This is an optimization exercise on Yosys and OpenROAD, whose aim is small area and a short achievable clock period, not a production implementation. Function was checked by simulation only, so behaviour that the tests miss may differ from the original. Some runs may be left out. An edit can pass the tests and still lose a function that they never use. Power and IR-drop figures of this design are not reliable: the tool's default activity estimate is inflated in some of its runs.

Fig. 1: run 1, met3 routing
(1 px per micron)
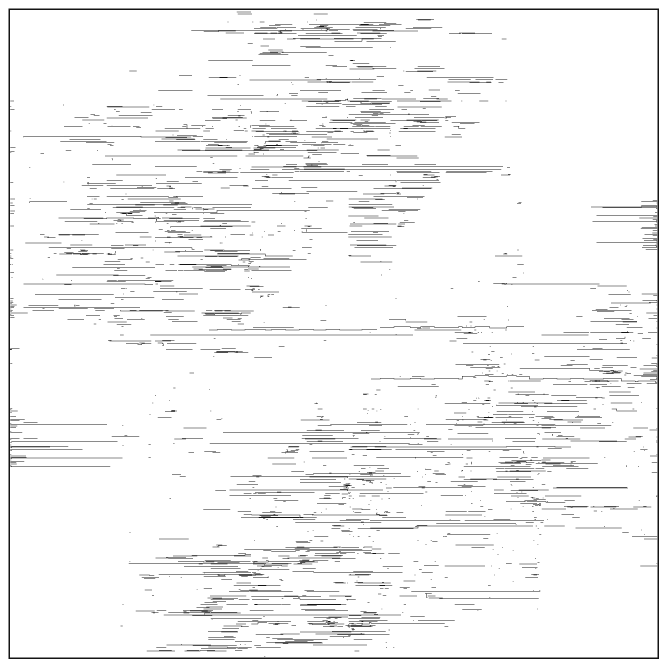
Fig. 2: run 1, close-up of the layout
Window x 471 to 501, y 147 to 177 microns. Cells in grey, sequential cells in the stronger grey; small squares are vias.
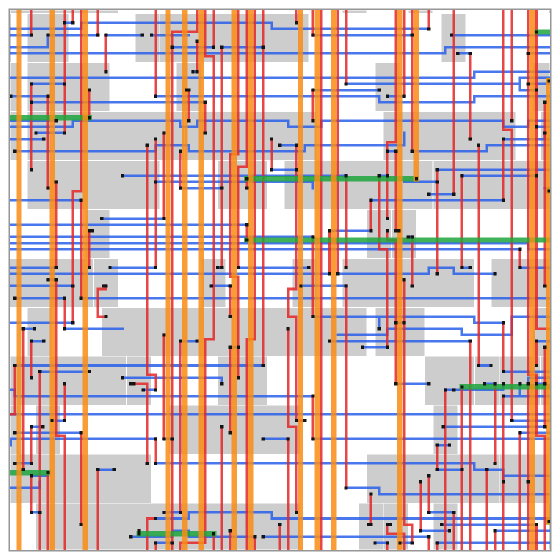
Fig. 3: run 1, signal wires by layer
(1 px per micron)
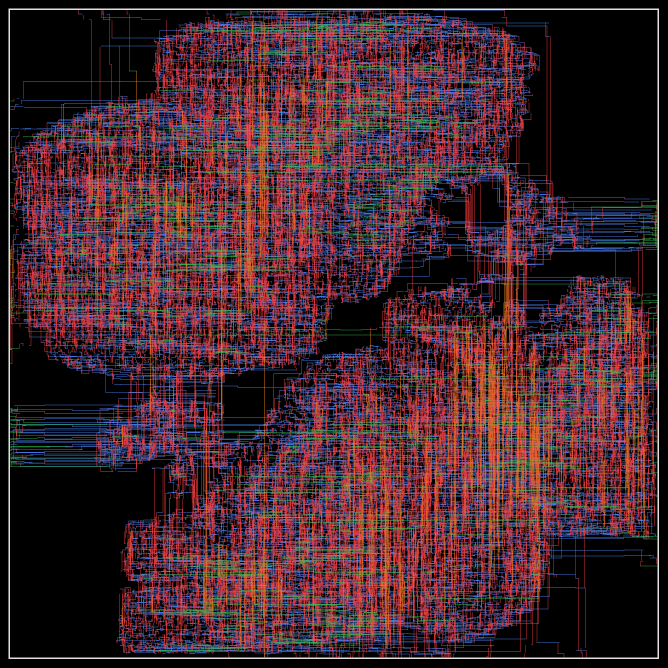
$ cat flow/run.sh
#!/bin/bash
# synth_recipe.tcl (not shown) runs the flow's synth.tcl, then flattens the netlist and writes it again
# the make line also repeats each setting of config.mk as NAME=value (left out here)
make -C /OpenROAD-flow-scripts/flow DESIGN_CONFIG=/design/flow/config.mk WORK_HOME=/design/flow/orfs CLKGATE_MAP_FILE= SYNTH_SCRIPT=/design/flow/synth_recipe.tcl finish
$ cat flow/config.mk
export PLATFORM = sky130hd
export DESIGN_NAME = mimo_zf_2x2
export DESIGN_NICKNAME = mimo_zf_2x2
export VERILOG_FILES = /design/flow/design.v
export SDC_FILE = /design/flow/constraint.sdc
export NUM_CORES = 4
export LEC_CHECK = 0
export CAP_MARGIN = 20
export CORE_MARGIN = 2
export CORE_UTILIZATION = 40
export SLEW_MARGIN = 20
$ cat flow/constraint.sdc
create_clock -name core_clock -period 13.0 [get_ports {clk}]
set_input_delay 2.6000 -clock core_clock [delete_from_list [all_inputs] [get_ports {clk}]]
set_output_delay 2.6000 -clock core_clock [all_outputs]
set_load 0.01 [all_outputs]
$ cat flow/design.v
module complex_mult #(
    parameter WIDTH = 16,
    parameter FRAC  = 11
)(
    input  wire signed [WIDTH-1:0] a_re, a_im,
    input  wire signed [WIDTH-1:0] b_re, b_im,
    output reg  signed [WIDTH-1:0] p_re, p_im
);
    wire signed [2*WIDTH-1:0] ac = a_re * b_re;
    wire signed [2*WIDTH-1:0] bd = a_im * b_im;
    wire signed [2*WIDTH-1:0] ad = a_re * b_im;
    wire signed [2*WIDTH-1:0] bc = a_im * b_re;
    wire signed [2*WIDTH:0] re_long = ac - bd;
    wire signed [2*WIDTH:0] im_long = ad + bc;
    wire signed [2*WIDTH:0] re_shifted = re_long >>> FRAC;
    wire signed [2*WIDTH:0] im_shifted = im_long >>> FRAC;
    localparam signed [WIDTH-1:0] MAX_VAL = {1'b0, {(WIDTH-1){1'b1}}};  
    localparam signed [WIDTH-1:0] MIN_VAL = {1'b1, {(WIDTH-1){1'b0}}};  
    always @(*) begin
        if (re_shifted > MAX_VAL)      p_re = MAX_VAL;
        else if (re_shifted < MIN_VAL) p_re = MIN_VAL;
        else                           p_re = re_shifted[WIDTH-1:0];
        if (im_shifted > MAX_VAL)      p_im = MAX_VAL;
        else if (im_shifted < MIN_VAL) p_im = MIN_VAL;
        else                           p_im = im_shifted[WIDTH-1:0];
    end
endmodule
module mimo_zf_2x2 #(
    parameter DATA_W = 16,
    parameter FRAC   = 11
)(
    input  wire                     clk,
    input  wire                     rst_n,
    input  wire                     in_valid,
    input  wire signed [DATA_W-1:0] Y1_re, Y1_im,
    input  wire signed [DATA_W-1:0] Y2_re, Y2_im,
    input  wire signed [DATA_W-1:0] h00_re, h00_im,  
    input  wire signed [DATA_W-1:0] h01_re, h01_im,  
    input  wire signed [DATA_W-1:0] h10_re, h10_im,  
    input  wire signed [DATA_W-1:0] h11_re, h11_im,  
    output reg                      out_valid,
    output reg signed [DATA_W-1:0] X1_re, X1_im,
    output reg signed [DATA_W-1:0] X2_re, X2_im
);
    wire signed [DATA_W-1:0] p00_re, p00_im;
    wire signed [DATA_W-1:0] p01_re, p01_im;
    wire signed [DATA_W-1:0] p10_re, p10_im;
    wire signed [DATA_W-1:0] p11_re, p11_im;
    complex_mult #(.WIDTH(DATA_W), .FRAC(FRAC)) u_mul_00 (
        .a_re(h00_re), .a_im(h00_im), .b_re(Y1_re), .b_im(Y1_im),
        .p_re(p00_re), .p_im(p00_im)
    );
    complex_mult #(.WIDTH(DATA_W), .FRAC(FRAC)) u_mul_01 (
        .a_re(h01_re), .a_im(h01_im), .b_re(Y2_re), .b_im(Y2_im),
        .p_re(p01_re), .p_im(p01_im)
    );
    complex_mult #(.WIDTH(DATA_W), .FRAC(FRAC)) u_mul_10 (
        .a_re(h10_re), .a_im(h10_im), .b_re(Y1_re), .b_im(Y1_im),
        .p_re(p10_re), .p_im(p10_im)
    );
    complex_mult #(.WIDTH(DATA_W), .FRAC(FRAC)) u_mul_11 (
        .a_re(h11_re), .a_im(h11_im), .b_re(Y2_re), .b_im(Y2_im),
        .p_re(p11_re), .p_im(p11_im)
    );
    function signed [DATA_W-1:0] sat_add;
        input signed [DATA_W-1:0] a;
        input signed [DATA_W-1:0] b;
        reg signed [DATA_W:0] sum;  
        reg signed [DATA_W:0] max_limit;
        reg signed [DATA_W:0] min_limit;
        begin
            sum = a + b;
            max_limit = $signed({1'b0, {(DATA_W-1){1'b1}}});  
            min_limit = $signed({1'b1, {(DATA_W-1){1'b0}}});  
            if (sum > max_limit)
                sat_add = max_limit[DATA_W-1:0];
            else if (sum < min_limit)
                sat_add = min_limit[DATA_W-1:0];
            else
                sat_add = sum[DATA_W-1:0];
        end
    endfunction
    always @(posedge clk or negedge rst_n) begin
        if (!rst_n) begin
            out_valid <= 1'b0;
            X1_re <= 0; X1_im <= 0;
            X2_re <= 0; X2_im <= 0;
        end else begin
            out_valid <= in_valid;
            if (in_valid) begin
                X1_re <= sat_add(p00_re, p01_re);
                X1_im <= sat_add(p00_im, p01_im);
                X2_re <= sat_add(p10_re, p11_re);
                X2_im <= sat_add(p10_im, p11_im);
            end else begin
                X1_re <= 0; X1_im <= 0;
                X2_re <= 0; X2_im <= 0;
            end
        end
    end
endmodule
==> impl_metrics.csv, run 1 <==
group,metric,value,unit
sta,setup_violations,0,
yosys,ys_ff_latch,65,
sta,relSlewSlack,0.4304,
clocking,htreeDepth,3,
floorplanning,core,412800,sq um
floorplanning,row_count,236,
sta,worst_pin_slew,848.4,ps
clocking,cts_sinks,65,
global_routing,grt_max_degree,38,
min_path,min_path_type,"input port to asynchronous set/reset pin",
yosys,syn_area_per_cell,9.316,sq um
drt,drt-vias-per-instance,4.808,
drt,wl,513.5,mm
sta,final_hold_viol_count,0,
layout,final_common_cell,"inv_1",
layout,final_core_util,0.4778,
layout,final_cell_area,197200,sq um
yosys,synthTopCellsByArea,"fa_1, inv_1, ha_1",
yosys,async_flop_share,1.000,
drt,wl_per_cell,20.47,microns
drt,drcViolationCount,0,
setup_path,max_stage_delay,530,ps
yosys,syn-num-nets,23941,
setup_path,cp-start-kind,"input port",
sta,setup_tns,0,ps
flow_run,maxCapViolations,0,
yosys,yosysUniqueCellTypes,95,
floorplanning,die_h,647.5,microns
yosys,synth_flop_cell,"dfrtp_1",
global_routing,grt_first_pass_wirelength,796.9,mm
yosys,synth_area_leader_cell,"fa_1",
placed_design,hpwlAfterDp,439.8,mm
layout,drive_gt1_frac,0.1525,
yosys,synth_common_cells,"inv_1, fa_1, and2_1",
clocking,cts-root-buf,"clkbuf_16",
global_routing,grt_pass1_vias,133177,
yosys,yosysTopAreaCellShare,0.5670,
yosys,yosysWarnings,2,
clocking,cts_buffers,9,
yosys,syn-cell-area,165700,sq um
setup_path,cp_slowest_cell,"fa_1",
setup_path,crit_type,"input port to register",
setup_path,crit_top_cell,"buf_4",
global_routing,grt_usage,0.2513,
layout,final_cell_mix,"inv_1, fa_1, and2_1",
layout,nNetsFinal,25736,
sta,slew_viol_final,0,
sta,rsz0062_at_grt,"yes",
yosys,netlist_instances,17782,
drt,via_count,120602,
placed_design,place_congestion,0.9722,
floorplanning,ioPinCount,260,
yosys,synth-edff-count,0,
drt,postRouteAntennaNets,0,
sta,whs,2246,ps
setup_path,cp-end-kind,"register",
floorplanning,die_area,419300,sq um
setup_path,crit_required,13290,ps
floorplanning,die_w,647.5,microns
setup_path,critPathMaxFanout,6,
setup_path,cp.arrival,13100,ps
global_routing,antenna_found_initial,37,
clocking,holdBufCountCts,0,
placed_design,io_buffers,259,
sta,fmaxAchievable,0.07805,GHz
layout,synthToLayoutAreaGrowth,19.07,%
sta,finalCritPeriodShare,0.9855,
clocking,clockBufferDepth,2,
drt,drtIter0Drc,7203,
global_routing,grt_overflow,0,
clocking,clk_pin_slew,80,ps
clocking,cts_tree,"done",
outcome,status,"no timing/DRC/antenna violations",
sta,period_needed,12810,ps
yosys,yosysMostFrequentCell,"inv_1",
floorplanning,start_util,0.4013,
yosys,yosysSeqAreaShare,0.009819,
-- Fig. 1 (at the start) --
longest straight run: 262 microns
nets with wire on the layer: 1170
wire length on this layer: 32.9 mm

-- Fig. 2 (at the start) --
legend:
  orange:
    layer: M4
  red:
    layer: M2
  blue:
    layer: M1
  green:
    layer: M3
most frequent: inv_1 (17), fa_1 (13), buf_4 (5)
sequential cells in the window: 0
cells with their middle in the window: 45

-- Fig. 3 (at the start) --
legend:
  green:
    layer: M3
    wire_length: 32.9 mm
  purple:
    layer: M5
    wire_length: 29.4 microns
  blue:
    layer: M1
    wire_length: 212 mm
  orange:
    layer: M4
    wire_length: 25.3 mm
  red:
    layer: M2
    wire_length: 243 mm

-- run 1: metal layers --
layer,up-vias,part of all wire,global-route usage
met1,62887,0.41,0.3380
met4,6,0.049,0.09163
met5,-,0.000056,0
met3,800,0.064,0.03586
li1,53436,-,-
met2,3473,0.47,0.4136
-- run 1: worst max path at each step --
stage	cells after the start	slack, ps	start	to
2_1_floorplan	43	4	Y2_re[1]	X1_re[14]$_DFF_PN0_
3_3_place_gp	44	-1170	h01_im[10]	X1_re[10]$_DFF_PN0_
3_5_place_dp	44	-1200	h01_im[10]	X1_re[14]$_DFF_PN0_
4_1_cts	45	-20	h11_re[11]	X2_re[3]$_DFF_PN0_
5_1_grt	45	-330	h11_im[6]	X2_im[6]$_DFF_PN0_
6_report	52	190	h00_re[8]	X1_re[6]$_DFF_PN0_
-- run 1: flip-flops by register name, indices dropped and copies added (netlist names) --
signal     count
X1_im         16
X1_re         16
X2_im         16
X2_re         16
out_valid      1
-- run 1: cell type report --
class / count / area, sq um
Fill cell: 39140 / 215600
Multi-Input combinational cell: 11574 / 143000
Timing Repair Buffer: 2649 / 25580
Inverter: 5278 / 19840
Tap cell: 5474 / 6849
Sequential cell: 65 / 1627
Clock buffer: 11 / 242.7
Antenna cell: 26 / 65.06
Clock inverter: 5 / 55.05
-- run 1: logic make-up after synthesis --
logic type / Yosys count / synth area share
buf+inv: 6143 / 0.1394
fa+ha+maj: 5965 / 0.6631
simple gates: 4538 / 0.1390
compound gates: 689 / 0.02821
xor+xnor: 374 / 0.01982
flops: 65 / 0.009819
mux: 8 / 0.0005665
-- run 1: what timing repair did --
action	in CTS	in global routing
pin swaps	127	372
cloned	11	23
buffers inserted	121	164
gates resized for setup	298	737
setup endpoints to repair	64	64
-- run 1: critical path, delay by kind of cell --
kind,cells,cell delay [ps]
multiplexers,1,190
buffers and inverters,24,2890
adder cells (fa/ha/maj),10,4350
AND/OR/NAND/NOR,1,170
XOR/XNOR,1,170
AO/OA/AOI/OAI,15,2700
-- run 1: per-stage QoR --
stage | instances | setup WS (ps)
floorplan | 17782 | 4.145
global placement | 24735 | -1174
detailed placement | 24735 | -1200
CTS | 24878 | -20.51
global route | 25069 | -328.3
finish | 25082 | 188.2
Fig. 4: run 1, the clock tree on the layout
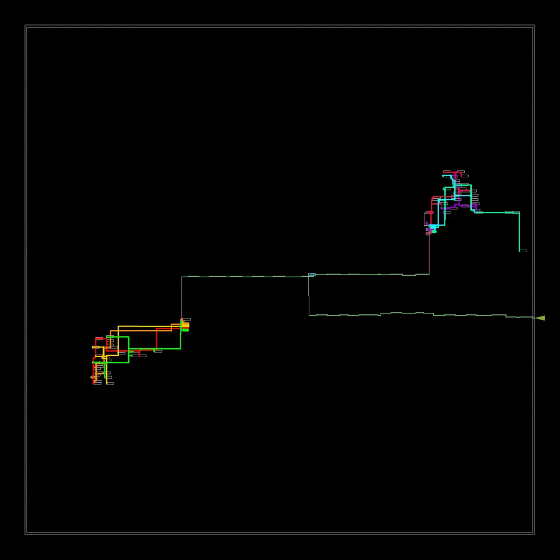

==> run 2: too many edits to list; what changed since run 1 <==
flow/design.v: 101 -> 927 lines; modules unchanged: 0
  zf_dot: new, 798 lines
  mimo_zf_2x2: edited, 74 -> 129 lines
  removed: complex_mult
==> module mimo_zf_2x2 as of run 2 <==
module mimo_zf_2x2 #(
    parameter DATA_W = 16,
    parameter FRAC   = 11
)(
    input  wire                     clk,
    input  wire                     rst_n,
    input  wire                     in_valid,
    input  wire signed [DATA_W-1:0] Y1_re, Y1_im,
    input  wire signed [DATA_W-1:0] Y2_re, Y2_im,
    input  wire signed [DATA_W-1:0] h00_re, h00_im,
    input  wire signed [DATA_W-1:0] h01_re, h01_im,
    input  wire signed [DATA_W-1:0] h10_re, h10_im,
    input  wire signed [DATA_W-1:0] h11_re, h11_im,
    output reg                      out_valid,
    output reg signed [DATA_W-1:0] X1_re, X1_im,
    output reg signed [DATA_W-1:0] X2_re, X2_im
);
    function [23:0] booth_enc;    
        input [15:0] y;
        integer k;
        reg b0, b1, b2;
        begin
            for (k = 0; k < 8; k = k + 1) begin
                b2 = y[2*k+1];
                b1 = y[2*k];
                b0 = (k == 0) ? 1'b0 : y[2*k-1];
                booth_enc[k]      = b1 ^ b0;
                booth_enc[8 + k]  = (b2 & ~b1 & ~b0) | (~b2 & b1 & b0);
                booth_enc[16 + k] = b2;
            end
        end
    endfunction
    reg [23:0] e1r, e1i, e2r, e2i;
    reg [15:0] y1r, y1i, y2r, y2i;
    reg [23:0] g10r, g10i, g11r, g11i;
    reg [15:0] a00r, a00i, a01r, a01i;
    reg v1, v2, v3;
    always @(posedge clk) begin
        e1r <= booth_enc(Y1_re);  e1i <= booth_enc(Y1_im);
        e2r <= booth_enc(Y2_re);  e2i <= booth_enc(Y2_im);
        a00r <= h00_re; a00i <= h00_im; a01r <= h01_re; a01i <= h01_im;
        y1r <= Y1_re;  y1i <= Y1_im;  y2r <= Y2_re;  y2i <= Y2_im;
        g10r <= booth_enc(h10_re);  g10i <= booth_enc(h10_im);
        g11r <= booth_enc(h11_re);  g11i <= booth_enc(h11_im);
    end
    always @(posedge clk or negedge rst_n) begin
        if (!rst_n) begin
            v1 <= 1'b0;
            v2 <= 1'b0;
            v3 <= 1'b0;
            out_valid <= 1'b0;
        end else begin
            v1 <= in_valid;
            v2 <= v1;
            v3 <= v2;
            out_valid <= v3;
        end
    end
    wire [21:0] c00r0, c00r1, c00i0, c00i1, c01r0, c01r1, c01i0, c01i1;
    wire [21:0] c10r0, c10r1, c10i0, c10i1, c11r0, c11r1, c11i0, c11i1;
    wire k00r, k00i, k01r, k01i, k10r, k10i, k11r, k11i;
    zf_dot d00r (.a(a00r), .b(a00i), .ea_one(e1r[7:0]), .ea_two(e1r[15:8]), .ea_neg(e1r[23:16]),
                 .eb_one(e1i[7:0]), .eb_two(e1i[15:8]), .eb_neg(~e1i[23:16]), .s0(c00r0), .s1(c00r1), .cy(k00r));
    zf_dot d00i (.a(a00r), .b(a00i), .ea_one(e1i[7:0]), .ea_two(e1i[15:8]), .ea_neg(e1i[23:16]),
                 .eb_one(e1r[7:0]), .eb_two(e1r[15:8]), .eb_neg(e1r[23:16]),  .s0(c00i0), .s1(c00i1), .cy(k00i));
    zf_dot d01r (.a(a01r), .b(a01i), .ea_one(e2r[7:0]), .ea_two(e2r[15:8]), .ea_neg(e2r[23:16]),
                 .eb_one(e2i[7:0]), .eb_two(e2i[15:8]), .eb_neg(~e2i[23:16]), .s0(c01r0), .s1(c01r1), .cy(k01r));
    zf_dot d01i (.a(a01r), .b(a01i), .ea_one(e2i[7:0]), .ea_two(e2i[15:8]), .ea_neg(e2i[23:16]),
                 .eb_one(e2r[7:0]), .eb_two(e2r[15:8]), .eb_neg(e2r[23:16]),  .s0(c01i0), .s1(c01i1), .cy(k01i));
    zf_dot d10r (.a(y1r), .b(y1i), .ea_one(g10r[7:0]), .ea_two(g10r[15:8]), .ea_neg(g10r[23:16]),
                 .eb_one(g10i[7:0]), .eb_two(g10i[15:8]), .eb_neg(~g10i[23:16]), .s0(c10r0), .s1(c10r1), .cy(k10r));
    zf_dot d10i (.a(y1i), .b(y1r), .ea_one(g10r[7:0]), .ea_two(g10r[15:8]), .ea_neg(g10r[23:16]),
                 .eb_one(g10i[7:0]), .eb_two(g10i[15:8]), .eb_neg(g10i[23:16]),  .s0(c10i0), .s1(c10i1), .cy(k10i));
    zf_dot d11r (.a(y2r), .b(y2i), .ea_one(g11r[7:0]), .ea_two(g11r[15:8]), .ea_neg(g11r[23:16]),
                 .eb_one(g11i[7:0]), .eb_two(g11i[15:8]), .eb_neg(~g11i[23:16]), .s0(c11r0), .s1(c11r1), .cy(k11r));
    zf_dot d11i (.a(y2i), .b(y2r), .ea_one(g11r[7:0]), .ea_two(g11r[15:8]), .ea_neg(g11r[23:16]),
                 .eb_one(g11i[7:0]), .eb_two(g11i[15:8]), .eb_neg(g11i[23:16]),  .s0(c11i0), .s1(c11i1), .cy(k11i));
    reg [21:0] q00r0, q00r1, q00i0, q00i1, q01r0, q01r1, q01i0, q01i1;
    reg [21:0] q10r0, q10r1, q10i0, q10i1, q11r0, q11r1, q11i0, q11i1;
    reg j00r, j00i, j01r, j01i, j10r, j10i, j11r, j11i;
    always @(posedge clk) begin
        q00r0 <= c00r0; q00r1 <= c00r1; q00i0 <= c00i0; q00i1 <= c00i1;
        q01r0 <= c01r0; q01r1 <= c01r1; q01i0 <= c01i0; q01i1 <= c01i1;
        q10r0 <= c10r0; q10r1 <= c10r1; q10i0 <= c10i0; q10i1 <= c10i1;
        q11r0 <= c11r0; q11r1 <= c11r1; q11i0 <= c11i0; q11i1 <= c11i1;
        j00r <= k00r; j00i <= k00i; j01r <= k01r; j01i <= k01i;
        j10r <= k10r; j10i <= k10i; j11r <= k11r; j11i <= k11i;
    end
    function [15:0] sat_prod;     
        input [21:0] r0, r1;      
        input c;
        reg [22:0] p;
        begin
            p = {r0, 1'b1} + {r1, c};     
            if (p[22:16] == 7'b0000000 || p[22:16] == 7'b1111111)
                sat_prod = p[16:1];
            else
                sat_prod = p[22] ? 16'h8000 : 16'h7fff;
        end
    endfunction
    function [15:0] sat_add;
        input [15:0] a, b;
        reg [16:0] s;
        begin
            s = {a[15], a} + {b[15], b};
            if (s[16] == s[15])
                sat_add = s[15:0];
            else
                sat_add = s[16] ? 16'h8000 : 16'h7fff;
        end
    endfunction
    reg [15:0] p00r, p00i, p01r, p01i, p10r, p10i, p11r, p11i;
    always @(posedge clk) begin
        p00r <= sat_prod(q00r0, q00r1, j00r);
        p00i <= sat_prod(q00i0, q00i1, j00i);
        p01r <= sat_prod(q01r0, q01r1, j01r);
        p01i <= sat_prod(q01i0, q01i1, j01i);
        p10r <= sat_prod(q10r0, q10r1, j10r);
        p10i <= sat_prod(q10i0, q10i1, j10i);
        p11r <= sat_prod(q11r0, q11r1, j11r);
        p11i <= sat_prod(q11i0, q11i1, j11i);
    end
    always @(posedge clk) begin
        X1_re <= sat_add(p00r, p01r);
        X1_im <= sat_add(p00i, p01i);
        X2_re <= sat_add(p10r, p11r);
        X2_im <= sat_add(p10i, p11i);
    end
endmodule
==> flow/flow/run.sh (new file) <==
#!/bin/bash
# Standard synthesis, then fixinv.py re-chooses full-adder and xor phases to
# drop most inverters (logic unchanged, registers untouched), then the
# standard layout with buf_2 port buffers and repair_timing aiming below the
# clock period (SETUP_SLACK_MARGIN).
set -euo pipefail
R=$PWD/orfs/results/$FLOW_PLATFORM/mimo_zf_2x2/base
bash standard.sh synth > synth.log 2>&1
cp $R/1_2_yosys.v $R/1_2_yosys.std.v
python3 flow/fixinv.py $R/1_2_yosys.std.v $R/1_2_yosys.v > fixinv.log 2>&1
bash standard.sh SETUP_SLACK_MARGIN=$(cat flow/margin) \
  "BUFFER_PORTS_ARGS=-buffer_cell sky130_fd_sc_hd__buf_2" finish > layout.log 2>&1
==> flow/flow/fixinv.py (new file) <==
#!/usr/bin/env python3
"""Removes buffers, and inverters from a mapped sky130 netlist by re-choosing the phase
of full-adder cells (a full adder is self-dual: inverting all three inputs
inverts both outputs) and of xor2/xnor2 cells (swapping one for the other
inverts the output). Every signal is kept, in one phase or the other, and an
inverter is put back only where some load still needs the other phase.
usage: fixinv.py IN.v OUT.v
"""
import re, sys
from collections import defaultdict

src = open(sys.argv[1]).read()
m = re.search(r'\bmodule\b.*?\bendmodule\b', src, re.S)
body = m.group(0)
inst_re = re.compile(r'^\s*(sky130_fd_sc_hd__\w+)\s+(\\\S+\s|\S+)\s*\((.*?)\);\s*$', re.S | re.M)
pin_re = re.compile(r'\.(\w+)\(\s*(.*?)\s*\)\s*(?:,|$)', re.S)

cells = []
first = None
last = None
for mm in inst_re.finditer(body):
    if first is None:
        first = mm.start()
    last = mm.end()
    typ, name, pins = mm.group(1), mm.group(2).strip(), mm.group(3)
    conns = dict((p, n.strip()) for p, n in pin_re.findall(pins))
    cells.append({'type': typ, 'name': name, 'conns': conns})
head = body[:first]
tail = body[last:]
# sanity: nothing but cells between first and last
OUTS = {'X', 'Y', 'Q', 'Q_N', 'SUM', 'COUT', 'HI', 'LO'}

def is_inv(c):
    t = c['type'][len('sky130_fd_sc_hd__'):]
    return t.startswith('inv_') or t.startswith('clkinv_')

def is_buf(c):
    t = c['type'][len('sky130_fd_sc_hd__'):]
    return t.startswith('buf_') or t.startswith('clkbuf_')

def is_fa(c):
    return c['type'].startswith('sky130_fd_sc_hd__fa_')

def is_xor(c):
    t = c['type'][len('sky130_fd_sc_hd__'):]
    return t in ('xor2_1', 'xnor2_1')

port_nets = set()
for mm in re.finditer(r'^\s*(input|output|inout)\s+(\[[^\]]*\]\s*)?(\\\S+\s|\S+?)\s*;', head, re.M):
    port_nets.add(mm.group(3).strip())

def base(n):
    return re.sub(r'\s*\[\d+\]$', '', n)

driver = {}
loads = defaultdict(list)
for i, c in enumerate(cells):
    for p, n in c['conns'].items():
        if p in OUTS:
            driver[n] = (i, p)
        else:
            loads[n].append((i, p))

root = {}
def get_root(n):
    if n in root:
        return root[n]
    d = driver.get(n)
    if d is not None and (is_inv(cells[d[0]]) or is_buf(cells[d[0]])) and base(n) not in port_nets:
        r, q = get_root(cells[d[0]]['conns']['A'])
        res = (r, q ^ (1 if is_inv(cells[d[0]]) else 0))
    else:
        res = (n, 0)
    root[n] = res
    return res

# demands: every non-inverter load pin, plus port nets driven by inverters (kept)
flip = [0] * len(cells)
pins = []  # (cell, pin, root, par)
for n, ls in loads.items():
    r, q = get_root(n)
    for (i, p) in ls:
        if is_inv(cells[i]) and base(cells[i]['conns']['Y']) not in port_nets:
            continue
        if is_buf(cells[i]) and base(cells[i]['conns']['X']) not in port_nets:
            continue
        pins.append((i, p, r, q))

root_pins = defaultdict(list)   # root -> indices into pins
cell_pins = defaultdict(list)   # fa cell -> its input pin indices
for k, (i, p, r, q) in enumerate(pins):
    root_pins[r].append(k)
    if is_fa(cells[i]):
        cell_pins[i].append(k)

def phase(r):
    d = driver.get(r)
    if d is None:
        return 0
    return flip[d[0]]

def need(k):
    i, p, r, q = pins[k]
    if is_xor(cells[i]):
        return 0   # absorbed by choosing xor2 or xnor2
    f = flip[i] if is_fa(cells[i]) else 0
    return q ^ f ^ phase(r)

needcnt = defaultdict(int)
for k in range(len(pins)):
    if need(k):
        needcnt[pins[k][2]] += 1
def cost():
    return sum(1 for r, v in needcnt.items() if v > 0)

start = cost()
# initial phases: satisfy as many pin parities as possible with a parity
# union-find (pin k wants flip[load] ^ flip[driver] == q), then improve greedily
flippable = lambda i: is_fa(cells[i]) or is_xor(cells[i])
NONE = len(cells)
par_ = list(range(len(cells) + 1)); rel = [0] * (len(cells) + 1)
def find(x):
    if par_[x] == x:
        return x, 0
    r, p = find(par_[x])
    par_[x] = r; rel[x] ^= p
    return r, rel[x]
import sys as _s
_s.setrecursionlimit(100000)
cons = []
for k, (i, p, r, q) in enumerate(pins):
    a = i if is_fa(cells[i]) else NONE
    d = driver.get(r)
    b = d[0] if (d is not None and flippable(d[0])) else NONE
    if a == NONE and b == NONE:
        continue
    cons.append((0 if NONE in (a, b) else 1, a, b, q))
cons.sort(key=lambda t: t[0])
for _, a, b, q in cons:
    ra, pa = find(a); rb, pb = find(b)
    if ra != rb:
        par_[ra] = rb; rel[ra] = pa ^ pb ^ q
for i in range(len(cells)):
    if flippable(i):
        r, p = find(i)
        flip[i] = p ^ (0)  # NONE's root has phase 0
        rn, pn = find(NONE)
        if r == rn:
            flip[i] = p ^ pn
needcnt.clear()
for k in range(len(pins)):
    if need(k):
        needcnt[pins[k][2]] += 1
sys.stderr.write(f'fixinv: after parity assignment {cost()}\n')
cand = [i for i, c in enumerate(cells) if is_fa(c) or is_xor(c)]
def affected(i):
    ks = list(cell_pins.get(i, [])) if is_fa(cells[i]) else []
    for p in ('SUM', 'COUT', 'Y', 'X'):
        n = cells[i]['conns'].get(p)
        if n is not None:
            ks += root_pins.get(n, [])
    return ks
import random, math
random.seed(1)
aff = {i: affected(i) for i in cand}
def try_flip(i):
    ks = aff[i]
    rs = set(pins[k][2] for k in ks)
    before = sum(1 for r in rs if needcnt[r] > 0)
    for k in ks:
        if need(k): needcnt[pins[k][2]] -= 1
    flip[i] ^= 1
    for k in ks:
        if need(k): needcnt[pins[k][2]] += 1
    return sum(1 for r in rs if needcnt[r] > 0) - before
def undo(i):
    try_flip(i)
cur = cost(); best = cur; best_flip = flip[:]
T = 0.6
for it in range(60):
    order = cand[:]
    random.shuffle(order)
    for i in order:
        dlt = try_flip(i)
        if dlt < 0 or (dlt == 0 and random.random() < 0.5) or (dlt > 0 and random.random() < math.exp(-dlt / T)):
            cur += dlt
            if cur < best:
                best = cur; best_flip = flip[:]
        else:
            undo(i)
    T *= 0.9
flip[:] = best_flip
needcnt.clear()
for k in range(len(pins)):
    if need(k):
        needcnt[pins[k][2]] += 1
end = cost()
ninv = sum(1 for c in cells if is_inv(c))
sys.stderr.write(f'fixinv: {ninv} inverters before, roots needing inversion {start} -> {end}\n')

# rebuild
def raw_need(k):
    i, p, r, q = pins[k]
    f = flip[i] if is_fa(cells[i]) else 0
    return q ^ f ^ phase(r)
xtog = defaultdict(int)
for i in cand:
    if is_xor(cells[i]):
        xtog[i] ^= flip[i]
for k, (i, p, r, q) in enumerate(pins):
    if is_xor(cells[i]):
        xtog[i] ^= raw_need(k)
for i, v in xtog.items():
    if v:
        c = cells[i]
        if 'xnor2' in c['type']:
            c['type'] = c['type'].replace('xnor2', 'xor2')
            c['conns']['X'] = c['conns'].pop('Y')
        else:
            c['type'] = c['type'].replace('xor2', 'xnor2')
            c['conns']['Y'] = c['conns'].pop('X')
invnet = {}
newwires = []
newcells = []
def inv_of(r):
    if r not in invnet:
        nm = f'_fixinv_{len(invnet)}_'
        invnet[r] = nm
        newwires.append(nm)
        newcells.append({'type': 'sky130_fd_sc_hd__inv_1', 'name': f'_fixinv_c{len(invnet)}_',
                         'conns': {'A': r, 'Y': nm}})
    return invnet[r]
for k, (i, p, r, q) in enumerate(pins):
    cells[i]['conns'][p] = inv_of(r) if need(k) else r
keep = [c for c in cells if not (is_inv(c) and base(c['conns']['Y']) not in port_nets)
        and not (is_buf(c) and base(c['conns']['X']) not in port_nets)]
out = [head.rstrip('\n')]
for w in newwires:
    out.append(f'  wire {w};')
for c in keep + newcells:
    cs = ',\n'.join(f'    .{p}({n}' + (' )' if n.startswith('\\') else ')')
                     for p, n in c['conns'].items())
    out.append(f"  {c['type']} {c['name']} (\n{cs}\n  );")
out.append(tail.lstrip('\n'))
res = src[:m.start()] + '\n'.join(out) + src[m.end():]
open(sys.argv[2], 'w').write(res)
sys.stderr.write(f'fixinv: {len(keep) + len(newcells)} cells written, {len(newcells)} inverters\n')
==> flow/flow/margin (new file) <==
8.6
==> flow/standard.sh (new file) <==
#!/bin/bash
# synth_recipe.tcl (not shown) runs the flow's synth.tcl, then flattens the netlist and writes it again
# the make line also repeats each setting of config.mk as NAME=value (left out here)
make -C /OpenROAD-flow-scripts/flow DESIGN_CONFIG=/design/flow/config.mk WORK_HOME=/design/flow/orfs CLKGATE_MAP_FILE= SYNTH_SCRIPT=/design/flow/synth_recipe.tcl "${@:-finish}"
--- a/flow/config.mk
+++ b/flow/config.mk
@@ -8,4 +8,6 @@
 export CAP_MARGIN = 20
 export CORE_MARGIN = 2
-export CORE_UTILIZATION = 40
+export CORE_UTILIZATION = 50
+export CTS_CLUSTER_DIAMETER = 100
+export CTS_CLUSTER_SIZE = 20
 export SLEW_MARGIN = 20
removed: flow/run.sh
Fig. 5: run 2, the clock tree on the layout
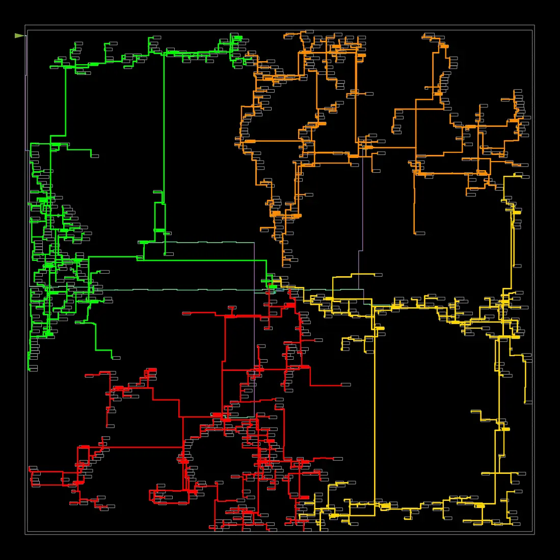
H-tree levels: 2
sequential cells: 824
CTS sink count: 824
Clock Tree Root: clkbuf_16

Fig. 6: run 2, met3 routing
(1 px per micron)
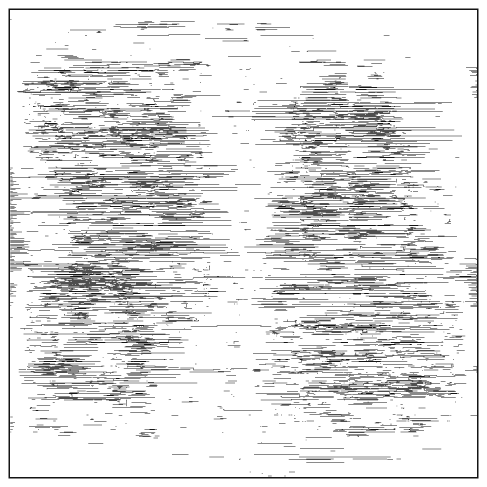
main direction: horizontal
nets with wire on the layer: 1233

==> impl_metrics.csv, run 2 <==
group,metric,value,unit
setup_path,cp-start-kind,"register",
flow_run,maxCapViolations,0,
setup_path,cp.arrival,5100,ps
drt,wl_per_cell,31.29,microns
sta,fmaxAchievable,0.2257,GHz
clocking,cts_tree,"done",
layout,nFillCells,18240,
layout,final_cell_mix,"a22oi_1, fa_1, xnor2_1",
layout,drive_gt1_frac,0.1026,
layout,final_common_cell,"a22oi_1",
sta,rsz0062_at_grt,"yes",
sta,setup_tns,0,ps
floorplanning,die_w,467.1,microns
clocking,cts_buffers,59,
clocking,clkLatencyLatePin,800,ps
global_routing,antenna_found_initial,23,
floorplanning,start_util,0.5041,
outcome,status,"no timing/DRC/antenna violations",
layout,final_core_util,0.5718,
global_routing,grt_pass1_vias,95983,
clocking,clk_pin_slew,80,ps
sta,final_hold_viol_count,0,
sta,worst_pin_slew,988.9,ps
drt,via_count,90364,
yosys,yosysWarnings,1,
drt,drt-vias-per-instance,6.720,
global_routing,grt_usage,0.3769,
yosys,syn-cell-area,107200,sq um
sta,skew,43.62,ps
setup_path,crit_required,13670,ps
yosys,netlist_instances,9751,
drt,dr.pass1.iters,8,
yosys,syn_area_per_cell,11.00,sq um
sta,setup_violations,0,
layout,synthToLayoutAreaGrowth,13.42,%
setup_path,crit_type,"register to register",
placed_design,hpwlAfterDp,245.6,mm
layout,nNetsFinal,13106,
drt,drtIter0Drc,11160,
setup_path,cp-end-kind,"register",
sta,period_needed,4430,ps
floorplanning,die_h,467.1,microns
global_routing,grt_first_pass_wirelength,619.3,mm
min_path,min_path_type,"register to register",
sta,finalCritPeriodShare,0.3408,
global_routing,grt_max_degree,51,
global_routing,grt_overflow,0,
placed_design,place_congestion,0.9124,
drt,wl,420.8,mm
placed_design,io_buffers,259,
drt,drcViolationCount,0,
floorplanning,row_count,169,
sta,slew_viol_final,0,
setup_path,critPathMaxFanout,32,
floorplanning,core,212700,sq um
floorplanning,ioPinCount,260,
yosys,syn-num-nets,12286,
sta,relSlewSlack,0.3320,
floorplanning,die_area,218200,sq um
drt,postRouteAntennaNets,0,
setup_path,r2r_setup_slack,8570,ps
clocking,clockBufferDepth,3,
[run 2: worst max-delay path: stages, from the launching register on]
cell and delay [ps]:
dfxtp_4 700, a22oi_2 160, xnor2_1 210, fa_1 470, fa_1 460, fa_2 350, fa_1 480, fa_1 510
ha_2 210, or4_1 510, a21oi_1 150, nor3_1 70
[run 2: repair_timing]
action	in CTS	in global routing
hold buffers	0	0
resized for setup	261	295
pin swaps	9	37
buffers inserted	146	77
cloned	7	15
endpoints found under the setup margin	232	106
[run 2: layout make-up]
type,count,area (sq um),share of cell area
Antenna cell,17,42.54,0.0003498
Clock buffer,72,1577,0.01296
Clock inverter,28,402.9,0.003312
Inverter,416,1562,0.01284
Multi-Input combinational cell,8511,89450,0.7354
Sequential cell,824,16880,0.1388
Tap cell,2821,3530,0.02902
Timing Repair Buffer,759,8183,0.06728
[run 2: worst paths after layout]
path,start,endpoint,cells past startpoint
setup / recovery,y2r[4]$_DFF_P_,j11i$_DFF_P_,11
hold / removal,v2$_DFF_PN0_,v3$_DFF_PN0_,0
setup reg to reg,y2r[4]$_DFF_P_,j11i$_DFF_P_,11
hold reg to reg,v2$_DFF_PN0_,v3$_DFF_PN0_,0
max in group asynchronous,rst_n,out_valid$_DFF_PN0_,1
min in group asynchronous,rst_n,v1$_DFF_PN0_,1
[run 2: metal layers]
metal  share of wire  GRT usage
met1            0.37     0.4803
met3            0.13     0.1160
met4           0.067     0.2085
met5         0.00024          0
met2            0.43     0.5703
[run 2: per-stage QoR]
stage,instances,cell area (sq um),hold WS [ps],setup slack [ps]
4_1_cts,13339,119500,352.3,8498
3_3_place_gp,13086,114300,336.8,7796
2_1_floorplan,9751,107500,331.2,8411
6_report,13448,121600,348.8,8570
3_5_place_dp,13086,114300,335.8,7760
5_1_grt,13443,121600,366.1,8467
Fig. 7: run 2, IR drop over the die
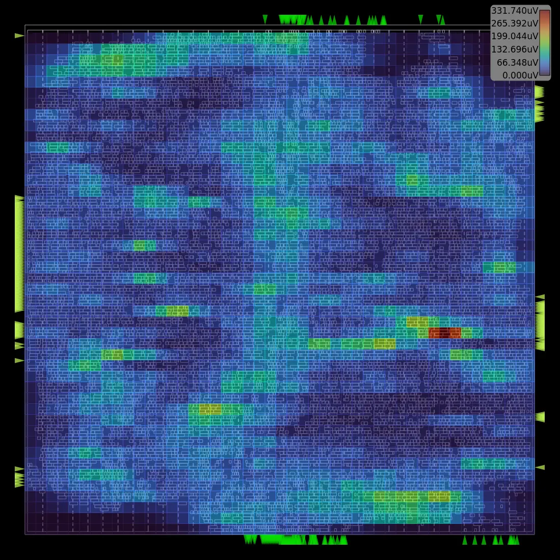

==> run 2 -> run 3 <==
==> flow/flow/margin (replaced) <==
8.8
Fig. 8: run 3, IR drop over the die
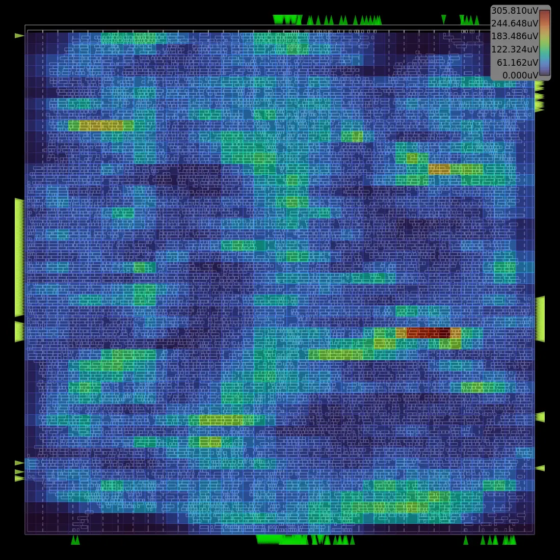

Fig. 9: run 3, close-up of the layout
Window x 335 to 365, y 102 to 132 microns. Cells in grey, sequential cells in the stronger grey; small squares are vias.
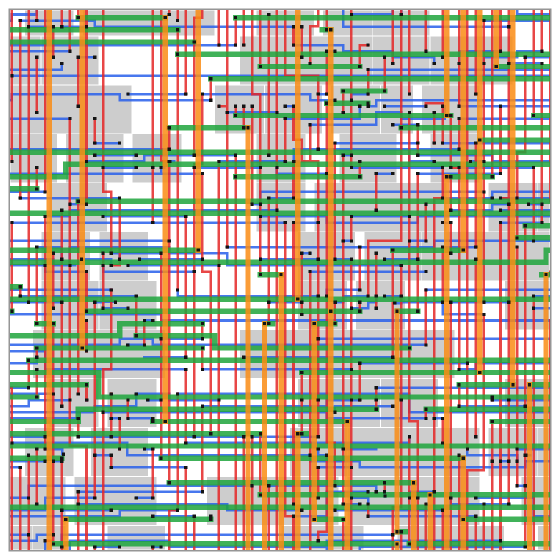
legend:
  blue:
    layer: M1
  red:
    layer: M2
  orange:
    layer: M4
  green:
    layer: M3
cells with their middle in the window: 57
most frequent: a22oi_1 (17), xnor2_1 (10), xor2_1 (9)
sequential cells in the window: 0

==> impl_metrics.csv, run 3 <==
group,metric,value,unit
sta,relSlewSlack,0.3398,
drt,drcViolationCount,0,
setup_path,regToRegStartpoint,"g11r[19]$_DFF_P_",
sta,slew_viol_final,0,
sta,period_needed,4335,ps
global_routing,grt_busiest_layer,"met2",
floorplanning,start_util,0.5041,
yosys,syn-cell-area,107200,sq um
min_path,min_path_type,"register to register",
floorplanning,die_h,467.1,microns
global_routing,grt_max_degree,44,
sta,skew,53.89,ps
clocking,cts_sinks,824,
layout,nFillCells,17720,
outcome,status,"no timing/DRC/antenna violations",
yosys,yosysWarnings,1,
layout,synthToLayoutAreaGrowth,17.09,%
setup_path,crit_required,13670,ps
drt,via_count,93059,
setup_path,critPathMaxFanout,36,
clocking,htreeDepth,2,
sta,final_hold_viol_count,0,
drt,wl,444.8,mm
sta,finalCritPeriodShare,0.3334,
layout,drive_gt1_frac,0.1395,
setup_path,cp-start-kind,"register",
clocking,holdBufCountCts,0,
clocking,clk_pin_slew,80,ps
placed_design,io_buffers,259,
min_path,min_from,"v1$_DFF_PN0_",
floorplanning,ioPinCount,260,
setup_path,crit_start,"g11r[19]$_DFF_P_",
sta,setup_tns,0,ps
global_routing,grt.met2_usage,0.5819,
sta,rsz0062_at_grt,"yes",
global_routing,met3_usage,0.1287,
drt,wl_per_cell,32.71,microns
sta,setup_violations,0,
setup_path,cp.arrival,5000,ps
clocking,clockBufferDepth,3,
yosys,syn_area_per_cell,11.00,sq um
global_routing,grt_overflow,0,
clocking,clkLatencyLatePin,800,ps
placed_design,hpwlAfterDp,243.3,mm
drt,drtIter0Drc,13076,
global_routing,grt_pass1_vias,97160,
drt,postRouteAntennaNets,0,
clocking,cts-root-buf,"clkbuf_16",
clocking,cts_tree,"done",
layout,nNetsFinal,13252,
floorplanning,die_w,467.1,microns
placed_design,place_congestion,0.9204,
drt,dr.pass1.iters,11,
flow_run,maxCapViolations,0,
clocking,cts_buffers,58,
floorplanning,core,212700,sq um
global_routing,antenna_found_initial,35,
sta,fmaxAchievable,0.2307,GHz
yosys,syn-num-nets,12286,
global_routing,grt_usage,0.3912,
setup_path,cp-end-kind,"register",
layout,final_common_cell,"a22oi_1",
placed_design,placed_cell_area,114600,sq um
floorplanning,row_count,169,
global_routing,grt_first_pass_wirelength,637.7,mm
drt,drt-vias-per-instance,6.843,
setup_path,crit_type,"register to register",
sta,worst_pin_slew,981.9,ps
yosys,netlist_instances,9751,
layout,final_cell_mix,"a22oi_1, fa_1, xnor2_1",
layout,final_cell_area,125600,sq um
setup_path,r2r_setup_slack,8670,ps
global_routing,use_met1,0.4974,
floorplanning,die_area,218200,sq um
==> run 3: per-layer routing <==
layer  wire (microns)  vias to the layer above  part of all wire
met5              297                        -           0.00067
met4            33450                       22             0.075
met3            63800                     2112              0.14
met2           188400                     7723              0.42
met1           158800                    46298              0.36
li1                 -                    36904                 -
==> run 3: path summary, 6_finish.rpt <==
path | to | depth (start not counted)
max in group asynchronous | out_valid$_DFF_PN0_ | 1
max | j11i$_DFF_P_ | 11
min reg2reg | v2$_DFF_PN0_ | 0
min in group asynchronous | v2$_DFF_PN0_ | 1
min | v2$_DFF_PN0_ | 0
max reg2reg | j11i$_DFF_P_ | 11
==> run 3: layout make-up <==
class | instances | area, sq um | share of cell area
multi-input combinational | 8511 | 90240 | 0.7187
sequential | 824 | 17090 | 0.1361
timing repair buffer | 906 | 11140 | 0.08871
tap | 2821 | 3530 | 0.02811
clock buffer | 72 | 1598 | 0.01272
inverter | 416 | 1562 | 0.01244
clock inverter | 26 | 341.6 | 0.002720
antenna | 24 | 60.06 | 0.0004783
==> run 3: repair_timing <==
action	4_1_cts	5_1_grt
gates cloned	19	35
endpoints found under the setup margin	254	153
gates resized for setup	415	395
pin swaps	17	144
setup buffers	226	132
==> run 3: metrics by stage <==
stage          hold slack, ps  worst slack (ps)  std cells    util
3_3_place_gp            336.8              7873      13066  0.5390
6_report                350.5              8665      13600  0.5903
3_5_place_dp            335.8              7880      13066  0.5390
2_1_floorplan           331.2              8639       9751       -
4_1_cts                 355.3              8683      13409  0.5736
5_1_grt                 366.5              8582      13592  0.5902
==> run 3: critical path, cell delays in order, from the launching register on <==
cell and delay (ps):
dfxtp_2 330, buf_6 490, ha_1 390, inv_1 160, fa_1 460, fa_1 450, fa_1 520, fa_1 490
ha_1 210, or4_4 540, a21oi_2 120, nor3_1 60
Fig. 10: run 3, the clock tree on the layout
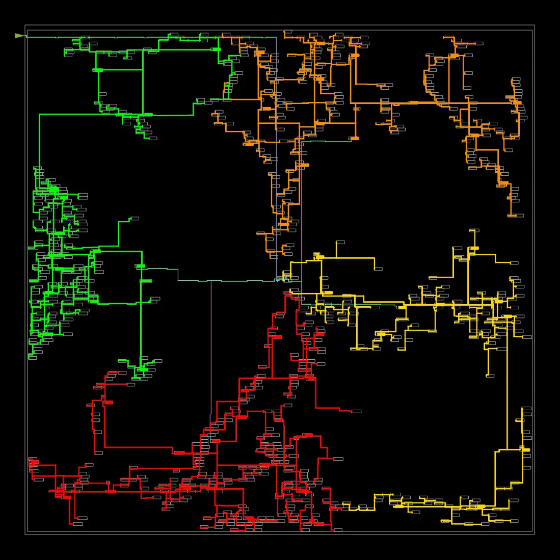

==> run 3 -> run 4 <==
==> flow/flow/margin (replaced) <==
8.5
Fig. 11: run 4, the clock tree on the layout
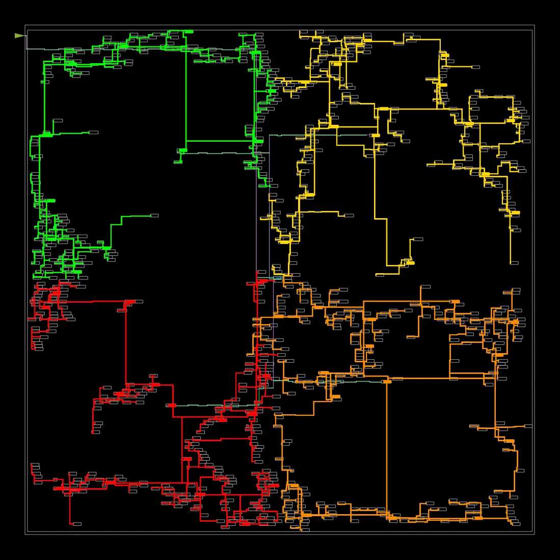
Num CTS Buffers: 59

==> impl_metrics.csv, run 4 <==
group,metric,value,unit
outcome,status,"no timing/DRC/antenna violations",
layout,synthToLayoutAreaGrowth,12.24,%
setup_path,r2r_setup_slack,8490,ps
layout,nFillCells,18340,
sta,worst_pin_slew,974.9,ps
global_routing,grt_overflow,0,
drt,wl_per_cell,31.04,microns
layout,nNetsFinal,13048,
clocking,cts_sinks,824,
sta,relSlewSlack,0.3415,
min_path,min_from,"v3$_DFF_PN0_",
clocking,htreeDepth,2,
drt,via_count,90243,
floorplanning,die_area,218200,sq um
yosys,syn_area_per_cell,11.00,sq um
setup_path,cp-start-kind,"register",
drt,wl,415.6,mm
setup_path,cp-end-kind,"register",
setup_path,crit_chain,"buf_12 > a22oi_1 > xnor2_1 > fa_1 > fa_1 > fa_2 > fa_1 > fa_1 > ha_1 > or4_1 > a21oi_2 > nor3_1",
layout,fin_cells,13389,
placed_design,hpwlAfterDp,245.0,mm
drt,highest_layer,"met4",
clocking,cts_tree,"done",
floorplanning,core,212700,sq um
setup_path,crit_top_cell,"fa_1",
clocking,clockBufferDepth,3,
clocking,clk_pin_slew,100,ps
drt,drt-vias-per-instance,6.740,
layout,final_cell_mix,"a22oi_1, fa_1, xnor2_1",
sta,setup_tns,0,ps
min_path,min_to,"out_valid$_DFF_PN0_",
global_routing,grt_busiest_layer,"met2",
global_routing,grt_pass1_vias,95476,
setup_path,crit_required,13650,ps
setup_path,critPathMaxFanout,32,
yosys,syn-cell-area,107200,sq um
sta,rsz0062_at_grt,"yes",
global_routing,met3_usage,0.1086,
placed_design,dp.cells,13093,
setup_path,regToRegStartpoint,"y1r[5]$_DFF_P_",
global_routing,antenna_found_initial,14,
global_routing,grt_first_pass_wirelength,611.3,mm
flow_run,maxCapViolations,0,
drt,drcViolationCount,0,
setup_path,crit-reg2reg-capture,"j10i$_DFF_P_",
drt,wl_met2,180.4,mm
clocking,clkLatencyLatePin,810,ps
sta,finalCritPeriodShare,0.3465,
setup_path,reg2reg_depth,12,
floorplanning,start_util,0.5041,
sta,setup_violations,0,
sta,period_needed,4505,ps
drt,met1_length,151.5,mm
sta,final_hold_viol_count,0,
yosys,yosysWarnings,1,
global_routing,use_met1,0.4741,
setup_path,crit_type,"register to register",
min_path,whs_path_depth,0,
layout,final_common_cell,"a22oi_1",
yosys,syn-num-nets,12286,
drt,wl_met3,54.72,mm
drt,drtIter0Drc,11683,
placed_design,io_buffers,259,
floorplanning,die_w,467.1,microns
drt,postRouteAntennaNets,0,
setup_path,cp.arrival,5150,ps
floorplanning,ioPinCount,260,
global_routing,grt_max_degree,52,
floorplanning,row_count,169,
setup_path,max_stage_delay,530,ps
sta,slew_viol_final,0,
global_routing,grt_usage,0.3708,
sta,whs,355.1,ps
setup_path,cp_slowest_cell,"or4_1",
global_routing,grt.met2_usage,0.5616,
sta,skew,56.81,ps
min_path,min_path_type,"register to register",
floorplanning,die_h,467.1,microns
drt,dr.pass1.iters,9,
yosys,netlist_instances,9751,
clocking,holdBufCountCts,0,
placed_design,place_congestion,0.9081,
clocking,cts-root-buf,"clkbuf_16",
sta,fmaxAchievable,0.2220,GHz
layout,drive_gt1_frac,0.09421,
Fig. 12: run 4, met3 routing
(1 px per micron)
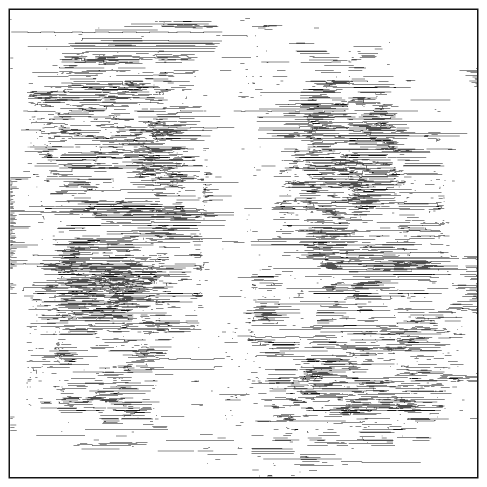
longest straight run: 160 microns
share of all routed wire: 13%

[run 4: cell count changes in the layout (fill, tap and decap cells not counted), sizes merged]
| cell | previous run | this run |
|---|---|---|
| bufbuf | 19 | 2 |
| buf | 839 | 670 |
| clkinv | 9 | 8 |
| diode | 24 | 17 |
| inv | 430 | 433 |
| clkinvlp | 3 | 1 |
| clkbuf | 120 | 100 |
| bufinv | 0 | 2 |
[run 4: how the worst max path moves through the flow]
stage,startpoint,to,slack [ps],cells after the start
floorplan,g10r[21]$_DFF_P_,j10i$_DFF_P_,8310,10
global placement,y1r[5]$_DFF_P_,j10i$_DFF_P_,7650,12
detailed placement,y1r[5]$_DFF_P_,j10i$_DFF_P_,7580,12
CTS,g10i[1]$_DFF_P_,j10i$_DFF_P_,8390,12
global route,g10i[1]$_DFF_P_,j10i$_DFF_P_,8410,12
finish,y1r[5]$_DFF_P_,j10i$_DFF_P_,8490,12
[run 4: repair_timing]
item / 4_1_cts / 5_1_grt
endpoints found under the setup margin: 173 / 81
gates cloned: 2 / 17
setup buffers: 76 / 85
pin swaps: 4 / 24
gates resized for setup: 192 / 216
[run 4: worst max-delay path, delay by kind of cell (launching register included)]
kind / cells / cell delay (ps)
compound gates: 2 / 270
xor+xnor: 1 / 230
fa+ha+maj: 6 / 2610
buf+inv: 1 / 230
flops: 1 / 400
simple gates: 2 / 590
[run 4: metrics by stage]
step / cell area [sq um] / utilization / setup WS (ps)
6_report: 120400 / 0.5658 / 8495
5_1_grt: 120300 / 0.5658 / 8413
4_1_cts: 118300 / 0.5560 / 8394
3_5_place_dp: 114300 / 0.5372 / 7580
3_3_place_gp: 114300 / 0.5372 / 7649
2_1_floorplan: 107500 / - / 8307
[run 4: cell type report]
cell class,instances,area [sq um],share of cell area
inverter,416,1562,0.01297
antenna,17,42.54,0.0003534
timing repair buffer,701,7073,0.05876
tap,2821,3530,0.02932
clock buffer,71,1595,0.01325
sequential,824,16860,0.1401
multi-input combinational,8511,89320,0.7421
clock inverter,28,381.6,0.003171
Fig. 13: run 4, IR drop over the die
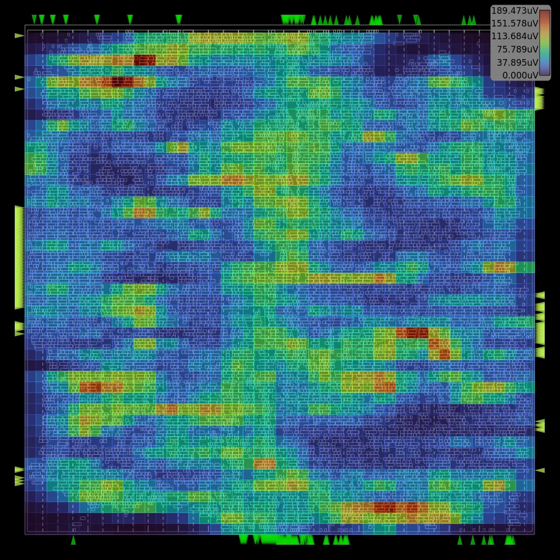

==> run 4 -> run 5 <==
==> flow/flow/margin (replaced) <==
8.8
--- a/flow/config.mk
+++ b/flow/config.mk
@@ -9,3 +9,3 @@
 export CORE_MARGIN = 2
-export CORE_UTILIZATION = 50
+export CORE_UTILIZATION = 60
 export CTS_CLUSTER_DIAMETER = 100
Fig. 14: run 5, IR drop over the die
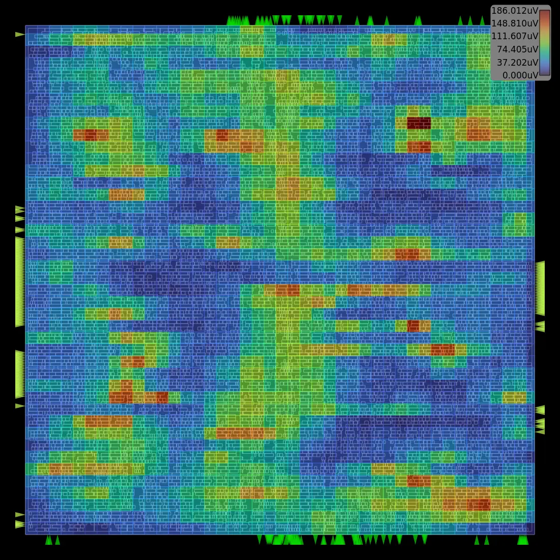

==> impl_metrics.csv, run 5 <==
group,metric,value,unit
floorplanning,die_area,182100,sq um
clocking,cts_buffers,55,
yosys,syn_area_per_cell,11.00,sq um
flow_run,maxCapViolations,0,
yosys,syn-num-nets,12286,
sta,slew_viol_final,0,
placed_design,io_buffers,259,
clocking,cts-root-buf,"clkbuf_16",
setup_path,cp.depth,12,
global_routing,grt_max_degree,46,
yosys,yosysWarnings,1,
yosys,netlist_instances,9751,
min_path,whs_path_depth,0,
clocking,clk_pin_slew,90,ps
drt,drcViolationCount,0,
clocking,clockBufferDepth,3,
sta,setup_tns,0,ps
sta,fmaxAchievable,0.2229,GHz
placed_design,pre_cts_ws,7968,ps
setup_path,endpoint,"j01i$_DFF_P_",
layout,synthToLayoutAreaGrowth,16.73,%
clocking,holdBufCountCts,0,
outcome,status,"no timing/DRC/antenna violations",
layout,final_cell_area,125200,sq um
clocking,cts_sinks,824,
sta,rsz0062_at_grt,"yes",
sta,relSlewSlack,0.2841,
drt,via_count,94842,
floorplanning,start_util,0.6023,
setup_path,crit_required,13670,ps
setup_path,worst_path_dominant_cell_family,"adder cells",
layout,drive_gt1_frac,0.1407,
layout,final_cell_mix,"a22oi_1, fa_1, xnor2_1",
sta,skew,26.98,ps
layout,fin_cells,13154,
floorplanning,die_w,426.8,microns
setup_path,cp_slowest_cell,"fa_1",
setup_path,cp.arrival,5160,ps
global_routing,grt_usage,0.4579,
Fig. 15: run 5, signal wires by layer
(2 px per micron)
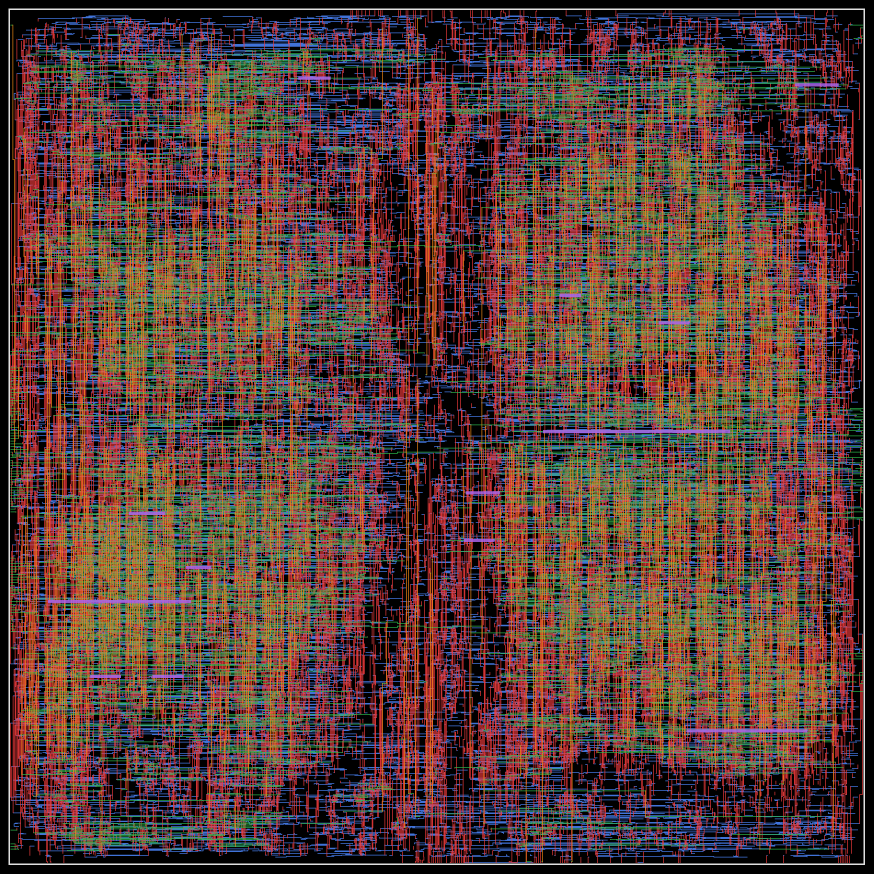
legend:
  red:
    layer: M2
    wire_length: 180 mm
  green:
    layer: M3
    wire_length: 69.8 mm
  blue:
    layer: M1
    wire_length: 151 mm
  purple:
    layer: M5
    wire_length: 363 microns
  orange:
    layer: M4
    wire_length: 38.8 mm

## run 5: cell types whose count changed in the layout (fill, tap and decap cells not counted), moves of 14 or more
cell	change
fa_2	+58
buf_12	+112
fa_1	-58
a22oi_2	+93
dfxtp_2	+54
dfxtp_1	-108
buf_16	+35
buf_8	+32
bufbuf_16	+14
buf_4	+94
buf_6	-63
dfxtp_4	+54
o21ai_0	-14
a22oi_1	-93
## run 5: final cells by class
| class | count | area, sq um |
|---|---|---|
| Timing Repair Buffer | 939 | 11590 |
| Tap cell | 2355 | 2947 |
| Clock inverter | 19 | 260.3 |
| Sequential cell | 824 | 17130 |
| Fill cell | 13053 | 52860 |
| Clock buffer | 68 | 1456 |
| Multi-Input combinational cell | 8511 | 90170 |
| Antenna cell | 22 | 55.05 |
| Inverter | 416 | 1562 |
## run 5: stage by stage
stage	utilization
global placement	0.6401
floorplan	-
finish	0.7031
CTS	0.6817
global route	0.7029
detailed placement	0.6401
## run 5: how the worst min path moves through the flow
stage,startpoint,end
after floorplan,v3$_DFF_PN0_,out_valid$_DFF_PN0_
after global placement,v2$_DFF_PN0_,v3$_DFF_PN0_
after detailed placement,v1$_DFF_PN0_,v2$_DFF_PN0_
after CTS,v1$_DFF_PN0_,v2$_DFF_PN0_
after global routing,v1$_DFF_PN0_,v2$_DFF_PN0_
final,v1$_DFF_PN0_,v2$_DFF_PN0_
## run 5: what timing repair did
action,4_1_cts,5_1_grt
resized for setup,438,386
hold endpoints to repair,0,0
pin swaps,18,130
setup buffers,256,152
setup endpoints to repair,258,140
cloned,16,35
## run 5: routing by layer
metal	GRT usage	vias up	wire length [microns]	share of wire
met2	0.6693	8686	180100	0.41
met5	0.0007937	-	363	0.00082
met1	0.5748	46493	151000	0.34
met4	0.2817	26	38770	0.088
met3	0.1708	2663	69780	0.16
li1	-	36974	-	-
Fig. 16: run 5, the clock tree on the layout
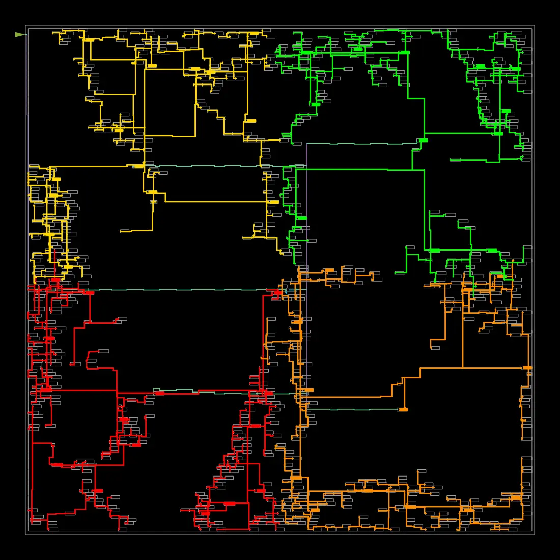

==> run 5 -> run 6 <==
--- a/flow/design.v
+++ b/flow/design.v
@@ -831,5 +831,3 @@
     reg [23:0] e1r, e1i, e2r, e2i;
-    reg [15:0] y1r, y1i, y2r, y2i;
-    reg [23:0] g10r, g10i, g11r, g11i;
-    reg [15:0] a00r, a00i, a01r, a01i;
+    reg [15:0] a00r, a00i, a01r, a01i, a10r, a10i, a11r, a11i;
     reg v1, v2, v3;
@@ -839,5 +837,3 @@
         a00r <= h00_re; a00i <= h00_im; a01r <= h01_re; a01i <= h01_im;
-        y1r <= Y1_re;  y1i <= Y1_im;  y2r <= Y2_re;  y2i <= Y2_im;
-        g10r <= booth_enc(h10_re);  g10i <= booth_enc(h10_im);
-        g11r <= booth_enc(h11_re);  g11i <= booth_enc(h11_im);
+        a10r <= h10_re; a10i <= h10_im; a11r <= h11_re; a11i <= h11_im;
     end
@@ -867,10 +863,10 @@
                  .eb_one(e2r[7:0]), .eb_two(e2r[15:8]), .eb_neg(e2r[23:16]),  .s0(c01i0), .s1(c01i1), .cy(k01i));
-    zf_dot d10r (.a(y1r), .b(y1i), .ea_one(g10r[7:0]), .ea_two(g10r[15:8]), .ea_neg(g10r[23:16]),
-                 .eb_one(g10i[7:0]), .eb_two(g10i[15:8]), .eb_neg(~g10i[23:16]), .s0(c10r0), .s1(c10r1), .cy(k10r));
-    zf_dot d10i (.a(y1i), .b(y1r), .ea_one(g10r[7:0]), .ea_two(g10r[15:8]), .ea_neg(g10r[23:16]),
-                 .eb_one(g10i[7:0]), .eb_two(g10i[15:8]), .eb_neg(g10i[23:16]),  .s0(c10i0), .s1(c10i1), .cy(k10i));
-    zf_dot d11r (.a(y2r), .b(y2i), .ea_one(g11r[7:0]), .ea_two(g11r[15:8]), .ea_neg(g11r[23:16]),
-                 .eb_one(g11i[7:0]), .eb_two(g11i[15:8]), .eb_neg(~g11i[23:16]), .s0(c11r0), .s1(c11r1), .cy(k11r));
-    zf_dot d11i (.a(y2i), .b(y2r), .ea_one(g11r[7:0]), .ea_two(g11r[15:8]), .ea_neg(g11r[23:16]),
-                 .eb_one(g11i[7:0]), .eb_two(g11i[15:8]), .eb_neg(g11i[23:16]),  .s0(c11i0), .s1(c11i1), .cy(k11i));
+    zf_dot d10r (.a(a10r), .b(a10i), .ea_one(e1r[7:0]), .ea_two(e1r[15:8]), .ea_neg(e1r[23:16]),
+                 .eb_one(e1i[7:0]), .eb_two(e1i[15:8]), .eb_neg(~e1i[23:16]), .s0(c10r0), .s1(c10r1), .cy(k10r));
+    zf_dot d10i (.a(a10r), .b(a10i), .ea_one(e1i[7:0]), .ea_two(e1i[15:8]), .ea_neg(e1i[23:16]),
+                 .eb_one(e1r[7:0]), .eb_two(e1r[15:8]), .eb_neg(e1r[23:16]),  .s0(c10i0), .s1(c10i1), .cy(k10i));
+    zf_dot d11r (.a(a11r), .b(a11i), .ea_one(e2r[7:0]), .ea_two(e2r[15:8]), .ea_neg(e2r[23:16]),
+                 .eb_one(e2i[7:0]), .eb_two(e2i[15:8]), .eb_neg(~e2i[23:16]), .s0(c11r0), .s1(c11r1), .cy(k11r));
+    zf_dot d11i (.a(a11r), .b(a11i), .ea_one(e2i[7:0]), .ea_two(e2i[15:8]), .ea_neg(e2i[23:16]),
+                 .eb_one(e2r[7:0]), .eb_two(e2r[15:8]), .eb_neg(e2r[23:16]),  .s0(c11i0), .s1(c11i1), .cy(k11i));
     reg [21:0] q00r0, q00r1, q00i0, q00i1, q01r0, q01r1, q01i0, q01i1;
==> flow/flow/margin (replaced) <==
8.7
--- a/flow/config.mk
+++ b/flow/config.mk
@@ -9,5 +9,3 @@
 export CORE_MARGIN = 2
-export CORE_UTILIZATION = 60
-export CTS_CLUSTER_DIAMETER = 100
-export CTS_CLUSTER_SIZE = 20
+export CORE_UTILIZATION = 50
 export SLEW_MARGIN = 20
Fig. 17: run 6, the clock tree on the layout
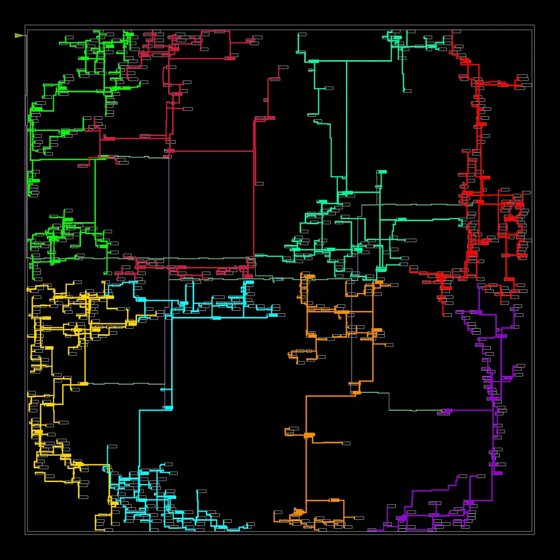
H-tree levels: 3
sequential cells: 764
CTS sink count: 764
Num CTS Buffers: 94

Fig. 18: run 6, close-up of the layout
Window x 333 to 363, y 101 to 131 microns. Cells in grey, sequential cells in the stronger grey; small squares are vias.
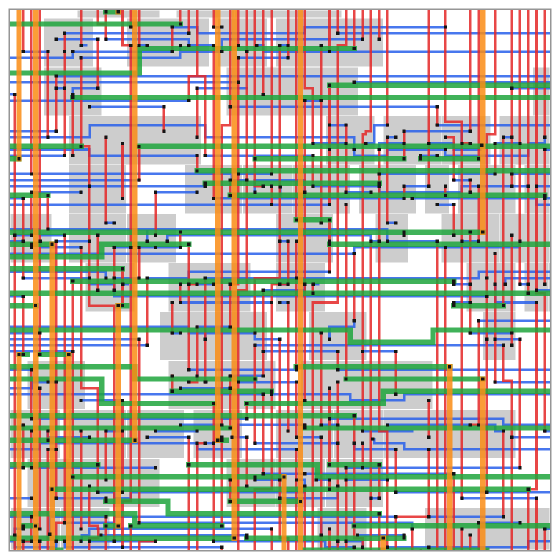
legend:
  blue:
    layer: M1
  red:
    layer: M2
  orange:
    layer: M4
  green:
    layer: M3
most frequent: a22oi_1 (17), xnor2_1 (13), fa_1 (6)
cells with their middle in the window: 51
sequential cells in the window: 0

==> impl_metrics.csv, run 6 <==
group,metric,value,unit
outcome,status,"no timing/DRC/antenna violations",
setup_path,max_stage_delay,890,ps
placed_design,place_congestion,0.9437,
floorplanning,core,210000,sq um
yosys,yosysWarnings,1,
setup_path,crit_chain,"ha_1 > a211oi_1 > o21ai_1 > o311ai_1 > a31oi_1 > o211ai_1 > a21oi_1 > xor2_1 > a21oi_1 > o21ai_0",
floorplanning,die_area,215500,sq um
sta,period_needed,4337,ps
global_routing,grt_pass1_vias,97129,
sta,setup_tns,0,ps
sta,whs,346.6,ps
global_routing,antenna_found_initial,31,
layout,final_cell_mix,"a22oi_1, fa_1, xnor2_1",
clocking,clockBufferDepth,3,
floorplanning,die_w,464.2,microns
setup_path,cp-end-kind,"register",
placed_design,dp.cells,12955,
global_routing,grt_max_degree,49,
sta,worst_pin_slew,1103,ps
sta,slew_viol_final,0,
clocking,cts-root-buf,"clkbuf_16",
min_path,min_path_type,"register to register",
global_routing,grt_first_pass_wirelength,659.9,mm
drt,postRouteAntennaNets,0,
layout,final_cell_area,127100,sq um
sta,skew,69.21,ps
layout,fin_cells,13660,
setup_path,cp.arrival,4910,ps
drt,wl,473.2,mm
setup_path,r2r_setup_slack,8660,ps
placed_design,io_buffers,259,
layout,final_core_util,0.6054,
floorplanning,die_h,464.2,microns
layout,synthToLayoutAreaGrowth,20.06,%
sta,relSlewSlack,0.2645,
flow_run,maxCapViolations,0,
yosys,syn-num-nets,12171,
setup_path,cp_slowest_cell,"o21ai_0",
sta,fmaxAchievable,0.2306,GHz
global_routing,grt_overflow,0,
sta,final_hold_viol_count,0,
yosys,syn-cell-area,105900,sq um
floorplanning,ioPinCount,260,
drt,drcViolationCount,0,
setup_path,crit_required,13580,ps
floorplanning,start_util,0.5042,
drt,drtIter0Drc,15538,
global_routing,grt_usage,0.4135,
sta,setup_violations,0,
setup_path,critPathMaxFanout,12,
setup_path,worst_path_dominant_cell_family,"compound AO/OA/AOI/OAI gates",
sta,fin_ws,8663,ps
drt,wl_per_cell,34.64,microns
layout,drive_gt1_frac,0.1431,
sta,rsz0062_at_grt,"yes",
yosys,syn_area_per_cell,10.98,sq um
placed_design,pre_cts_ws,7740,ps
clocking,clk_pin_slew,70,ps
drt,via_count,96011,
clocking,holdBufCountCts,0,
yosys,netlist_instances,9648,
-- run 6: layout make-up --
cell class / instances / area, sq um
Sequential cell: 764 / 15770
Timing Repair Buffer: 1020 / 13260
Antenna cell: 13 / 32.53
Clock inverter: 55 / 546.8
Clock buffer: 119 / 2629
Multi-Input combinational cell: 8467 / 89810
Inverter: 417 / 1573
Tap cell: 2805 / 3510
Fill cell: 17306 / 82860
-- run 6: per-layer routing --
metal | track usage | up-vias | part of all wire
li1 | - | 37157 | -
met1 | 0.5253 | 47583 | 0.35
met2 | 0.5805 | 8626 | 0.40
met3 | 0.1711 | 2617 | 0.17
met4 | 0.2558 | 28 | 0.084
met5 | 0.008467 | - | 0.0012
-- run 6: worst paths after layout --
kind / start / end / depth (start not counted)
max: q11r1[0]$_DFF_P_ / p11r[8]$_DFF_P_ / 10
min: v1$_DFF_PN0_ / v2$_DFF_PN0_ / 0
max reg2reg: q11r1[0]$_DFF_P_ / p11r[8]$_DFF_P_ / 10
min reg2reg: v1$_DFF_PN0_ / v2$_DFF_PN0_ / 0
max in group asynchronous: rst_n / out_valid$_DFF_PN0_ / 1
min in group asynchronous: rst_n / v1$_DFF_PN0_ / 1
-- run 6: what timing repair did --
action	CTS	global route
cloned	41	60
gates resized for setup	503	316
setup endpoints to repair	259	140
setup buffers	260	157
pin swaps	5	105

## Gallery

I/O nets highlighted.
(1 px per micron)
shot_01.png
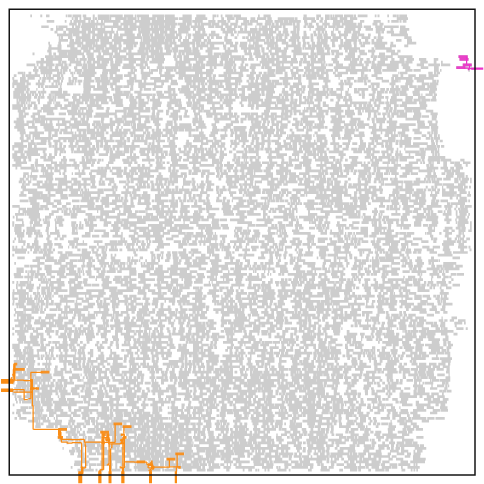
shot_02.png
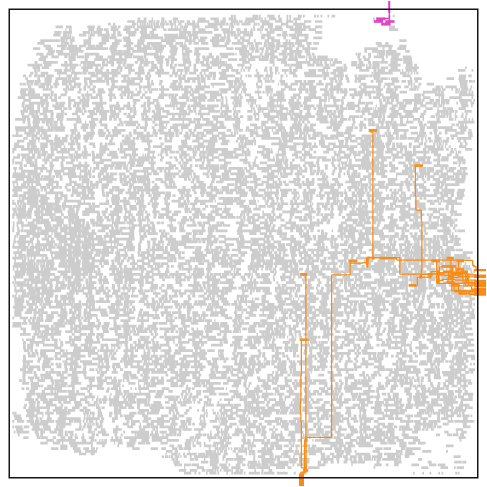
shot_03.png
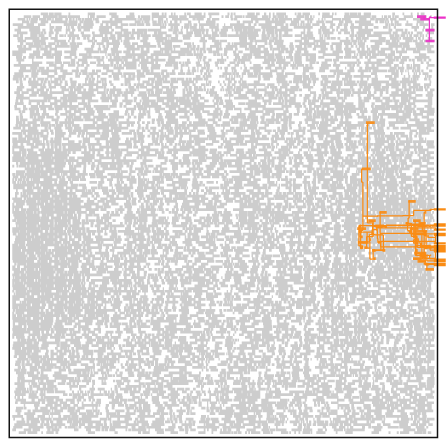
shot_04.png
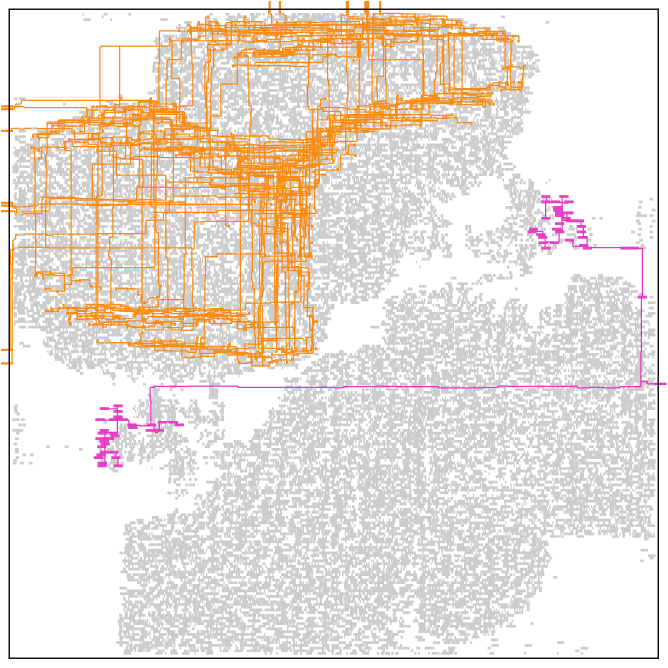
shot_03.png: run 5
shot_01.png: run 6
shot_04.png: run 1
shot_02.png: run 2
- smallest die: shot_03.png
- most cells: shot_04.png


==> gallery <==
Signal wires by layer.
(1.5 px per micron)
panel A
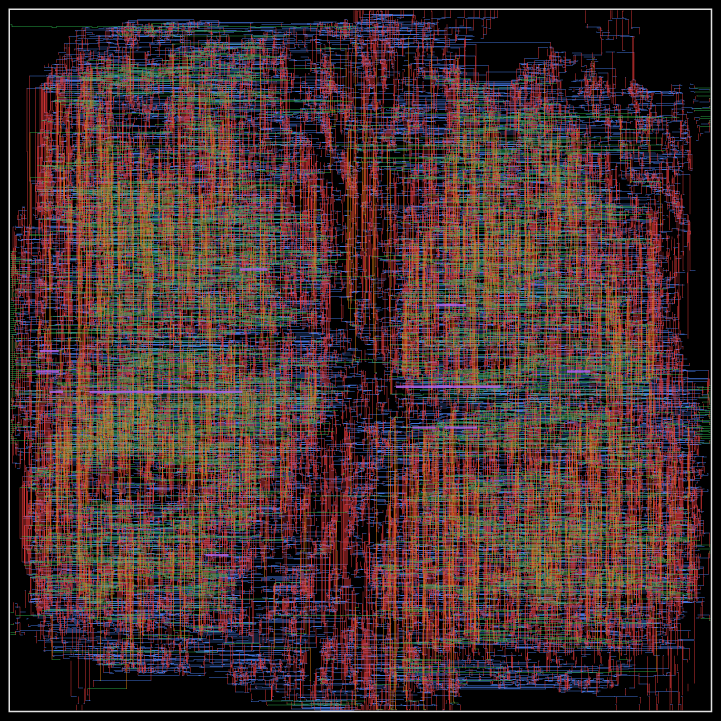
panel B
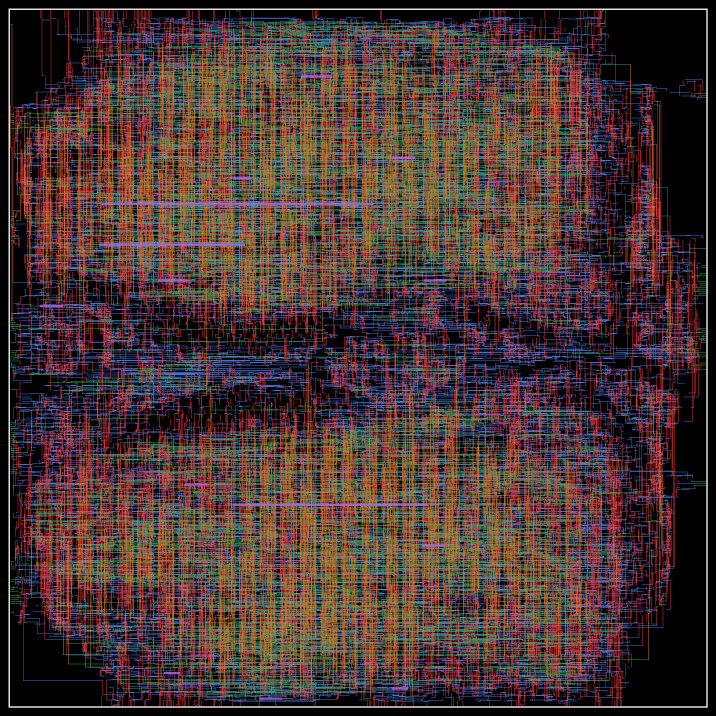
run 3 -> panel A
run 6 -> panel B

Key to panel A:
legend:
  blue:
    layer: M1
    wire_length: 159 mm
  purple:
    layer: M5
    wire_length: 297 microns
  orange:
    layer: M4
    wire_length: 33.5 mm
  red:
    layer: M2
    wire_length: 188 mm
  green:
    layer: M3
    wire_length: 63.8 mm

## what the ideal ports hide
How much do the figures lean on ideal ports? The routed layouts below were timed once more, with nothing changed but the port constraints. Step 1: set_driving_cell puts a clkbuf_16 on clk and a buf_2 on each other input, an assumption about the parent block. Step 2 times the ports against the registers' clock, not the clock port: input delays grow and output delays shrink by t, the midpoint of the rising clock arrivals with the driver on. Three values: no drivers, after step 1, after step 2; two values: the first two.
run | t (ns) | setup slack, ns | slew at the worst register clock pin (ns) | worst slew at a driven data input, ns
run 1 | 0.477 | 0.188 / 0.179 / -0.298 | 0.08 / 0.08 | 0.35
run 2 | 0.879 | 8.570 / 8.570 / 8.570 | 0.10 / 0.10 | 0.20
run 3 | 0.868 | 8.665 / 8.665 / 8.665 | 0.10 / 0.10 | 0.19
run 4 | 0.872 | 8.495 / 8.495 / 8.495 | 0.10 / 0.10 | 0.22
run 5 | 0.869 | 8.514 / 8.514 / 8.514 | 0.10 / 0.10 | 0.22
run 6 | 0.869 | 8.663 / 8.663 / 8.663 | 0.08 / 0.08 | 0.07
With both steps, setup timing fails in run 1, where it was met with ideal ports. For run 1, which loses most, drivers alone change the setup slack by -0.009 ns; drivers and shift together by -0.486 ns.
